This is an optimization exercise on Yosys and OpenROAD, whose aim is few clock cycles, not a production implementation.
The RTL was checked by simulation tests, not by an equivalence proof against the original design.
The series may have gaps, and a smaller design here may also do less where the tests do not look.

==> flow/run.sh <==
#!/bin/bash
# synth_recipe.tcl (not shown) runs the flow's synth.tcl, then flattens the netlist and writes it again
# the make line also repeats each setting of config.mk as NAME=value (left out here)
make -C /OpenROAD-flow-scripts/flow DESIGN_CONFIG=/design/flow/config.mk WORK_HOME=/design/flow/orfs CLKGATE_MAP_FILE= SYNTH_SCRIPT=/design/flow/synth_recipe.tcl finish
==> flow/config.mk <==
export PLATFORM = sky130hd
export DESIGN_NAME = core
export DESIGN_NICKNAME = core
export VERILOG_FILES = /design/flow/design.v
export SDC_FILE = /design/flow/constraint.sdc
export NUM_CORES = 4
export LEC_CHECK = 0
export CAP_MARGIN = 20
export CORE_MARGIN = 2
export CORE_UTILIZATION = 30
export PLACE_DENSITY = 0.45
export SETUP_SLACK_MARGIN = 0.2
export SLEW_MARGIN = 20
==> flow/constraint.sdc <==
create_clock -name core_clock -period 7.5 [get_ports {clk}]
set_input_delay 1.5000 -clock core_clock [delete_from_list [all_inputs] [get_ports {clk}]]
set_output_delay 1.5000 -clock core_clock [all_outputs]
set_load 0.01 [all_outputs]
==> flow/design.v <==
module regfile (
    input clk,
    input [4:0] rs1_address,
    input [4:0] rs2_address,
    output reg [31:0] rs1_data,
    output reg [31:0] rs2_data,
    input [4:0] rd_address,
    input [31:0] rd_data
);
    reg [31:0] registers [1:31];
    integer i;
    always @(*) begin
        rs1_data = 0;
        rs2_data = 0;
        for (i = 1; i < 32; i = i + 1) begin
            rs1_data = rs1_data | ({32{rs1_address == i}} & registers[i]);
            rs2_data = rs2_data | ({32{rs2_address == i}} & registers[i]);
        end
    end
    always @(posedge clk) begin
        for (i = 1; i < 32; i = i + 1) begin
            if (rd_address == i) begin
                registers[i] <= rd_data;
            end
        end
    end
endmodule
module alu (
    input [31:0] input_a,
    input [31:0] input_b,
    input [2:0] function_select,
    input function_modifier,
    output [31:0] add_result,
    output reg [31:0] result
);
localparam ALU_ADD_SUB = 3'b000;
localparam ALU_SLL     = 3'b001;
localparam ALU_SLT     = 3'b010;
localparam ALU_SLTU    = 3'b011;
localparam ALU_XOR     = 3'b100;
localparam ALU_SRL_SRA = 3'b101;
localparam ALU_OR      = 3'b110;
localparam ALU_AND_CLR = 3'b111;
/*verilator lint_off UNUSED*/  
wire [32:0] tmp_shifted = $signed({function_modifier ? input_a[31] : 1'b0, input_a}) >>> input_b[4:0];
/*verilator lint_on UNUSED*/
assign add_result = input_a + (function_modifier ? -input_b : input_b);
wire slt = $signed({function_select[0] ? 1'b0 : input_a[31], input_a})
         < $signed({function_select[0] ? 1'b0 : input_b[31], input_b});
always @(*) begin
    case (function_select)
        ALU_ADD_SUB: result = add_result;
        ALU_SLL:     result = input_a << input_b[4:0];
        ALU_SLT,
        ALU_SLTU:    result = {31'b0, slt};
        ALU_XOR:     result = input_a ^ input_b;
        ALU_SRL_SRA: result = tmp_shifted[31:0];
        ALU_OR:      result = input_a | input_b;
        ALU_AND_CLR: result = (function_modifier ? ~input_a : input_a) & input_b;
    endcase
end
endmodule
module cmp (
    input [31:0] input_a,
    input [31:0] input_b,
    input [2:0] function_select,
    output result
);
wire usign = function_select[1];
wire less = function_select[2];
wire is_equal = (input_a == input_b);
wire is_less = ($signed({usign ? 1'b0 : input_a[31], input_a}) < $signed({usign ? 1'b0 : input_b[31], input_b}));
wire quasi_result = less ? is_less : is_equal;
assign result = function_select[0] ? !quasi_result : quasi_result;
endmodule
module csr (
    input clk,
    input reset,
    input meip,
    input [11:0] read_address,
    output reg [31:0] read_data,
    output reg readable,
    output reg writeable,
    input write_enable,
    input [11:0] write_address,
    input [31:0] write_data,
    input retired,
    input traped,
    input mret,
    input [31:0] ecp,
    input [3:0] trap_cause,
    input interupt,
    output eip,
    output tip,
    output sip,
    output [31:0] trap_vector,
    output [31:0] mret_vector
);
reg [63:0] cycle;
reg [63:0] instret;
reg pie;
reg ie;
reg meie;
reg msie;
reg msip;
reg mtie;
reg mtip;
reg [31:0] mtvec;
reg [31:0] mscratch;
reg [31:0] mecp;
reg [3:0] mcause;
reg minterupt;
reg [63:0] mtimecmp;
reg meip_sampled;
always @(posedge clk) begin
    meip_sampled <= meip;
end
assign eip = ie && meie && meip_sampled;
assign tip = ie && mtie && mtip;
assign sip = ie && msie && msip;
assign trap_vector = mtvec;
assign mret_vector = mecp;
always @(*) begin
    casez (read_address)
        12'hc00, 12'hc01: begin  
            read_data = cycle[31:0];
            readable = 1;
            writeable = 0;
        end
        12'hc02: begin  
            read_data = instret[31:0];
            readable = 1;
            writeable = 0;
        end
        12'hc80, 12'hc81: begin  
            read_data = cycle[63:32];
            readable = 1;
            writeable = 0;
        end
        12'hc82: begin  
            read_data = instret[63:32];
            readable = 1;
            writeable = 0;
        end
        12'hc03, 12'hc04, 12'hc05, 12'hc06, 12'hc07, 12'hc08, 12'hc09, 12'hc0a, 12'hc0b, 12'hc0c, 12'hc0d, 12'hc0e, 12'hc0f, 12'hc1?,
        12'hc83, 12'hc84, 12'hc85, 12'hc86, 12'hc87, 12'hc88, 12'hc89, 12'hc8a, 12'hc8b, 12'hc8c, 12'hc8d, 12'hc8e, 12'hc8f,
        12'hc9?: begin  
            read_data = 0;
            readable = 1;
            writeable = 0;
        end
        12'hf11, 12'hf12, 12'hf13, 12'hf14: begin  
            read_data = 0;
            readable = 1;
            writeable = 0;
        end
        12'h300: begin  
            read_data = {1'b0, 8'b0, 1'b0, 1'b0, 1'b0, 1'b0, 1'b0, 1'b0, 2'b0, 2'b0, 2'b0, 2'b0, 1'b0, pie, 1'b0, 1'b0, 1'b0, ie, 1'b0, 1'b0, 1'b0};
            readable = 1;
            writeable = 1;
        end
        12'h301: begin  
            read_data = {2'b1, 4'b0, 26'b00000000000000000100000000};
            readable = 1;
            writeable = 1;
        end
        12'h344: begin  
            read_data = {20'b0, meip, 1'b0, 1'b0, 1'b0, mtip, 1'b0, 1'b0, 1'b0, msip, 1'b0, 1'b0, 1'b0};
            readable = 1;
            writeable = 1;
        end
        12'h304: begin  
            read_data = {20'b0, meie, 1'b0, 1'b0, 1'b0, mtie, 1'b0, 1'b0, 1'b0, msie, 1'b0, 1'b0, 1'b0};
            readable = 1;
            writeable = 1;
        end
        12'h305: begin  
            read_data = {mtvec[31:2], 2'b00};
            readable = 1;
            writeable = 1;
        end
        12'h340: begin  
            read_data = mscratch;
            readable = 1;
            writeable = 1;
        end
        12'h341: begin  
            read_data = mecp;
            readable = 1;
            writeable = 1;
        end
        12'h342: begin  
            read_data = {minterupt, 27'b0, mcause};
            readable = 1;
            writeable = 1;
        end
        12'h343: begin  
            read_data = 0;
            readable = 1;
            writeable = 1;
        end
        12'hb00, 12'hb01: begin  
            read_data = cycle[31:0];
            readable = 1;
            writeable = 1;
        end
        12'hb02: begin  
            read_data = instret[31:0];
            readable = 1;
            writeable = 1;
        end
        12'hb80, 12'hb81: begin  
            read_data = cycle[63:32];
            readable = 1;
            writeable = 1;
        end
        12'hb82: begin  
            read_data = instret[63:32];
            readable = 1;
            writeable = 1;
        end
        12'hb03, 12'hb04, 12'hb05, 12'hb06, 12'hb07, 12'hb08, 12'hb09, 12'hb0a, 12'hb0b, 12'hb0c, 12'hb0d, 12'hb0e, 12'hb0f, 12'hb1?,
        12'hb83, 12'hb84, 12'hb85, 12'hb86, 12'hb87, 12'hb88, 12'hb89, 12'hb8a, 12'hb8b, 12'hb8c, 12'hb8d, 12'hb8e, 12'hb8f,
        12'hb9?: begin  
            read_data = 0;
            readable = 1;
            writeable = 1;
        end
        12'h32?, 12'h33?: begin  
            read_data = 0;
            readable = 1;
            writeable = 1;
        end
        12'hbc0: begin  
            read_data = mtimecmp[31:0];
            readable = 1;
            writeable = 1;
        end
        12'hbc1: begin  
            read_data = mtimecmp[63:32];
            readable = 1;
            writeable = 1;
        end
        default: begin
            read_data = 0;
            readable = 0;
            writeable = 0;
        end
    endcase
end
always @(posedge clk) begin
    if (traped) begin
        pie <= ie;
        ie <= 0;
        mecp <= ecp;
        minterupt <= interupt;
        mcause <= trap_cause;
    end else if (mret) begin
        ie <= pie;
        pie <= 1;
    end
    cycle <= cycle + 1;
    if (retired) begin
        instret <= instret + 1;
    end
    if (write_enable) begin
        casez (write_address)
            12'h300: begin  
                ie <= write_data[3];
                pie <= write_data[7];
            end
            12'h344: begin  
                msip <= write_data[3];
            end
            12'h304: begin  
                msie <= write_data[3];
                mtie <= write_data[7];
                meie <= write_data[11];
            end
            12'h305: begin  
                mtvec <= {write_data[31:2], 2'b00};
            end
            12'h340: begin  
                mscratch <= write_data;
            end
            12'h341: begin  
                mecp <= write_data;
            end
            12'h342: begin  
                minterupt <= write_data[31];
                mcause <= write_data[3:0];
            end
            12'hb00, 12'hb01: begin  
                cycle[31:0] <= write_data;
            end
            12'hb02: begin  
                instret[31:0] <= write_data;
            end
            12'hb80, 12'hb81: begin  
                cycle[63:32] <= write_data;
            end
            12'hb82: begin  
                instret[63:32] <= write_data;
            end
            12'hbc0: begin  
                mtimecmp[31:0] <= write_data;
            end
            12'hbc1: begin  
                mtimecmp[63:32] <= write_data;
            end
            default: begin
            end
        endcase
    end
    if (reset) begin
        ie <= 0;
        pie <= 0;
        mcause <= 0;
        minterupt <= 0;
        cycle <= 0;
        instret <= 0;
    end
    mtip <= cycle >= mtimecmp;
end
endmodule
module hazard (
    input uses_csr,
    input csr_write_execute,
    input csr_write_memory,
    input csr_write_writeback,
    input mem_request,
    input mem_ready,
    input wfi,
    input load_branch_hazard,
    output data_hazard,
    output hold_memory,
    output hold_execute,
    output hold_decode
);
assign data_hazard = uses_csr && (csr_write_execute || csr_write_memory || csr_write_writeback);
assign hold_memory = (mem_request && !mem_ready) || wfi;
assign hold_execute = hold_memory || load_branch_hazard;
assign hold_decode = hold_execute || data_hazard;
endmodule
module busio (
    output ext_valid,
    output ext_instruction,
    input ext_ready,
    output [31:0] ext_address,
    output [31:0] ext_write_data,
    output reg [3:0] ext_write_strobe,
    input [31:0] ext_read_data,
    input [31:0] fetch_address,
    input mem_request,
    input [31:0] mem_address,
    input [31:0] mem_store_data,
    input [1:0] mem_size,
    input mem_store,
    output bus_ready,
    output [31:0] bus_read_data
);
wire store = mem_request && mem_store;
assign ext_valid = 1;
assign ext_instruction = !mem_request;
assign ext_address = (mem_request ? mem_address : fetch_address) & 32'hffff_fffc;
assign ext_write_data = mem_store_data << (8 * mem_address[1:0]);
always @(*) begin
    if (!store) begin
        ext_write_strobe = 0;
    end else if (mem_size == 0) begin
        ext_write_strobe = (4'b0001 << mem_address[1:0]);
    end else if (mem_size == 1) begin
        ext_write_strobe = (4'b0011 << mem_address[1:0]);
    end else if (mem_size == 2) begin
        ext_write_strobe = 4'b1111;
    end else begin
        ext_write_strobe = 0;
    end
end
assign bus_ready = ext_ready;
assign bus_read_data = ext_read_data;
endmodule
module fetch #(
    parameter RESET_VECTOR = 32'h8000_0000,
    parameter INDEX_BITS = 6,
    parameter PREFETCH_WINDOW = 32,
    parameter BHT_BITS = 6
) (
    input clk,
    input reset,
    input redirect,
    input [31:0] redirect_pc,
    input hold,
    input bht_update,
    input [31:0] bht_update_pc,
    input bht_disagree,
    input bus_free,
    input bus_ready,
    input [31:0] bus_data,
    output [31:0] fetch_address,
    output reg [31:0] pc_out,
    output reg [31:0] instruction_out,
    output reg predicted_out,
    output reg hint_out,
    output reg valid_out
);
localparam ENTRIES = 1 << INDEX_BITS;
localparam TAG_BITS = 30 - INDEX_BITS;
localparam BHT_ENTRIES = 1 << BHT_BITS;
reg [31:0] pc;
reg [31:0] pf;
reg [31:0] ba;
reg [31:0] cache_data [0:ENTRIES-1];
reg [29:0] cache_target [0:ENTRIES-1];
reg [ENTRIES-1:0] cache_jump;
reg [ENTRIES-1:0] cache_branch;
reg [ENTRIES-1:0] cache_hint;
reg [TAG_BITS-1:0] cache_tag [0:ENTRIES-1];
reg [ENTRIES-1:0] cache_valid;
reg [1:0] bht [0:BHT_ENTRIES-1];
wire [INDEX_BITS-1:0] pc_index = pc[INDEX_BITS+1:2];
wire hit = cache_valid[pc_index] && cache_tag[pc_index] == pc[31:INDEX_BITS+2];
wire [INDEX_BITS-1:0] pf_index = pf[INDEX_BITS+1:2];
wire pf_hit = cache_valid[pf_index] && cache_tag[pf_index] == pf[31:INDEX_BITS+2];
wire [31:0] pf_distance = pf - pc;
wire pf_behind = pf_distance[31];
wire pf_in_window = pf_distance[31:2] < PREFETCH_WINDOW;
wire [31:0] ba_distance = ba - pc;
wire ba_in_window = ba_distance[31:2] < PREFETCH_WINDOW;
wire ba_is_pc = ba[31:2] == pc[31:2];
wire bus_done = bus_free && bus_ready;
wire from_bus = bus_done && ba_is_pc;
wire fetched = hit || from_bus;
wire fill = bus_done && (ba_is_pc || ba_in_window);
assign fetch_address = ba;
wire bus_is_jal = bus_data[6:0] == 7'b1101111;
wire bus_is_branch = bus_data[6:0] == 7'b1100011;
wire [31:0] bus_j_imm = {{12{bus_data[31]}}, bus_data[19:12], bus_data[20], bus_data[30:21], 1'b0};
wire [31:0] bus_b_imm = {{20{bus_data[31]}}, bus_data[7], bus_data[30:25], bus_data[11:8], 1'b0};
wire [31:0] bus_imm = bus_is_jal ? bus_j_imm : bus_b_imm;
wire [31:0] bus_target = {ba[31:2], 2'b00} + bus_imm;
wire bus_jump = bus_is_jal && !bus_imm[1];
wire bus_branch = bus_is_branch && !bus_imm[1];
wire bus_hint = bus_b_imm[31] || bus_data[14:12] == 3'b001 || bus_data[14:12] == 3'b101 || bus_data[14:12] == 3'b111;
wire [31:0] instr = from_bus ? bus_data : cache_data[pc_index];
wire [29:0] target = from_bus ? bus_target[31:2] : cache_target[pc_index];
wire is_jump = from_bus ? bus_jump : cache_jump[pc_index];
wire is_branch = from_bus ? bus_branch : cache_branch[pc_index];
wire hint = from_bus ? bus_hint : cache_hint[pc_index];
wire [1:0] counter = bht[pc[BHT_BITS+1:2]];
wire predict_taken = pc[1:0] == 0 && (is_jump || (is_branch && (hint ^ counter[1])));
wire [31:0] next_pc = predict_taken ? {target, 2'b00} : pc + 4;
wire advance = !hold && fetched;
always @(posedge clk) begin
    if (reset) begin
        pc <= RESET_VECTOR;
    end else if (redirect) begin
        pc <= redirect_pc;
    end else if (advance) begin
        pc <= next_pc;
    end
end
reg [31:0] pf_next;
always @(*) begin
    if (from_bus && !hit) begin
        pf_next = pc + 4;
    end else if (pf_behind) begin
        pf_next = pc + 4;
    end else if (pf_in_window && (pf_hit || (bus_done && ba[31:2] == pf[31:2]))) begin
        pf_next = pf + 4;
    end else begin
        pf_next = pf;
    end
end
always @(posedge clk) begin
    if (reset) begin
        pf <= RESET_VECTOR + 4;
    end else begin
        pf <= pf_next;
    end
end
always @(posedge clk) begin
    if (reset) begin
        ba <= RESET_VECTOR;
    end else if (redirect) begin
        ba <= redirect_pc;
    end else if (!fetched) begin
        ba <= pc;
    end else if (from_bus && !hit && !hold) begin
        ba <= next_pc;
    end else if (pf_in_window && !pf_behind) begin
        ba <= pf_next;
    end else begin
        ba <= advance ? next_pc : pc;
    end
end
always @(posedge clk) begin
    if (fill) begin
        cache_data[ba[INDEX_BITS+1:2]] <= bus_data;
        cache_target[ba[INDEX_BITS+1:2]] <= bus_target[31:2];
        cache_tag[ba[INDEX_BITS+1:2]] <= ba[31:INDEX_BITS+2];
    end
end
always @(posedge clk) begin
    if (reset) begin
        cache_valid <= 0;
    end else if (fill) begin
        cache_valid[ba[INDEX_BITS+1:2]] <= 1'b1;
    end
    if (fill) begin
        cache_jump[ba[INDEX_BITS+1:2]] <= bus_jump;
        cache_branch[ba[INDEX_BITS+1:2]] <= bus_branch;
        cache_hint[ba[INDEX_BITS+1:2]] <= bus_hint;
    end
end
integer i;
always @(posedge clk) begin
    if (reset) begin
        for (i = 0; i < BHT_ENTRIES; i = i + 1) begin
            bht[i] <= 2'b00;
        end
    end else if (bht_update) begin
        if (bht_disagree) begin
            if (bht[bht_update_pc[BHT_BITS+1:2]] != 2'b11) begin
                bht[bht_update_pc[BHT_BITS+1:2]] <= bht[bht_update_pc[BHT_BITS+1:2]] + 1;
            end
        end else begin
            if (bht[bht_update_pc[BHT_BITS+1:2]] != 2'b00) begin
                bht[bht_update_pc[BHT_BITS+1:2]] <= bht[bht_update_pc[BHT_BITS+1:2]] - 1;
            end
        end
    end
end
always @(posedge clk) begin
    if (reset || redirect) begin
        valid_out <= 0;
    end else if (!hold) begin
        valid_out <= fetched;
    end
    if (!hold) begin
        pc_out <= pc;
        instruction_out <= instr;
        predicted_out <= predict_taken;
        hint_out <= hint;
    end
end
endmodule
module decode (
    input [31:0] instr,
    input valid_in,
    output reg uses_rs1,
    output reg uses_rs2,
    output reg uses_csr,
    output [4:0] rs1_address,
    output [4:0] rs2_address,
    output [11:0] csr_address,
    output reg [31:0] imm,
    output reg [2:0] alu_fn,
    output reg alu_mod,
    output reg [1:0] sel_a,
    output reg [1:0] sel_b,
    output [2:0] cmp_fn,
    output reg jump,
    output reg branch,
    output reg csr_read,
    output reg csr_write,
    output reg load,
    output reg store,
    output [1:0] ls_size,
    output ls_signed,
    output reg bypass_memory,
    output reg [1:0] wsel,
    output reg [4:0] rd,
    output reg mret,
    output reg wfi,
    output reg [3:0] ecause,
    output reg exception
);
localparam ALU_ADD_SUB = 3'b000;
localparam ALU_OR      = 3'b110;
localparam ALU_AND_CLR = 3'b111;
localparam ALU_SEL_REG = 2'b00;
localparam ALU_SEL_IMM = 2'b01;
localparam ALU_SEL_PC  = 2'b10;
localparam ALU_SEL_CSR = 2'b11;
localparam WRITE_SEL_ALU     = 2'b00;
localparam WRITE_SEL_CSR     = 2'b01;
localparam WRITE_SEL_LOAD    = 2'b10;
localparam WRITE_SEL_NEXT_PC = 2'b11;
assign rs1_address = instr[19:15];
assign rs2_address = instr[24:20];
assign csr_address = instr[31:20];
assign cmp_fn = instr[14:12];
assign ls_size = instr[13:12];
assign ls_signed = !instr[14];
wire [4:0] rd_address = instr[11:7];
always @(*) begin
    case (instr[6:0])
        7'b1100111,  
        7'b0000011,  
        7'b0010011:  
        begin 
            uses_rs1 = valid_in;
            uses_rs2 = 0;
            uses_csr = 0;
        end
        7'b1100011,  
        7'b0100011,  
        7'b0110011:  
        begin 
            uses_rs1 = valid_in;
            uses_rs2 = valid_in;
            uses_csr = 0;
        end
        7'b1110011 : begin  
            uses_rs2 = 0;
            case (instr[14:12])
                3'b001: begin  
                    uses_rs1 = valid_in;
                    uses_csr = valid_in && (rd_address != 0);
                end
                3'b010,  
                3'b011:  
                begin 
                    uses_rs1 = valid_in;
                    uses_csr = valid_in;
                end
                3'b101: begin  
                    uses_rs1 = 0;
                    uses_csr = valid_in && (rd_address != 0);
                end
                3'b110,  
                3'b111:  
                begin 
                    uses_rs1 = 0;
                    uses_csr = valid_in;
                end
                default: begin
                    uses_rs1 = 0;
                    uses_csr = 0;
                end
            endcase
        end
        default : begin
            uses_rs1 = 0;
            uses_rs2 = 0;
            uses_csr = 0;
        end
    endcase
end
wire [31:0] u_type_imm_data = {instr[31:12], 12'b0};
wire [31:0] j_type_imm_data = {{12{instr[31]}}, instr[19:12], instr[20], instr[30:21], 1'b0};
wire [31:0] i_type_imm_data = {{20{instr[31]}}, instr[31:20]};
wire [31:0] s_type_imm_data = {{20{instr[31]}}, instr[31:25], instr[11:7]};
wire [31:0] b_type_imm_data = {{20{instr[31]}}, instr[7], instr[30:25], instr[11:8], 1'b0};
wire [31:0] csr_type_imm_data = {27'b0, rs1_address};
always @(*) begin
        imm = 0;
        alu_fn = ALU_OR;
        alu_mod = 0;
        sel_a = ALU_SEL_IMM;
        sel_b = ALU_SEL_IMM;
        wsel = WRITE_SEL_ALU;
        jump = 0;
        branch = 0;
        load = 0;
        store = 0;
        rd = 0;
        bypass_memory = 0;
        csr_read = 0;
        csr_write = 0;
        mret = 0;
        wfi = 0;
        ecause = 0;
        exception = 0;
        case (instr[6:0])
            7'b0110111 : begin  
                imm = u_type_imm_data;
                rd = rd_address;
                bypass_memory = 1;
            end
            7'b0010111 : begin  
                alu_fn = ALU_ADD_SUB;
                sel_a = ALU_SEL_PC;
                imm = u_type_imm_data;
                rd = rd_address;
                bypass_memory = 1;
            end
            7'b1101111 : begin  
                alu_fn = ALU_ADD_SUB;
                sel_a = ALU_SEL_PC;
                imm = j_type_imm_data;
                wsel = WRITE_SEL_NEXT_PC;
                branch = 1;
                jump = 1;
                rd = rd_address;
            end
            7'b1100111 : begin  
                alu_fn = ALU_ADD_SUB;
                sel_a = ALU_SEL_REG;
                imm = i_type_imm_data;
                wsel = WRITE_SEL_NEXT_PC;
                branch = 1;
                jump = 1;
                rd = rd_address;
                if (instr[14:12] != 0) begin
                    ecause = 2;
                    exception = 1;
                end
            end
            7'b1100011 : begin  
                alu_fn = ALU_ADD_SUB;
                sel_a = ALU_SEL_PC;
                imm = b_type_imm_data;
                branch = 1;
                if (instr[14:13] == 2'b01) begin
                    ecause = 2;
                    exception = 1;
                end
            end
            7'b0000011 : begin  
                alu_fn = ALU_ADD_SUB;
                sel_a = ALU_SEL_REG;
                imm = i_type_imm_data;
                wsel = WRITE_SEL_LOAD;
                load = 1;
                rd = rd_address;
                if (instr[13:12] == 2'b11 || (instr[14] && instr[13:12] == 2'b10)) begin
                    ecause = 2;
                    exception = 1;
                end
            end
            7'b0100011 : begin  
                alu_fn = ALU_ADD_SUB;
                sel_a = ALU_SEL_REG;
                imm = s_type_imm_data;
                store = 1;
                if (instr[13:12] == 2'b11 || instr[14]) begin
                    ecause = 2;
                    exception = 1;
                end
            end
            7'b0010011 : begin  
                alu_fn = instr[14:12];
                alu_mod = (instr[14:12] == 3'b101 && instr[30]);
                sel_a = ALU_SEL_REG;
                imm = i_type_imm_data;
                wsel = WRITE_SEL_ALU;
                rd = rd_address;
                bypass_memory = 1;
                if (
                    (instr[14:12] == 3'b001 && instr[31:25] != 0)
                    || (instr[14:12] == 3'b101 && (instr[31] != 0 || instr[29:25] != 0))
                ) begin
                    ecause = 2;
                    exception = 1;
                end
            end
            7'b0110011 : begin  
                alu_fn = instr[14:12];
                alu_mod = instr[30];
                sel_a = ALU_SEL_REG;
                sel_b = ALU_SEL_REG;
                wsel = WRITE_SEL_ALU;
                rd = rd_address;
                bypass_memory = 1;
                if (instr[31:25] != 0 && (instr[31:25] != 7'b0100000 || (instr[14:12] != 0 && instr[14:12] != 3'b101))) begin
                    ecause = 2;
                    exception = 1;
                end
            end
            7'b0001111 : begin  
                if (instr[14:13] != 0) begin
                    ecause = 2;
                    exception = 1;
                end
            end
            7'b1110011 : begin  
                case (instr[14:12])
                    3'b000: begin  
                        case (instr[24:20])
                            5'b00000: begin  
                                ecause = 11;
                                exception = 1;
                                if (instr[31:25] != 0 || instr[19:15] != 0 || instr[11:7] != 0) begin
                                    ecause = 2;
                                end
                            end
                            5'b00001: begin  
                                ecause = 3;
                                exception = 1;
                                if (instr[31:25] != 0 || instr[19:15] != 0 || instr[11:7] != 0) begin
                                    ecause = 2;
                                end
                            end
                            5'b00010: begin  
                                mret = 1;
                                if (instr[31:25] != 7'b0011000 || instr[19:15] != 0 || instr[11:7] != 0) begin
                                    ecause = 2;
                                    exception = 1;
                                end
                            end
                            5'b00101: begin  
                                wfi = 1;
                                if (instr[31:25] != 7'b0001000 || instr[19:15] != 0 || instr[11:7] != 0) begin
                                    ecause = 2;
                                    exception = 1;
                                end
                            end
                            default: begin
                                ecause = 2;
                                exception = 1;
                            end
                        endcase
                    end
                    3'b001: begin  
                        rd = rd_address;
                        bypass_memory = 1;
                        sel_a = ALU_SEL_REG;
                        csr_read = (rd_address != 0);
                        csr_write = 1;
                        wsel = WRITE_SEL_CSR;
                    end
                    3'b010: begin  
                        rd = rd_address;
                        bypass_memory = 1;
                        sel_a = ALU_SEL_REG;
                        sel_b = ALU_SEL_CSR;
                        csr_read = 1;
                        csr_write = (rs1_address != 0);
                        wsel = WRITE_SEL_CSR;
                    end
                    3'b011: begin  
                        rd = rd_address;
                        bypass_memory = 1;
                        alu_fn = ALU_AND_CLR;
                        alu_mod = 1;
                        sel_a = ALU_SEL_REG;
                        sel_b = ALU_SEL_CSR;
                        csr_read = 1;
                        csr_write = (rs1_address != 0);
                        wsel = WRITE_SEL_CSR;
                    end
                    3'b101: begin  
                        rd = rd_address;
                        bypass_memory = 1;
                        imm = csr_type_imm_data;
                        csr_read = (rd_address != 0);
                        csr_write = 1;
                        wsel = WRITE_SEL_CSR;
                    end
                    3'b110: begin  
                        rd = rd_address;
                        bypass_memory = 1;
                        sel_b = ALU_SEL_CSR;
                        imm = csr_type_imm_data;
                        csr_read = 1;
                        csr_write = (rs1_address != 0);
                        wsel = WRITE_SEL_CSR;
                    end
                    3'b111: begin  
                        rd = rd_address;
                        bypass_memory = 1;
                        alu_fn = ALU_AND_CLR;
                        alu_mod = 1;
                        sel_b = ALU_SEL_CSR;
                        imm = csr_type_imm_data;
                        csr_read = 1;
                        csr_write = (rs1_address != 0);
                        wsel = WRITE_SEL_CSR;
                    end
                    default: begin
                        ecause = 2;
                        exception = 1;
                    end
                endcase
            end
            default : begin
                ecause = 2;
                exception = 1;
            end
        endcase
end
endmodule
module execute (
    input [31:0] pc,
    input [31:0] rs1,
    input [31:0] rs2,
    input [31:0] branch_rs1,
    input [31:0] branch_rs2,
    input [31:0] csr_data,
    input [31:0] imm,
    input [2:0] alu_function,
    input alu_function_modifier,
    input [1:0] alu_select_a,
    input [1:0] alu_select_b,
    input [2:0] cmp_function,
    input jump,
    input branch,
    input [1:0] size,
    input [1:0] write_select,
    output [31:0] alu_add,
    output [31:0] branch_target,
    output [31:0] alu_result,
    output should_branch,
    output valid_branch_address,
    output taken,
    output reg valid_mem_address,
    output reg [31:0] rd_data
);
localparam ALU_SEL_REG = 2'b00;
localparam ALU_SEL_IMM = 2'b01;
localparam ALU_SEL_PC  = 2'b10;
localparam ALU_SEL_CSR = 2'b11;
localparam WRITE_SEL_ALU     = 2'b00;
localparam WRITE_SEL_CSR     = 2'b01;
localparam WRITE_SEL_LOAD    = 2'b10;
localparam WRITE_SEL_NEXT_PC = 2'b11;
wire cmp_out;
reg [31:0] alu_a, alu_b;
always @(*) begin
    case (alu_select_a)
        ALU_SEL_REG : alu_a = rs1;
        ALU_SEL_IMM : alu_a = imm;
        ALU_SEL_PC  : alu_a = pc;
        ALU_SEL_CSR : alu_a = csr_data;
    endcase
    case (alu_select_b)
        ALU_SEL_REG : alu_b = rs2;
        ALU_SEL_IMM : alu_b = imm;
        ALU_SEL_PC  : alu_b = pc;
        ALU_SEL_CSR : alu_b = csr_data;
    endcase
end
alu ex_alu (
    .input_a(alu_a),
    .input_b(alu_b),
    .function_select(alu_function),
    .function_modifier(alu_function_modifier),
    .add_result(alu_add),
    .result(alu_result)
);
cmp ex_cmp (
    .input_a(branch_rs1),
    .input_b(branch_rs2),
    .function_select(cmp_function),
    .result(cmp_out)
);
wire [31:0] next_pc = pc + 4;
assign should_branch = branch && (jump || cmp_out);
assign branch_target = ((alu_select_a == ALU_SEL_REG) ? branch_rs1 : pc) + imm;
assign valid_branch_address = branch_target[1:0] == 0;
assign taken = should_branch && valid_branch_address;
always @(*) begin
    case (size)
        2'b00: valid_mem_address = 1;
        2'b01: valid_mem_address = (alu_add[0] == 0);
        2'b10: valid_mem_address = (alu_add[1:0] == 0);
        2'b11: valid_mem_address = 0;
    endcase
end
always @(*) begin
    case (write_select)
        WRITE_SEL_CSR: rd_data = csr_data;
        WRITE_SEL_NEXT_PC: rd_data = next_pc;
        default: rd_data = alu_result;
    endcase
end
endmodule
module memory (
    input [31:0] read_data,
    input [3:0] offset,
    input byte_load,
    input half_load,
    input signed_load,
    output [31:0] load_data
);
wire [7:0] byte_data = ({8{offset[0]}} & read_data[7:0]) | ({8{offset[1]}} & read_data[15:8])
    | ({8{offset[2]}} & read_data[23:16]) | ({8{offset[3]}} & read_data[31:24]);
wire [15:0] half_data = offset[2] ? read_data[31:16] : read_data[15:0];
wire byte_sign = signed_load && byte_data[7];
wire half_sign = signed_load && half_data[15];
assign load_data[7:0] = byte_load ? byte_data : half_data[7:0];
assign load_data[15:8] = byte_load ? {8{byte_sign}} : half_data[15:8];
assign load_data[31:16] = byte_load ? {16{byte_sign}} : (half_load ? {16{half_sign}} : read_data[31:16]);
endmodule
module writeback (
    input [31:0] pc_in,
    input [31:0] rd_data_in,
    input [31:0] csr_data_in,
    input [4:0] rd_address_in,
    input [11:0] csr_address_in,
    input csr_write_in,
    input mret_in,
    input wfi_in,
    input valid_in,
    input [3:0] ecause_in,
    input exception_in,
    input sip,
    input tip,
    input eip,
    output [4:0] rd_address,
    output [31:0] rd_data,
    output csr_write,
    output [11:0] csr_address,
    output [31:0] csr_data,
    output traped,
    output mret,
    output wfi,
    output retired,
    output [31:0] ecp,
    output reg [3:0] ecause,
    output reg interupt
);
wire exception = exception_in && valid_in;
assign traped = (sip || tip || eip || exception);
assign ecp = wfi_in ? pc_in + 4 : pc_in;
assign wfi = valid_in && wfi_in;
assign retired = valid_in && !traped && !wfi;
assign mret = valid_in && mret_in;
always @(*) begin
    if (eip) begin
        ecause = 11;
        interupt = 1;
    end else if (tip) begin
        ecause = 7;
        interupt = 1;
    end else if (sip) begin
        ecause = 3;
        interupt = 1;
    end else if (exception_in) begin
        ecause = ecause_in;
        interupt = 0;
    end else begin
        ecause = 0;
        interupt = 0;
    end
end
assign rd_address = (!valid_in || traped) ? 5'h0 : rd_address_in;
assign rd_data = rd_data_in;
assign csr_write = valid_in && !traped && csr_write_in;
assign csr_address = csr_address_in;
assign csr_data = csr_data_in;
endmodule
module pipeline #(
    parameter RESET_VECTOR = 32'h8000_0000
) (
    input clk,
    input reset,
    input meip,
    input bus_ready,
    input [31:0] bus_read_data,
    output [31:0] fetch_address,
    output mem_request,
    output [31:0] mem_address,
    output [31:0] mem_store_data,
    output [1:0] mem_size,
    output mem_store
);
localparam ALU_SEL_REG = 2'b00;
localparam ALU_SEL_IMM = 2'b01;
localparam ALU_SEL_PC  = 2'b10;
localparam ALU_SEL_CSR = 2'b11;
localparam WRITE_SEL_ALU     = 2'b00;
localparam WRITE_SEL_CSR     = 2'b01;
localparam WRITE_SEL_LOAD    = 2'b10;
localparam WRITE_SEL_NEXT_PC = 2'b11;
wire wb_traped;
wire wb_mret;
wire wb_wfi;
wire flush_all = wb_traped || wb_mret;
wire mispredict;
wire [31:0] ex_redirect_pc;
wire [31:0] csr_trap_vector;
wire [31:0] csr_mret_vector;
wire redirect = flush_all || mispredict;
wire [31:0] redirect_pc = wb_traped ? csr_trap_vector : (wb_mret ? csr_mret_vector : ex_redirect_pc);
wire hold_m;
wire hold_e;
wire hold_d;
wire d_hazard;
wire lb_hazard;
wire [31:0] d_pc;
wire [31:0] d_instr;
wire d_pred;
wire d_hint;
wire d_valid;
fetch #(
    .RESET_VECTOR(RESET_VECTOR)
) pipeline_fetch (
    .clk(clk),
    .reset(reset),
    .redirect(redirect),
    .redirect_pc(redirect_pc),
    .hold(hold_d),
    .bht_update(e_valid && e_branch && !e_jump && !hold_e),
    .bht_update_pc(e_pc),
    .bht_disagree(ex_taken != e_hint),
    .bus_free(!mem_request),
    .bus_ready(bus_ready),
    .bus_data(bus_read_data),
    .fetch_address(fetch_address),
    .pc_out(d_pc),
    .instruction_out(d_instr),
    .predicted_out(d_pred),
    .hint_out(d_hint),
    .valid_out(d_valid)
);
wire dec_uses_rs1, dec_uses_rs2, dec_uses_csr;
wire [4:0] dec_rs1a, dec_rs2a;
wire [11:0] dec_csr_address;
wire [31:0] dec_imm;
wire [2:0] dec_alu_fn;
wire dec_alu_mod;
wire [1:0] dec_sel_a, dec_sel_b;
wire [2:0] dec_cmp_fn;
wire dec_jump, dec_branch, dec_csr_read, dec_csr_write, dec_load, dec_store;
wire [1:0] dec_size;
wire dec_signed;
wire dec_bypass_memory;
wire [1:0] dec_wsel;
wire [4:0] dec_rd;
wire dec_mret, dec_wfi;
wire [3:0] dec_ecause;
wire dec_exception;
decode pipeline_decode (
    .instr(d_instr),
    .valid_in(d_valid),
    .uses_rs1(dec_uses_rs1),
    .uses_rs2(dec_uses_rs2),
    .uses_csr(dec_uses_csr),
    .rs1_address(dec_rs1a),
    .rs2_address(dec_rs2a),
    .csr_address(dec_csr_address),
    .imm(dec_imm),
    .alu_fn(dec_alu_fn),
    .alu_mod(dec_alu_mod),
    .sel_a(dec_sel_a),
    .sel_b(dec_sel_b),
    .cmp_fn(dec_cmp_fn),
    .jump(dec_jump),
    .branch(dec_branch),
    .csr_read(dec_csr_read),
    .csr_write(dec_csr_write),
    .load(dec_load),
    .store(dec_store),
    .ls_size(dec_size),
    .ls_signed(dec_signed),
    .bypass_memory(dec_bypass_memory),
    .wsel(dec_wsel),
    .rd(dec_rd),
    .mret(dec_mret),
    .wfi(dec_wfi),
    .ecause(dec_ecause),
    .exception(dec_exception)
);
wire [31:0] rf_rs1, rf_rs2;
wire [4:0] wb_rd;
wire [31:0] wb_rd_data;
regfile pipeline_registers (
    .clk(clk),
    .rs1_address(dec_rs1a),
    .rs2_address(dec_rs2a),
    .rs1_data(rf_rs1),
    .rs2_data(rf_rs2),
    .rd_address(wb_rd),
    .rd_data(wb_rd_data)
);
wire [31:0] d_rs1 = (wb_rd != 0 && wb_rd == dec_rs1a) ? wb_rd_data : rf_rs1;
wire [31:0] d_rs2 = (wb_rd != 0 && wb_rd == dec_rs2a) ? wb_rd_data : rf_rs2;
wire [31:0] csr_read_data;
wire csr_readable, csr_writeable;
wire csr_exception = (dec_csr_read && !csr_readable) || (dec_csr_write && !csr_writeable);
wire d_exception = dec_exception || csr_exception;
wire [3:0] d_ecause = dec_exception ? dec_ecause : 4'd2;
reg e_valid;
reg [31:0] e_pc;
reg [31:0] e_rs1, e_rs2;
reg [4:0] e_rs1a, e_rs2a;
reg [31:0] e_csr_data;
reg [31:0] e_imm;
reg [2:0] e_alu_fn;
reg e_alu_mod;
reg [1:0] e_sel_a, e_sel_b;
reg [2:0] e_cmp_fn;
reg e_jump, e_branch, e_pred, e_hint;
reg e_uses_rs1, e_uses_rs2;
reg e_load, e_store;
reg [1:0] e_size;
reg e_signed;
reg [1:0] e_wsel;
reg [4:0] e_rd;
reg [11:0] e_csr_address;
reg e_csr_write;
reg e_mret, e_wfi;
reg [3:0] e_ecause;
reg e_exception;
reg m_valid;
reg [31:0] m_pc;
reg [31:0] m_address;
reg [31:0] m_alu;
reg [31:0] m_rd_data;
reg [31:0] m_store_data;
reg m_load, m_store;
reg [1:0] m_size;
reg m_signed;
reg [3:0] m_offset;
reg m_byte, m_half;
reg [4:0] m_rd;
reg [11:0] m_csr_address;
reg m_csr_write;
reg m_mret, m_wfi;
reg [3:0] m_ecause;
reg m_exception;
reg w_valid;
reg [31:0] w_pc;
reg [31:0] w_alu;
reg [31:0] w_rd_data;
reg [4:0] w_rd;
reg [11:0] w_csr_address;
reg w_csr_write;
reg w_mret, w_wfi;
reg [3:0] w_ecause;
reg w_exception;
hazard pipeline_hazard (
    .uses_csr(dec_uses_csr),
    .csr_write_execute(e_valid && e_csr_write),
    .csr_write_memory(m_valid && m_csr_write),
    .csr_write_writeback(w_valid && w_csr_write),
    .mem_request(mem_request),
    .mem_ready(bus_ready),
    .wfi(wb_wfi),
    .load_branch_hazard(lb_hazard),
    .data_hazard(d_hazard),
    .hold_memory(hold_m),
    .hold_execute(hold_e),
    .hold_decode(hold_d)
);
wire [31:0] m_forward;
wire fwd1_m = e_rs1a != 0 && m_valid && m_rd == e_rs1a;
wire fwd1_w = e_rs1a != 0 && w_valid && w_rd == e_rs1a;
wire fwd2_m = e_rs2a != 0 && m_valid && m_rd == e_rs2a;
wire fwd2_w = e_rs2a != 0 && w_valid && w_rd == e_rs2a;
wire [31:0] ex_rs1 = fwd1_m ? m_forward : (fwd1_w ? w_rd_data : e_rs1);
wire [31:0] ex_rs2 = fwd2_m ? m_forward : (fwd2_w ? w_rd_data : e_rs2);
wire [31:0] br_rs1 = fwd1_m ? m_rd_data : (fwd1_w ? w_rd_data : e_rs1);
wire [31:0] br_rs2 = fwd2_m ? m_rd_data : (fwd2_w ? w_rd_data : e_rs2);
assign lb_hazard = e_valid && e_branch && m_load && ((e_uses_rs1 && fwd1_m) || (e_uses_rs2 && fwd2_m));
wire [31:0] alu_add;
wire [31:0] branch_target;
wire [31:0] alu_result;
wire should_branch;
wire valid_branch_address;
wire ex_taken;
wire valid_mem_address;
wire [31:0] ex_rd_data;
execute pipeline_execute (
    .pc(e_pc),
    .rs1(ex_rs1),
    .rs2(ex_rs2),
    .branch_rs1(br_rs1),
    .branch_rs2(br_rs2),
    .csr_data(e_csr_data),
    .imm(e_imm),
    .alu_function(e_alu_fn),
    .alu_function_modifier(e_alu_mod),
    .alu_select_a(e_sel_a),
    .alu_select_b(e_sel_b),
    .cmp_function(e_cmp_fn),
    .jump(e_jump),
    .branch(e_branch),
    .size(e_size),
    .write_select(e_wsel),
    .alu_add(alu_add),
    .branch_target(branch_target),
    .alu_result(alu_result),
    .should_branch(should_branch),
    .valid_branch_address(valid_branch_address),
    .taken(ex_taken),
    .valid_mem_address(valid_mem_address),
    .rd_data(ex_rd_data)
);
wire [31:0] e_next_pc = e_pc + 4;
assign mispredict = e_valid && !lb_hazard && (ex_taken != e_pred);
assign ex_redirect_pc = ex_taken ? branch_target : e_next_pc;
always @(posedge clk) begin
    if (reset || flush_all) begin
        e_valid <= 0;
    end else if (hold_e) begin
        e_valid <= e_valid;
    end else begin
        e_valid <= d_valid && !d_hazard && !mispredict;
    end
    if (hold_e) begin
        e_rs1 <= ex_rs1;
        e_rs2 <= ex_rs2;
        if (mispredict) begin
            e_pred <= ex_taken;
        end
    end else begin
        e_pc <= d_pc;
        e_rs1 <= d_rs1;
        e_rs2 <= d_rs2;
        e_rs1a <= dec_rs1a;
        e_rs2a <= dec_rs2a;
        e_csr_data <= csr_read_data;
        e_imm <= dec_imm;
        e_alu_fn <= dec_alu_fn;
        e_alu_mod <= dec_alu_mod;
        e_sel_a <= dec_sel_a;
        e_sel_b <= dec_sel_b;
        e_cmp_fn <= dec_cmp_fn;
        e_jump <= dec_jump;
        e_branch <= dec_branch;
        e_pred <= d_pred;
        e_uses_rs1 <= dec_uses_rs1;
        e_uses_rs2 <= dec_uses_rs2;
        e_hint <= d_hint;
        e_load <= dec_load;
        e_store <= dec_store;
        e_size <= dec_size;
        e_signed <= dec_signed;
        e_wsel <= dec_wsel;
        e_rd <= dec_rd;
        e_csr_address <= dec_csr_address;
        e_csr_write <= dec_csr_write;
        e_mret <= dec_mret;
        e_wfi <= dec_wfi;
        e_ecause <= d_ecause;
        e_exception <= d_exception;
    end
end
always @(posedge clk) begin
    if (reset || flush_all) begin
        m_valid <= 0;
    end else if (!hold_m) begin
        m_valid <= e_valid && !lb_hazard;
    end
    if (!hold_m) begin
        m_pc <= e_pc;
        m_address <= alu_add;
        m_alu <= alu_result;
        m_rd_data <= ex_rd_data;
        m_store_data <= ex_rs2;
        m_load <= e_load;
        m_store <= e_store;
        m_size <= e_size;
        m_offset <= 4'b0001 << alu_add[1:0];
        m_byte <= e_size == 2'b00;
        m_half <= e_size == 2'b01;
        m_signed <= e_signed;
        m_rd <= e_rd;
        m_csr_address <= e_csr_address;
        m_csr_write <= e_csr_write;
        m_mret <= e_mret;
        m_wfi <= e_wfi;
        if (!e_exception && should_branch && !valid_branch_address) begin
            m_ecause <= 0;
            m_exception <= 1;
        end else if (!e_exception && (e_load || e_store) && !valid_mem_address) begin
            m_ecause <= e_load ? 4'h4 : 4'h6;
            m_exception <= 1;
        end else begin
            m_ecause <= e_ecause;
            m_exception <= e_exception;
        end
    end
end
assign mem_request = m_valid && !m_exception && (m_load || m_store) && !wb_traped && !wb_mret && !wb_wfi;
assign mem_address = m_address;
assign mem_store_data = m_store_data;
assign mem_size = m_size;
assign mem_store = m_store;
wire [31:0] load_data;
memory pipeline_memory (
    .read_data(bus_read_data),
    .offset(m_offset),
    .byte_load(m_byte),
    .half_load(m_half),
    .signed_load(m_signed),
    .load_data(load_data)
);
assign m_forward = m_load ? load_data : m_rd_data;
wire m_wait = mem_request && !bus_ready;
always @(posedge clk) begin
    if (reset || flush_all) begin
        w_valid <= 0;
    end else if (wb_wfi) begin
        w_valid <= w_valid;
    end else begin
        w_valid <= m_valid && !m_wait;
    end
    if (!wb_wfi) begin
        w_pc <= m_pc;
        w_alu <= m_alu;
        w_rd_data <= m_forward;
        w_rd <= m_rd;
        w_csr_address <= m_csr_address;
        w_csr_write <= m_csr_write;
        w_mret <= m_mret;
        w_wfi <= m_wfi;
        w_ecause <= m_ecause;
        w_exception <= m_exception;
    end
end
wire csr_eip, csr_tip, csr_sip;
wire wb_csr_write;
wire [11:0] wb_csr_address;
wire [31:0] wb_csr_data;
wire wb_retired;
wire [31:0] wb_ecp;
wire [3:0] wb_ecause;
wire wb_interupt;
writeback pipeline_writeback (
    .pc_in(w_pc),
    .rd_data_in(w_rd_data),
    .csr_data_in(w_alu),
    .rd_address_in(w_rd),
    .csr_address_in(w_csr_address),
    .csr_write_in(w_csr_write),
    .mret_in(w_mret),
    .wfi_in(w_wfi),
    .valid_in(w_valid),
    .ecause_in(w_ecause),
    .exception_in(w_exception),
    .sip(csr_sip),
    .tip(csr_tip),
    .eip(csr_eip),
    .rd_address(wb_rd),
    .rd_data(wb_rd_data),
    .csr_write(wb_csr_write),
    .csr_address(wb_csr_address),
    .csr_data(wb_csr_data),
    .traped(wb_traped),
    .mret(wb_mret),
    .wfi(wb_wfi),
    .retired(wb_retired),
    .ecp(wb_ecp),
    .ecause(wb_ecause),
    .interupt(wb_interupt)
);
csr pipeline_csr (
    .clk(clk),
    .reset(reset),
    .meip(meip),
    .read_address(dec_csr_address),
    .read_data(csr_read_data),
    .readable(csr_readable),
    .writeable(csr_writeable),
    .write_enable(wb_csr_write),
    .write_address(wb_csr_address),
    .write_data(wb_csr_data),
    .retired(wb_retired),
    .traped(wb_traped),
    .mret(wb_mret),
    .ecp(wb_ecp),
    .trap_cause(wb_ecause),
    .interupt(wb_interupt),
    .eip(csr_eip),
    .tip(csr_tip),
    .sip(csr_sip),
    .trap_vector(csr_trap_vector),
    .mret_vector(csr_mret_vector)
);
endmodule
module core #(
    parameter RESET_VECTOR = 32'h8000_0000
) (
    input clk,
    input reset,
    input meip,
    output ext_valid,
    output ext_instruction,
    input ext_ready,
    output [31:0] ext_address,
    output [31:0] ext_write_data,
    output [3:0] ext_write_strobe,
    input [31:0] ext_read_data
);
wire bus_ready;
wire [31:0] bus_read_data;
wire [31:0] fetch_address;
wire mem_request;
wire [31:0] mem_address;
wire [31:0] mem_store_data;
wire [1:0] mem_size;
wire mem_store;
pipeline #(
    .RESET_VECTOR(RESET_VECTOR)
) core_pipeline (
    .clk(clk),
    .reset(reset),
    .meip(meip),
    .bus_ready(bus_ready),
    .bus_read_data(bus_read_data),
    .fetch_address(fetch_address),
    .mem_request(mem_request),
    .mem_address(mem_address),
    .mem_store_data(mem_store_data),
    .mem_size(mem_size),
    .mem_store(mem_store)
);
busio core_busio (
    .ext_valid(ext_valid),
    .ext_instruction(ext_instruction),
    .ext_ready(ext_ready),
    .ext_address(ext_address),
    .ext_write_data(ext_write_data),
    .ext_write_strobe(ext_write_strobe),
    .ext_read_data(ext_read_data),
    .fetch_address(fetch_address),
    .mem_request(mem_request),
    .mem_address(mem_address),
    .mem_store_data(mem_store_data),
    .mem_size(mem_size),
    .mem_store(mem_store),
    .bus_ready(bus_ready),
    .bus_read_data(bus_read_data)
);
endmodule
==> results.toml, run 1 <==
[run_status]
status = "timing/DRC/antenna clean"

[placed_design]
hpwlAfterDp_mm = 1040
routabilityCongestion = 0.964
io_buffer_count = 102

[sta]
hold_violations = 0
slew_headroom_pct = 10.3
layout_min_cycle_time_ps = 7260
slew_viol_final = 0
clock_skew_ps = 136
final-setup-viol-count = 0
fin_crit_sh_pct = 96.8
tns_ps = 0
fmax_mhz = 138
rsz0062_at_grt = "no"

[route]
via_per_inst = 5.94
drc = 0
wl_met2_mm = 690
wl_met3_mm = 152
wl_met1_mm = 644
post_drt_wl_per_cell_um = 40.2
top_layer = "met5"
vias = 232000
dr.pass1.iters = 9

[setup_path]
regToRegSetupSlack_ps = 240
start_kind = "flip-flop"
r2r-end = "core_pipeline.pipeline_fetch.cache_data[63][4]"
crit_path_end_kind = "flip-flop"
cp-startpoint = "core_pipeline.pipeline_fetch.pc[5]"
slowest_delay_ps = 700
crit_slowest_cell = "dfxtp_4"
cpLargestDelayFamily = "simple AND/OR/NAND/NOR gates"
worstPathArrival_ps = 8040
path_buf_inv = 3
cp_num_cells = 16
endpoint = "core_pipeline.pipeline_fetch.cache_data[63][4]"
cp.required_ps = 8280
reg2regPathDepth = 16
critPathMaxFanout = 26
r2r_start = "core_pipeline.pipeline_fetch.pc[5]"

[synth]
post-synth-top-count-cell = "edfxtp_1"
synth_compound_area_share_pct = 8.03
seq_area_frac_synth_pct = 66.3
synth_top_flop_cell = "edfxtp_1"
yosys-top-cells-area = "edfxtp_1 (64%), mux4_2 (13%), dfxtp_1 (2.3%)"
synth_top_family_by_area = "multiplexers"
synth.ff_latch_count = 7879
synth_edf_count = 7476
synth_area_leader_cell = "edfxtp_1"
netlist_instances = 21300
muxShareOfSynthArea_pct = 15.6
syn_area_um2 = 351000
synth-xor-area-share_pct = 1.24
synth_warnings = 10

[cts]
insertion_delay_ps = 1220
post-cts-setup-buffers = 0
cts-htree-levels = 6
cts_tree = "built"
cts_buffer_depth = 5
cts_root_buffer = "clkbuf_16"
cts_sinks = 7879
cts-buffers-inserted = 864
cts.clk_slew.worst_paths_ps = 60

[die]
dieArea_um2 = 1180000
initial_utilization_pct = 30.1
dieHeight_mm = 1.09
num_rows = 397
ios = 106
die_w_mm = 1.09

[layout]
utilization_pct = 35.3
nets = 23000
drive_gt1_share_pct = 24.5
final_common_cell = "edfxtp_1"
synthToLayoutAreaGrowth_pct = 17.6
largest_register_ffs = 2048
layout_common_cells = "edfxtp_1 (7476), mux4_2 (2031), buf_4 (1472)"

[global_routing]
met3_usage_pct = 5.55
grt_pass1_wl_mm = 2080
gr-total-overflow = 0
grt_antenna_before_repair = 160
use_met2_pct = 39.0
grt.busiest_layer = "met2"
grt_use_met1_pct = 35.7

[min_path]
hold_class = "flip-flop to flip-flop"
hold-path-endpoint = "core_pipeline.e_pc[29]"
min_from = "core_pipeline.pipeline_fetch.pc_out[29]"

[flow_run]
drv_cap = 0
Testbench counts for the RTL of run 1, summed over its fixed seeds: cycles 78,197.
[run 1: area by class of cell]
| cell class | instances | area (um^2) | share of cell area (%) |
|---|---|---|---|
| clock inverters | 550 | 6010 | 1.46 |
| multi-input cells | 11700 | 113000 | 27.3 |
| inverters | 316 | 1240 | 0.300 |
| well taps | 15600 | 19500 | 4.72 |
| flip-flops and latches | 7879 | 233000 | 56.4 |
| repair buffers | 1869 | 17900 | 4.34 |
| diodes | 55 | 138 | 0.0334 |
| clock buffers | 1052 | 22500 | 5.47 |
[run 1: metrics by stage]
stage,hold slack [ps],setup slack [ps],instances,cell area (um^2)
floorplan,400,12.4,21300,351000
global placement,401,-1570,37400,383000
detailed placement,405,-1020,37400,384000
CTS,358,228,39000,412000
global route,378,172,39000,412000
finish,369,242,39000,412000
[run 1: what timing repair did]
item	in CTS	in global routing
gates resized for setup	7	26
setup endpoints to repair	24	99
hold buffers	0	0
pin swaps	0	2
==> run_1/met1.png <==
Supply wires on this layer in gray.
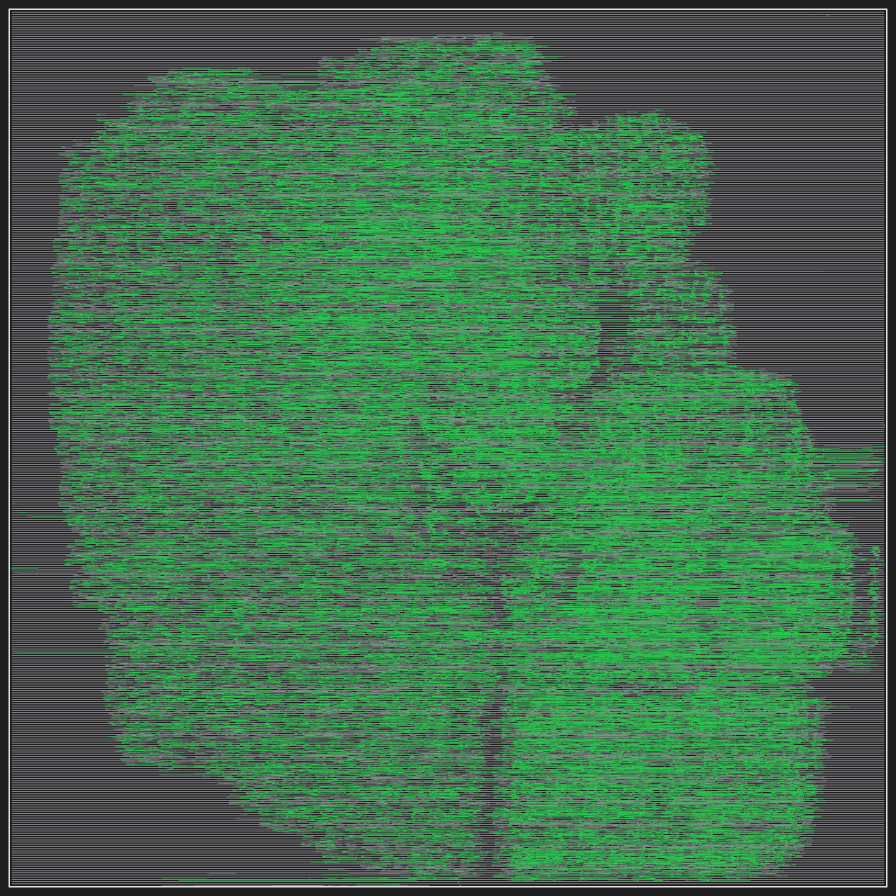
- wire length on this layer: 644 mm
- nets with wire on the layer: 22332
- longest straight run: 295 um
- share of all routed wire: 41%
- main direction: horizontal

==> run_1/met2.png <==
Scale bar: 200 um.
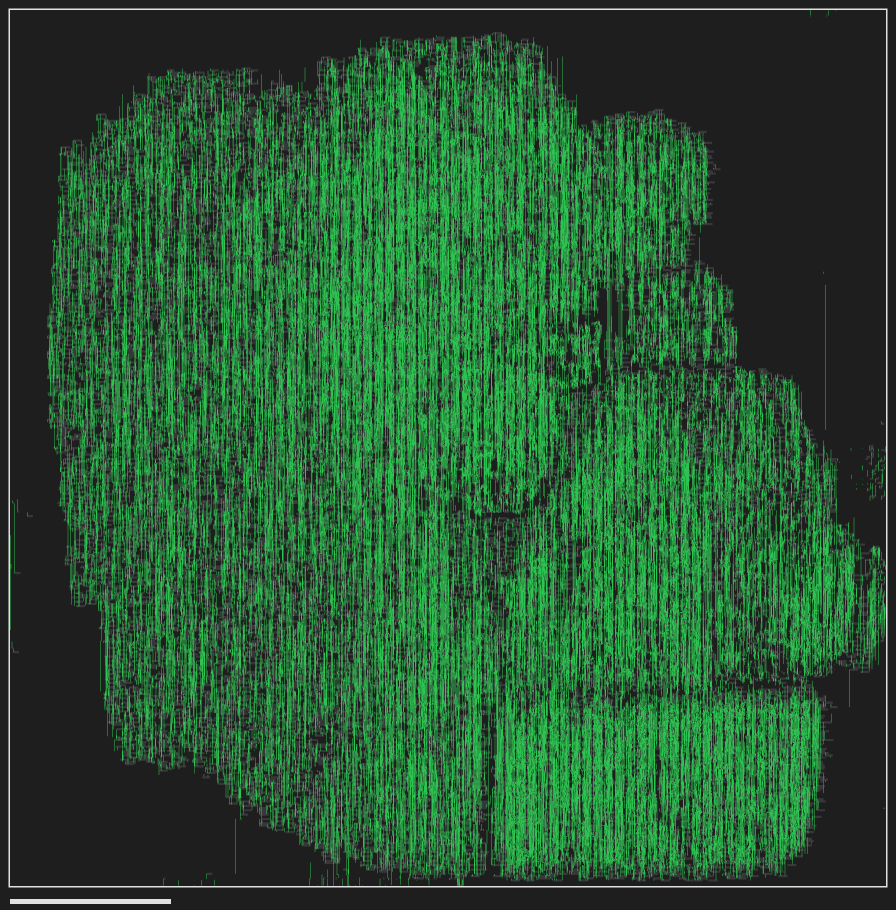
- wire length on this layer: 690 mm
- main direction: vertical
- longest straight run: 342 um

==> run_1/met3.png <==
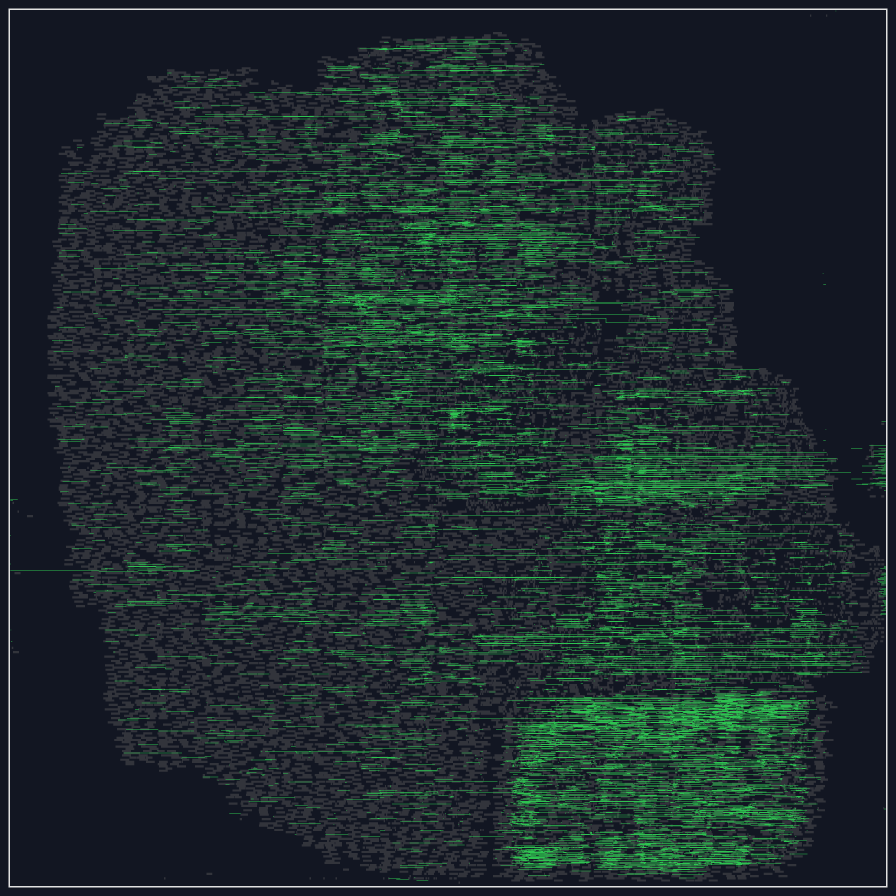
- share of all routed wire: 9.7%
- wire length on this layer: 152 mm

==> run_1/met4.png <==
Scale bar: 200 um. Supply wires on this layer in gray.
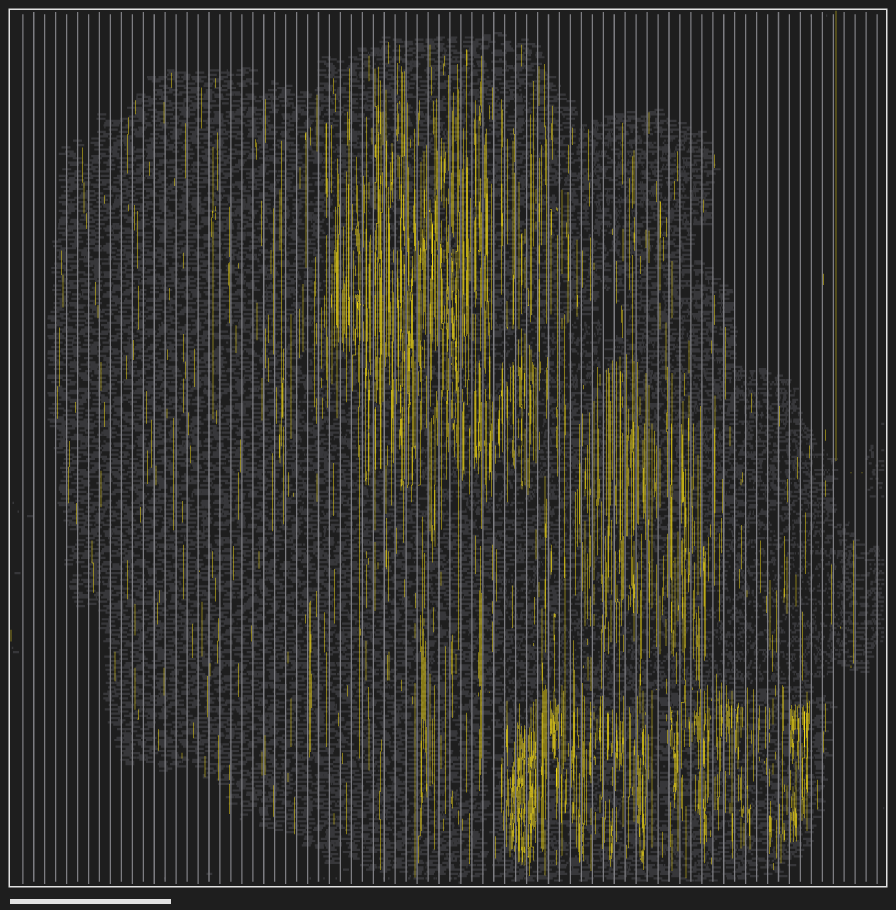

==> run 2: too many edits to list; what changed since run 1 <==
flow/design.v: 1520 -> 2277 lines; modules unchanged: 5
  regfile: edited, 27 -> 39 lines
  alu: edited, 35 -> 48 lines
  prefix_add: new, 31 lines
  less_than: new, 19 lines
  cmp: edited, 13 -> 19 lines
  csr: edited, 250 -> 251 lines
  fetch: edited, 165 -> 393 lines
  icache_bank: new, 66 lines
  execute: edited, 85 -> 77 lines
  writeback: edited, 58 -> 75 lines
  pipeline: edited, 421 -> 793 lines
==> module prefix_add as of run 2 <==
module prefix_add (
    input [31:0] a,
    input [31:0] b,
    input carry_in,
    output [31:0] sum,
    output carry_out
);
wire [31:0] p = a ^ b;
wire [31:0] g = a & b;
wire [32*6-1:0] gl;
wire [32*6-1:0] pl;
assign gl[31:0] = {g[31:1], g[0] | (p[0] & carry_in)};
assign pl[31:0] = p;
genvar l, i;
generate
    for (l = 0; l < 5; l = l + 1) begin : level
        for (i = 0; i < 32; i = i + 1) begin : bits
            if (i >= (1 << l)) begin : combine
                assign gl[(l+1)*32+i] = gl[l*32+i] | (pl[l*32+i] & gl[l*32+i-(1<<l)]);
                assign pl[(l+1)*32+i] = pl[l*32+i] & pl[l*32+i-(1<<l)];
            end else begin : pass
                assign gl[(l+1)*32+i] = gl[l*32+i];
                assign pl[(l+1)*32+i] = pl[l*32+i];
            end
        end
    end
endgenerate
wire [32:0] carry = {gl[5*32+31:5*32], carry_in};
assign sum = p ^ carry[31:0];
assign carry_out = carry[32];
endmodule
==> module fetch as of run 2 <==
module fetch #(
    parameter RESET_VECTOR = 32'h8000_0000,
    parameter INDEX_BITS = 6,
    parameter PREFETCH_WINDOW = 32,
    parameter BHT_BITS = 6,
    parameter BTI_BITS = 2
) (
    input clk,
    input reset,
    input redirect,
    input [31:0] redirect_pc,
    input hold,
    input bht_update,
    input [31:0] bht_update_pc,
    input bht_disagree,
    input bus_free,
    input bus_ready,
    input [31:0] bus_data,
    output [31:0] fetch_address,
    output reg [31:0] pc_out,
    output reg [31:0] instruction_out,
    output reg predicted_out,
    output reg jalr_predicted_out,
    output reg [29:0] target_out,
    output reg [31:0] instruction_b_out,
    output reg valid_b_out,
    output reg [31:0] pc_b_out,
    output reg b_target_out,
    output reg predicted_b_out,
    output reg hint_b_out,
    output reg hint_out,
    output reg valid_out
);
localparam ENTRIES = 1 << INDEX_BITS;
localparam TAG_BITS = 30 - INDEX_BITS;
localparam BHT_ENTRIES = 1 << BHT_BITS;
localparam BTI_ENTRIES = 1 << BTI_BITS;
reg [31:0] pc;
reg [31:0] pf;
reg [31:0] ba;
localparam BANK_BITS = INDEX_BITS - 1;
wire [31:0] pc4 = pc + 4;
wire [BANK_BITS-1:0] pc_index = pc[INDEX_BITS+1:3];
wire [BANK_BITS-1:0] pc4_index = pc4[INDEX_BITS+1:3];
wire [BANK_BITS-1:0] pf_index = pf[INDEX_BITS+1:3];
wire fill;
wire bus_jump_fill;
wire bus_jalr;
wire bus_branch;
wire bus_hint;
wire [29:0] bus_predicted_target;
wire [31:0] bank_data [0:1];
wire [29:0] bank_target [0:1];
wire [TAG_BITS-1:0] bank_tag [0:1];
wire [1:0] bank_valid, bank_jump, bank_jalr, bank_branch, bank_hint;
wire [TAG_BITS-1:0] bank_pf_tag [0:1];
wire [1:0] bank_pf_valid;
genvar g;
generate
    for (g = 0; g < 2; g = g + 1) begin : banks
        icache_bank #(
            .INDEX_BITS(BANK_BITS),
            .TAG_BITS(TAG_BITS)
        ) bank (
            .clk(clk),
            .reset(reset),
            .read_index((g == 0 && pc[2]) ? pc4_index : pc_index),
            .data(bank_data[g]),
            .target(bank_target[g]),
            .tag(bank_tag[g]),
            .valid(bank_valid[g]),
            .jump(bank_jump[g]),
            .jalr(bank_jalr[g]),
            .branch(bank_branch[g]),
            .hint(bank_hint[g]),
            .probe_index(pf_index),
            .probe_tag(bank_pf_tag[g]),
            .probe_valid(bank_pf_valid[g]),
            .write(fill && ba[2] == g),
            .write_index(ba[INDEX_BITS+1:3]),
            .write_data(bus_data),
            .write_target(bus_predicted_target),
            .write_tag(ba[31:INDEX_BITS+2]),
            .write_jump(bus_jump_fill),
            .write_jalr(bus_jalr),
            .write_branch(bus_branch),
            .write_hint(bus_hint)
        );
    end
endgenerate
wire sel_a = pc[2];
wire sel_b = !pc[2];
wire [31:0] cache_a_data = bank_data[sel_a];
wire [29:0] cache_a_target = bank_target[sel_a];
wire cache_a_jump = bank_jump[sel_a];
wire cache_a_jalr = bank_jalr[sel_a];
wire cache_a_branch = bank_branch[sel_a];
wire cache_a_hint = bank_hint[sel_a];
wire [31:0] cache_b_data = bank_data[sel_b];
wire [29:0] cache_b_target = bank_target[sel_b];
wire cache_b_jump = bank_jump[sel_b];
wire cache_b_jalr = bank_jalr[sel_b];
wire cache_b_branch = bank_branch[sel_b];
wire cache_b_hint = bank_hint[sel_b];
reg [1:0] bht [0:BHT_ENTRIES-1];
wire hit = bank_valid[sel_a] && bank_tag[sel_a] == pc[31:INDEX_BITS+2];
wire pf_hit = bank_pf_valid[pf[2]] && bank_pf_tag[pf[2]] == pf[31:INDEX_BITS+2];
wire [31:0] pf_distance = pf - pc;
wire pf_behind = pf_distance[31];
wire pf_in_window = pf_distance[31:2] < PREFETCH_WINDOW;
wire [31:0] ba_distance = ba - pc;
wire ba_in_window = ba_distance[31:2] < PREFETCH_WINDOW;
wire ba_is_pc = ba[31:2] == pc[31:2];
wire bus_done = bus_free && bus_ready;
wire from_bus = bus_done && ba_is_pc;
wire fetched = hit || from_bus;
assign fill = bus_done && (ba_is_pc || ba_in_window);
assign fetch_address = ba;
wire bus_is_jal = bus_data[6:0] == 7'b1101111;
wire bus_is_branch = bus_data[6:0] == 7'b1100011;
wire [31:0] bus_j_imm = {{12{bus_data[31]}}, bus_data[19:12], bus_data[20], bus_data[30:21], 1'b0};
wire [31:0] bus_b_imm = {{20{bus_data[31]}}, bus_data[7], bus_data[30:25], bus_data[11:8], 1'b0};
wire [31:0] bus_imm = bus_is_jal ? bus_j_imm : bus_b_imm;
wire [31:0] bus_target;
/*verilator lint_off PINCONNECTEMPTY*/
prefix_add bus_target_adder (
    .a({ba[31:2], 2'b00}),
    .b(bus_imm),
    .carry_in(1'b0),
    .sum(bus_target),
    .carry_out()
);
/*verilator lint_on PINCONNECTEMPTY*/
wire bus_jump = bus_is_jal && !bus_imm[1];
assign bus_branch = bus_is_branch && !bus_imm[1];
assign bus_hint = bus_b_imm[31] || bus_data[14:12] == 3'b001 || bus_data[14:12] == 3'b101 || bus_data[14:12] == 3'b111;
reg last_auipc;
reg [29:0] last_address;
reg [4:0] last_rd;
reg [31:0] last_value;
wire bus_is_auipc = bus_data[6:0] == 7'b0010111;
wire [31:0] bus_auipc_value = {ba[31:2], 2'b00} + {bus_data[31:12], 12'b0};
wire bus_is_jalr = bus_data[6:0] == 7'b1100111 && bus_data[14:12] == 3'b000;
wire [31:0] bus_jalr_target;
/*verilator lint_off PINCONNECTEMPTY*/
prefix_add bus_jalr_adder (
    .a(last_value),
    .b({{20{bus_data[31]}}, bus_data[31:20]}),
    .carry_in(1'b0),
    .sum(bus_jalr_target),
    .carry_out()
);
/*verilator lint_on PINCONNECTEMPTY*/
assign bus_jalr = bus_is_jalr && last_auipc && last_address + 1 == ba[31:2]
    && last_rd == bus_data[19:15] && bus_jalr_target[1:0] == 0;
always @(posedge clk) begin
    if (reset) begin
        last_auipc <= 0;
    end else if (bus_done) begin
        last_auipc <= bus_is_auipc && bus_data[11:7] != 0;
    end
    if (bus_done) begin
        last_address <= ba[31:2];
        last_rd <= bus_data[11:7];
        last_value <= bus_auipc_value;
    end
end
assign bus_jump_fill = bus_jump || bus_jalr;
wire [31:0] instr = from_bus ? bus_data : cache_a_data;
assign bus_predicted_target = bus_jalr ? bus_jalr_target[31:2] : bus_target[31:2];
wire [29:0] target = from_bus ? bus_predicted_target : cache_a_target;
wire is_jalr = from_bus ? bus_jalr : cache_a_jalr;
wire is_jump = from_bus ? (bus_jump || bus_jalr) : cache_a_jump;
wire is_branch = from_bus ? bus_branch : cache_a_branch;
wire hint = from_bus ? bus_hint : cache_a_hint;
wire [1:0] counter = bht[pc[BHT_BITS+1:2]];
wire predict_taken = pc[1:0] == 0 && (is_jump || (is_branch && (hint ^ counter[1])));
wire hit4 = bank_valid[sel_b] && bank_tag[sel_b] == pc4[31:INDEX_BITS+2];
wire [31:0] instr_b = cache_b_data;
wire [6:0] a_op = instr[6:0];
wire a_simple = a_op == 7'b0110011 || a_op == 7'b0010011 || a_op == 7'b0110111 || a_op == 7'b0010111
    || a_op == 7'b0000011 || a_op == 7'b0100011 || a_op == 7'b1100011 || a_op == 7'b1101111
    || a_op == 7'b1100111;
wire a_writes = !(a_op == 7'b0100011 || a_op == 7'b1100011);
wire [4:0] a_rd = instr[11:7];
reg [BTI_ENTRIES-1:0] bti_valid;
reg [29:0] bti_tag [0:BTI_ENTRIES-1];
reg [31:0] bti_data [0:BTI_ENTRIES-1];
reg [29:0] bti_pc [0:BTI_ENTRIES-1];
reg [29:0] bti_next [0:BTI_ENTRIES-1];
reg [BTI_ENTRIES-1:0] bti_match;
reg [31:0] bti_word;
reg [29:0] bti_word_pc;
reg [29:0] bti_word_next;
integer k;
always @(*) begin
    bti_word = 0;
    bti_word_pc = 0;
    bti_word_next = 0;
    for (k = 0; k < BTI_ENTRIES; k = k + 1) begin
        bti_match[k] = bti_valid[k] && bti_tag[k] == pc[31:2];
        bti_word = bti_word | ({32{bti_match[k]}} & bti_data[k]);
        bti_word_pc = bti_word_pc | ({30{bti_match[k]}} & bti_pc[k]);
        bti_word_next = bti_word_next | ({30{bti_match[k]}} & bti_next[k]);
    end
end
wire bti_hit = |bti_match;
function second_ok;
    input [31:0] w;
    input a_is_mem;
    reg [2:0] f3;
    begin
        f3 = w[14:12];
        case (w[6:0])
            7'b0110011: second_ok = w[31:25] == 0 || (w[31:25] == 7'b0100000 && (f3 == 3'b000 || f3 == 3'b101));
            7'b0010011: second_ok = (f3 == 3'b001) ? w[31:25] == 0
                : (f3 == 3'b101) ? (w[31] == 0 && w[29:25] == 0) : 1'b1;
            7'b0110111, 7'b0010111: second_ok = 1;
            7'b0000011: second_ok = !a_is_mem && f3 != 3'b011 && f3 != 3'b110 && f3 != 3'b111;
            7'b0100011: second_ok = !a_is_mem && (f3 == 3'b000 || f3 == 3'b001 || f3 == 3'b010);
            default: second_ok = 0;
        endcase
    end
endfunction
function second_reads;
    input [31:0] w;
    input [4:0] rd;
    begin
        case (w[6:0])
            7'b0110011, 7'b0100011, 7'b1100011: second_reads = w[19:15] == rd || w[24:20] == rd;
            7'b0010011, 7'b0000011: second_reads = w[19:15] == rd;
            default: second_reads = 0;
        endcase
    end
endfunction
wire [6:0] b_op = instr_b[6:0];
wire [2:0] b_f3 = instr_b[14:12];
wire b_is_op = b_op == 7'b0110011;
wire b_is_opimm = b_op == 7'b0010011;
wire b_is_upper = b_op == 7'b0110111 || b_op == 7'b0010111;
wire b_op_legal = instr_b[31:25] == 0 || (instr_b[31:25] == 7'b0100000 && (b_f3 == 3'b000 || b_f3 == 3'b101));
wire b_opimm_legal = (b_f3 == 3'b001) ? instr_b[31:25] == 0
    : (b_f3 == 3'b101) ? (instr_b[31] == 0 && instr_b[29:25] == 0) : 1'b1;
wire b_is_load = b_op == 7'b0000011 && b_f3 != 3'b011 && b_f3 != 3'b110 && b_f3 != 3'b111;
wire b_is_store = b_op == 7'b0100011 && (b_f3 == 3'b000 || b_f3 == 3'b001 || b_f3 == 3'b010);
wire a_mem = a_op == 7'b0000011 || a_op == 7'b0100011;
wire a_control = a_op == 7'b1100011 || a_op == 7'b1101111 || a_op == 7'b1100111;
wire b_is_branch = cache_b_branch && b_f3[2:1] != 2'b01;
wire b_is_jal = cache_b_jump && !cache_b_jalr;
wire [1:0] b_counter = bht[pc4[BHT_BITS+1:2]];
wire b_taken = b_is_jal || (b_is_branch && (cache_b_hint ^ b_counter[1]));
wire b_ok = (b_is_op && b_op_legal) || (b_is_opimm && b_opimm_legal) || b_is_upper
    || ((b_is_load || b_is_store) && !a_mem)
    || ((b_is_branch || b_is_jal) && !a_control);
wire b_dep = a_writes && a_rd != 0 && (
    ((b_is_op || b_is_opimm || b_is_load || b_is_store || b_is_branch) && instr_b[19:15] == a_rd)
    || ((b_is_op || b_is_store || b_is_branch) && instr_b[24:20] == a_rd));
wire pair = hit4 && pc[1:0] == 0 && a_simple && !predict_taken && b_ok && !b_dep;
wire predict_b_taken = b_taken && (b_is_branch || b_is_jal);
wire pair_target = bti_hit && pc[1:0] == 0 && a_simple && second_ok(bti_word, 1'b0)
    && !(a_writes && a_rd != 0 && second_reads(bti_word, a_rd));
wire [31:0] next_pc = predict_taken ? (pair_target ? {bti_word_next, 2'b00} : {target, 2'b00})
    : (pair ? (predict_b_taken ? {cache_b_target, 2'b00} : pc + 8) : pc4);
wire advance = !hold && fetched;
always @(posedge clk) begin
    if (reset) begin
        pc <= RESET_VECTOR;
    end else if (redirect) begin
        pc <= redirect_pc;
    end else if (advance) begin
        pc <= next_pc;
    end
end
reg [31:0] pf_next;
always @(*) begin
    if (from_bus && !hit) begin
        pf_next = pc + 4;
    end else if (pf_behind) begin
        pf_next = pc + 4;
    end else if (pf_in_window && (pf_hit || (bus_done && ba[31:2] == pf[31:2]))) begin
        pf_next = pf + 4;
    end else begin
        pf_next = pf;
    end
end
always @(posedge clk) begin
    if (reset) begin
        pf <= RESET_VECTOR + 4;
    end else begin
        pf <= pf_next;
    end
end
always @(posedge clk) begin
    if (reset) begin
        ba <= RESET_VECTOR;
    end else if (redirect) begin
        ba <= redirect_pc;
    end else if (!fetched) begin
        ba <= pc;
    end else if (from_bus && !hit && !hold) begin
        ba <= next_pc;
    end else if (pf_in_window && !pf_behind) begin
        ba <= pf_next;
    end else begin
        ba <= advance ? next_pc : pc;
    end
end
reg insert_pending;
reg [29:0] insert_tag;
reg [29:0] insert_target;
reg [BTI_BITS-1:0] insert_pointer;
always @(posedge clk) begin
    if (reset || redirect) begin
        insert_pending <= 0;
    end else if (advance) begin
        insert_pending <= predict_taken && !bti_hit;
    end else if (fetched) begin
        insert_pending <= 0;
    end
    if (advance) begin
        insert_tag <= pc[31:2];
        insert_target <= target;
    end
end
wire insert = insert_pending && !redirect && fetched && pc[31:2] == insert_target;
always @(posedge clk) begin
    if (reset) begin
        bti_valid <= 0;
        insert_pointer <= 0;
    end else if (insert) begin
        bti_valid[insert_pointer] <= 1'b1;
        insert_pointer <= insert_pointer + 1;
    end
    if (insert) begin
        bti_tag[insert_pointer] <= insert_tag;
        bti_data[insert_pointer] <= instr;
        bti_pc[insert_pointer] <= pc[31:2];
        bti_next[insert_pointer] <= pc4[31:2];
    end
end
reg update_q;
reg [BHT_BITS-1:0] update_index_q;
reg disagree_q;
always @(posedge clk) begin
    if (reset) begin
        update_q <= 0;
    end else begin
        update_q <= bht_update;
    end
    update_index_q <= bht_update_pc[BHT_BITS+1:2];
    disagree_q <= bht_disagree;
end
integer i;
always @(posedge clk) begin
    if (reset) begin
        for (i = 0; i < BHT_ENTRIES; i = i + 1) begin
            bht[i] <= 2'b00;
        end
    end else if (update_q) begin
        if (disagree_q) begin
            if (bht[update_index_q] != 2'b11) begin
                bht[update_index_q] <= bht[update_index_q] + 1;
            end
        end else begin
            if (bht[update_index_q] != 2'b00) begin
                bht[update_index_q] <= bht[update_index_q] - 1;
            end
        end
    end
end
always @(posedge clk) begin
    if (reset || redirect) begin
        valid_out <= 0;
        valid_b_out <= 0;
    end else if (!hold) begin
        valid_out <= fetched;
        valid_b_out <= fetched && (predict_taken ? pair_target : pair);
    end
    if (!hold) begin
        pc_out <= pc;
        instruction_out <= instr;
        predicted_out <= predict_taken;
        jalr_predicted_out <= predict_taken && is_jalr;
        target_out <= target;
        instruction_b_out <= predict_taken ? bti_word : instr_b;
        pc_b_out <= predict_taken ? {bti_word_pc, 2'b00} : pc4;
        b_target_out <= predict_taken;
        predicted_b_out <= !predict_taken && predict_b_taken;
        hint_b_out <= cache_b_hint;
        hint_out <= hint;
    end
end
endmodule
==> module less_than as of run 2 <==
module less_than (
    input [31:0] a,
    input [31:0] b,
    input unsigned_compare,
    output less
);
wire [31:0] flip = {!unsigned_compare, 31'b0};
wire no_borrow;
/*verilator lint_off PINCONNECTEMPTY*/
prefix_add compare_adder (
    .a(a ^ flip),
    .b(~(b ^ flip)),
    .carry_in(1'b1),
    .sum(),
    .carry_out(no_borrow)
);
/*verilator lint_on PINCONNECTEMPTY*/
assign less = !no_borrow;
endmodule
==> module cmp as of run 2 <==
module cmp (
    input [31:0] input_a,
    input [31:0] input_b,
    input [2:0] function_select,
    output result
);
wire usign = function_select[1];
wire less = function_select[2];
wire is_equal = (input_a == input_b);
wire is_less;
less_than cmp_less (
    .a(input_a),
    .b(input_b),
    .unsigned_compare(usign),
    .less(is_less)
);
wire quasi_result = less ? is_less : is_equal;
assign result = function_select[0] ? !quasi_result : quasi_result;
endmodule
--- a/flow/config.mk
+++ b/flow/config.mk
@@ -10,4 +10,4 @@
 export CORE_UTILIZATION = 30
 export PLACE_DENSITY = 0.45
-export SETUP_SLACK_MARGIN = 0.2
+export SETUP_SLACK_MARGIN = 0.25
 export SLEW_MARGIN = 20
==> run_2/met4.png <==
Scale bar: 200 um. Supply wires on this layer in gray.
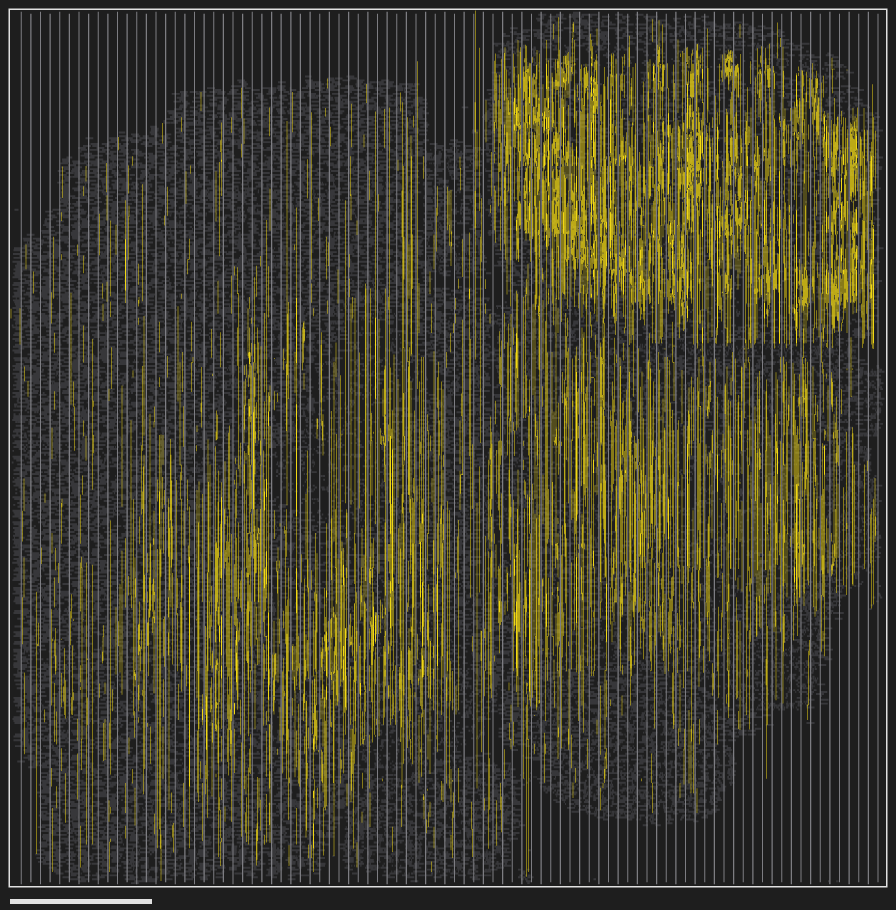
- share of all routed wire: 8.3%
- wire length on this layer: 226 mm

==> run_2/met2.png <==
Scale bar: 200 um.
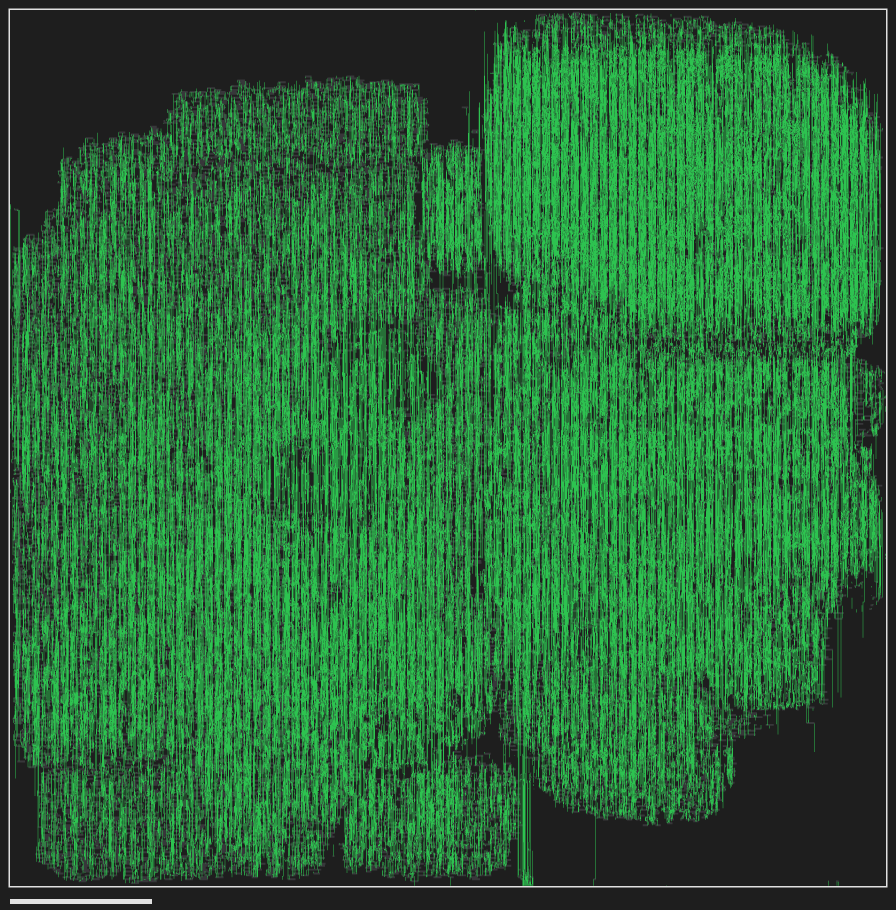
- longest straight run: 303 um
- wire length on this layer: 1190 mm
- nets with wire on the layer: 32131
- main direction: vertical
- share of all routed wire: 43%

==> run 2 against run 1 <==
Net effect:
- area after synthesis is 30% higher
- clock skew is 12 ps higher
- die area is 29% higher
- synthesized cell count is 59% higher
- core utilization is 0.78 points higher
- global-route usage is 9.0 points higher
- maximum frequency is 1.1% lower
- critical path depth is 6 higher
- sequential cell count is 1297 higher
- critical path type unchanged
==> results.toml, run 2 <==
[sta]
fmax_mhz = 136
fin_ws_ps = 164
tns_ps = 0
slew_viol_final = 0
final-setup-viol-count = 0
clock_skew_ps = 147
hold_ws_ps = 351
rsz0062_at_grt = "yes"
hold_violations = 0

[setup_path]
cp-startpoint = "core_pipeline.pipeline_fetch.pc[2]"
critPathMaxFanout = 27
cpLargestDelayFamily = "simple AND/OR/NAND/NOR gates"
r2r_start = "core_pipeline.pipeline_fetch.pc[2]"
slowest_delay_ps = 760
cp.required_ps = 8430
crit_slowest_cell = "nor4_1"
reg2regPathDepth = 22
r2r-end = "core_pipeline.pipeline_fetch.bti_pc[1][24]"
worstPathArrival_ps = 8270
crit_path_end_kind = "flip-flop"
start_kind = "flip-flop"
path_buf_inv = 7

[layout]
nMultiInputCombCells = 21600
layout.non_clock_inverters = 658
nets = 37100
largest_class = "flip-flops and latches"
multi_input_area_share_pct = 32.3
n_sequential_cell = 9176
layout_common_cells = "edfxtp_1 (8475), buf_4 (3308), nand2_1 (3115)"
final_common_cell = "edfxtp_1"
synthToLayoutAreaGrowth_pct = 20.2
seq_share_pct = 49.2
buf_share_pct = 6.59
multi_input_area_um2 = 177000
utilization_pct = 36.1
drive_gt1_share_pct = 24.6
largest_register_ffs = 2048
diodes = 317
regArea_um2 = 269000
clk_share_pct = 6.69
nClkBuffers = 1472
final_area_um2 = 546000

[route]
wl_met2_mm = 1190
vias = 367000
wl_met3_mm = 275
top_layer = "met5"
post_drt_wl_per_cell_um = 47.5
dr.pass1.iters = 14
wl_met1_mm = 1060

[synth]
post-synth-top-count-cell = "edfxtp_1"
synth_edf_count = 8475
synth_warnings = 11
synth_compound_area_share_pct = 12.1
synth-xor-area-share_pct = 2.51
yosys-top-cells-area = "edfxtp_1 (56%), mux4_2 (8.4%), dfxtp_1 (3.1%)"
muxShareOfSynthArea_pct = 13.6
syn_area_um2 = 454000
netlist_instances = 34000
synth_top_family_by_area = "multiplexers"
synth.ff_latch_count = 9176
synth_top_flop_cell = "edfxtp_1"

[cts]
cts_buffer_depth = 6
cts.clk_slew.worst_paths_ps = 60
cts-buffers-inserted = 1176
cts-htree-levels = 7
cts_root_buffer = "clkbuf_16"
cts_tree = "built"
cts.repair.resized = 54
hold_buffers = 0

[global_routing]
grt.busiest_layer = "met2"
grt_antenna_before_repair = 370
met3_usage_pct = 9.06
grt_pass1_wl_mm = 3520
grt_use_met1_pct = 44.2
use_met2_pct = 52.0

[run_status]
status = "timing/DRC/antenna clean"

[flow_run]
drv_cap = 0

[die]
dieArea_um2 = 1520000

[placed_design]
hpwlAfterDp_mm = 1930
dp_cells = 55400
io_buffer_count = 102
dpl_cell_area_um2 = 508000

[min_path]
hold_class = "flip-flop to flip-flop"
hold-path-endpoint = "core_pipeline.w_mret"
Testbench counts for the RTL of run 2, summed over its fixed seeds: cycles 56,333.
==> run_2/layout.png <==
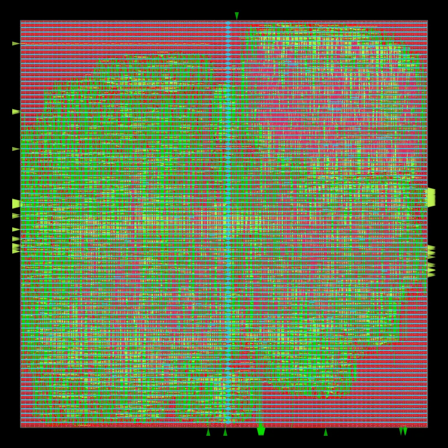
I/O Pins: 106
non-filler cells, final: 57800
Die Y-Extent: 1.23 mm
Die Span X: 1.23 mm
# rows: 452

==> run_2/met3.png <==
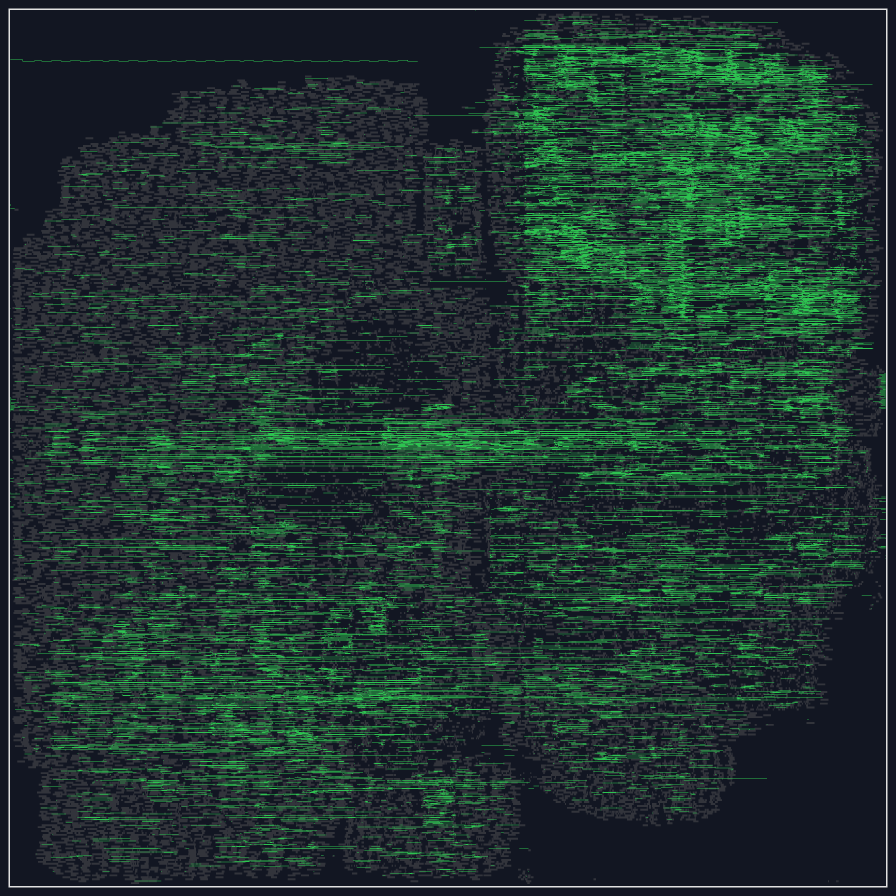
- wire length on this layer: 275 mm
- longest straight run: 602 um
- share of all routed wire: 10%

[run 2: changes by cell type after synthesis, moves of 306 or more]
cell	previous run	this run
inv_1	299	605
edfxtp_1	7476	8475
a221oi_1	315	781
nand2_1	1360	3148
nand3_1	450	772
xnor2_1	304	956
mux4_2	2031	1685
nor2_1	1103	2082
mux2_2	191	1179
a22oi_1	660	1366
a21oi_1	502	1270
clkbuf_1	773	1790
mux2i_1	598	1024
o21ai_0	718	1061
[run 2: worst max-delay path by stage]
stage / to / slack [ps] / depth (start not counted)
6_report: core_pipeline.pipeline_fetch.bti_pc[1][24] / 160 / 22
5_1_grt: core_pipeline.m_address[30] / 200 / 32
4_1_cts: core_pipeline.pipeline_fetch.bti_pc[1][24] / 250 / 26
3_5_place_dp: core_pipeline.m_rd_data[30] / -1860 / 32
3_3_place_gp: core_pipeline.m_rd_data[30] / -2200 / 32
2_1_floorplan: core_pipeline.pipeline_fetch.pc[12] / -2560 / 17

-- what the ideal ports hide --
The flow's constraints put no driver on any port. The routed layouts listed below were extracted and timed again, unchanged, in two steps.
Step 1: set_driving_cell puts a clkbuf_16 on clk and a buf_2 on each other input, an assumption about the parent block.
Step 2, shift: input delay + t, output delay - t, t = (earliest + latest rising clock arrival at the registers) / 2. This alone moves slack from input paths to output paths.
Slacks: ideal ports / drivers / drivers and shift; pairs: ideal ports / drivers.
| run | shift t [ns] | setup slack, ns | worst setup path after step 2 | worst register clock-pin slew, ns |
|---|---|---|---|---|
| run 1 | 1.334 | 0.242 / 0.242 / -0.676 | input to register | 0.08 / 0.08 |
| run 2 | 1.490 | 0.164 / 0.070 / -1.227 | input to register | 0.07 / 0.07 |
With both steps, setup timing fails in run 1 and run 2, where it was met with ideal ports. For run 2, which loses most, drivers alone change the setup slack by -0.094 ns; drivers and shift together by -1.391 ns.
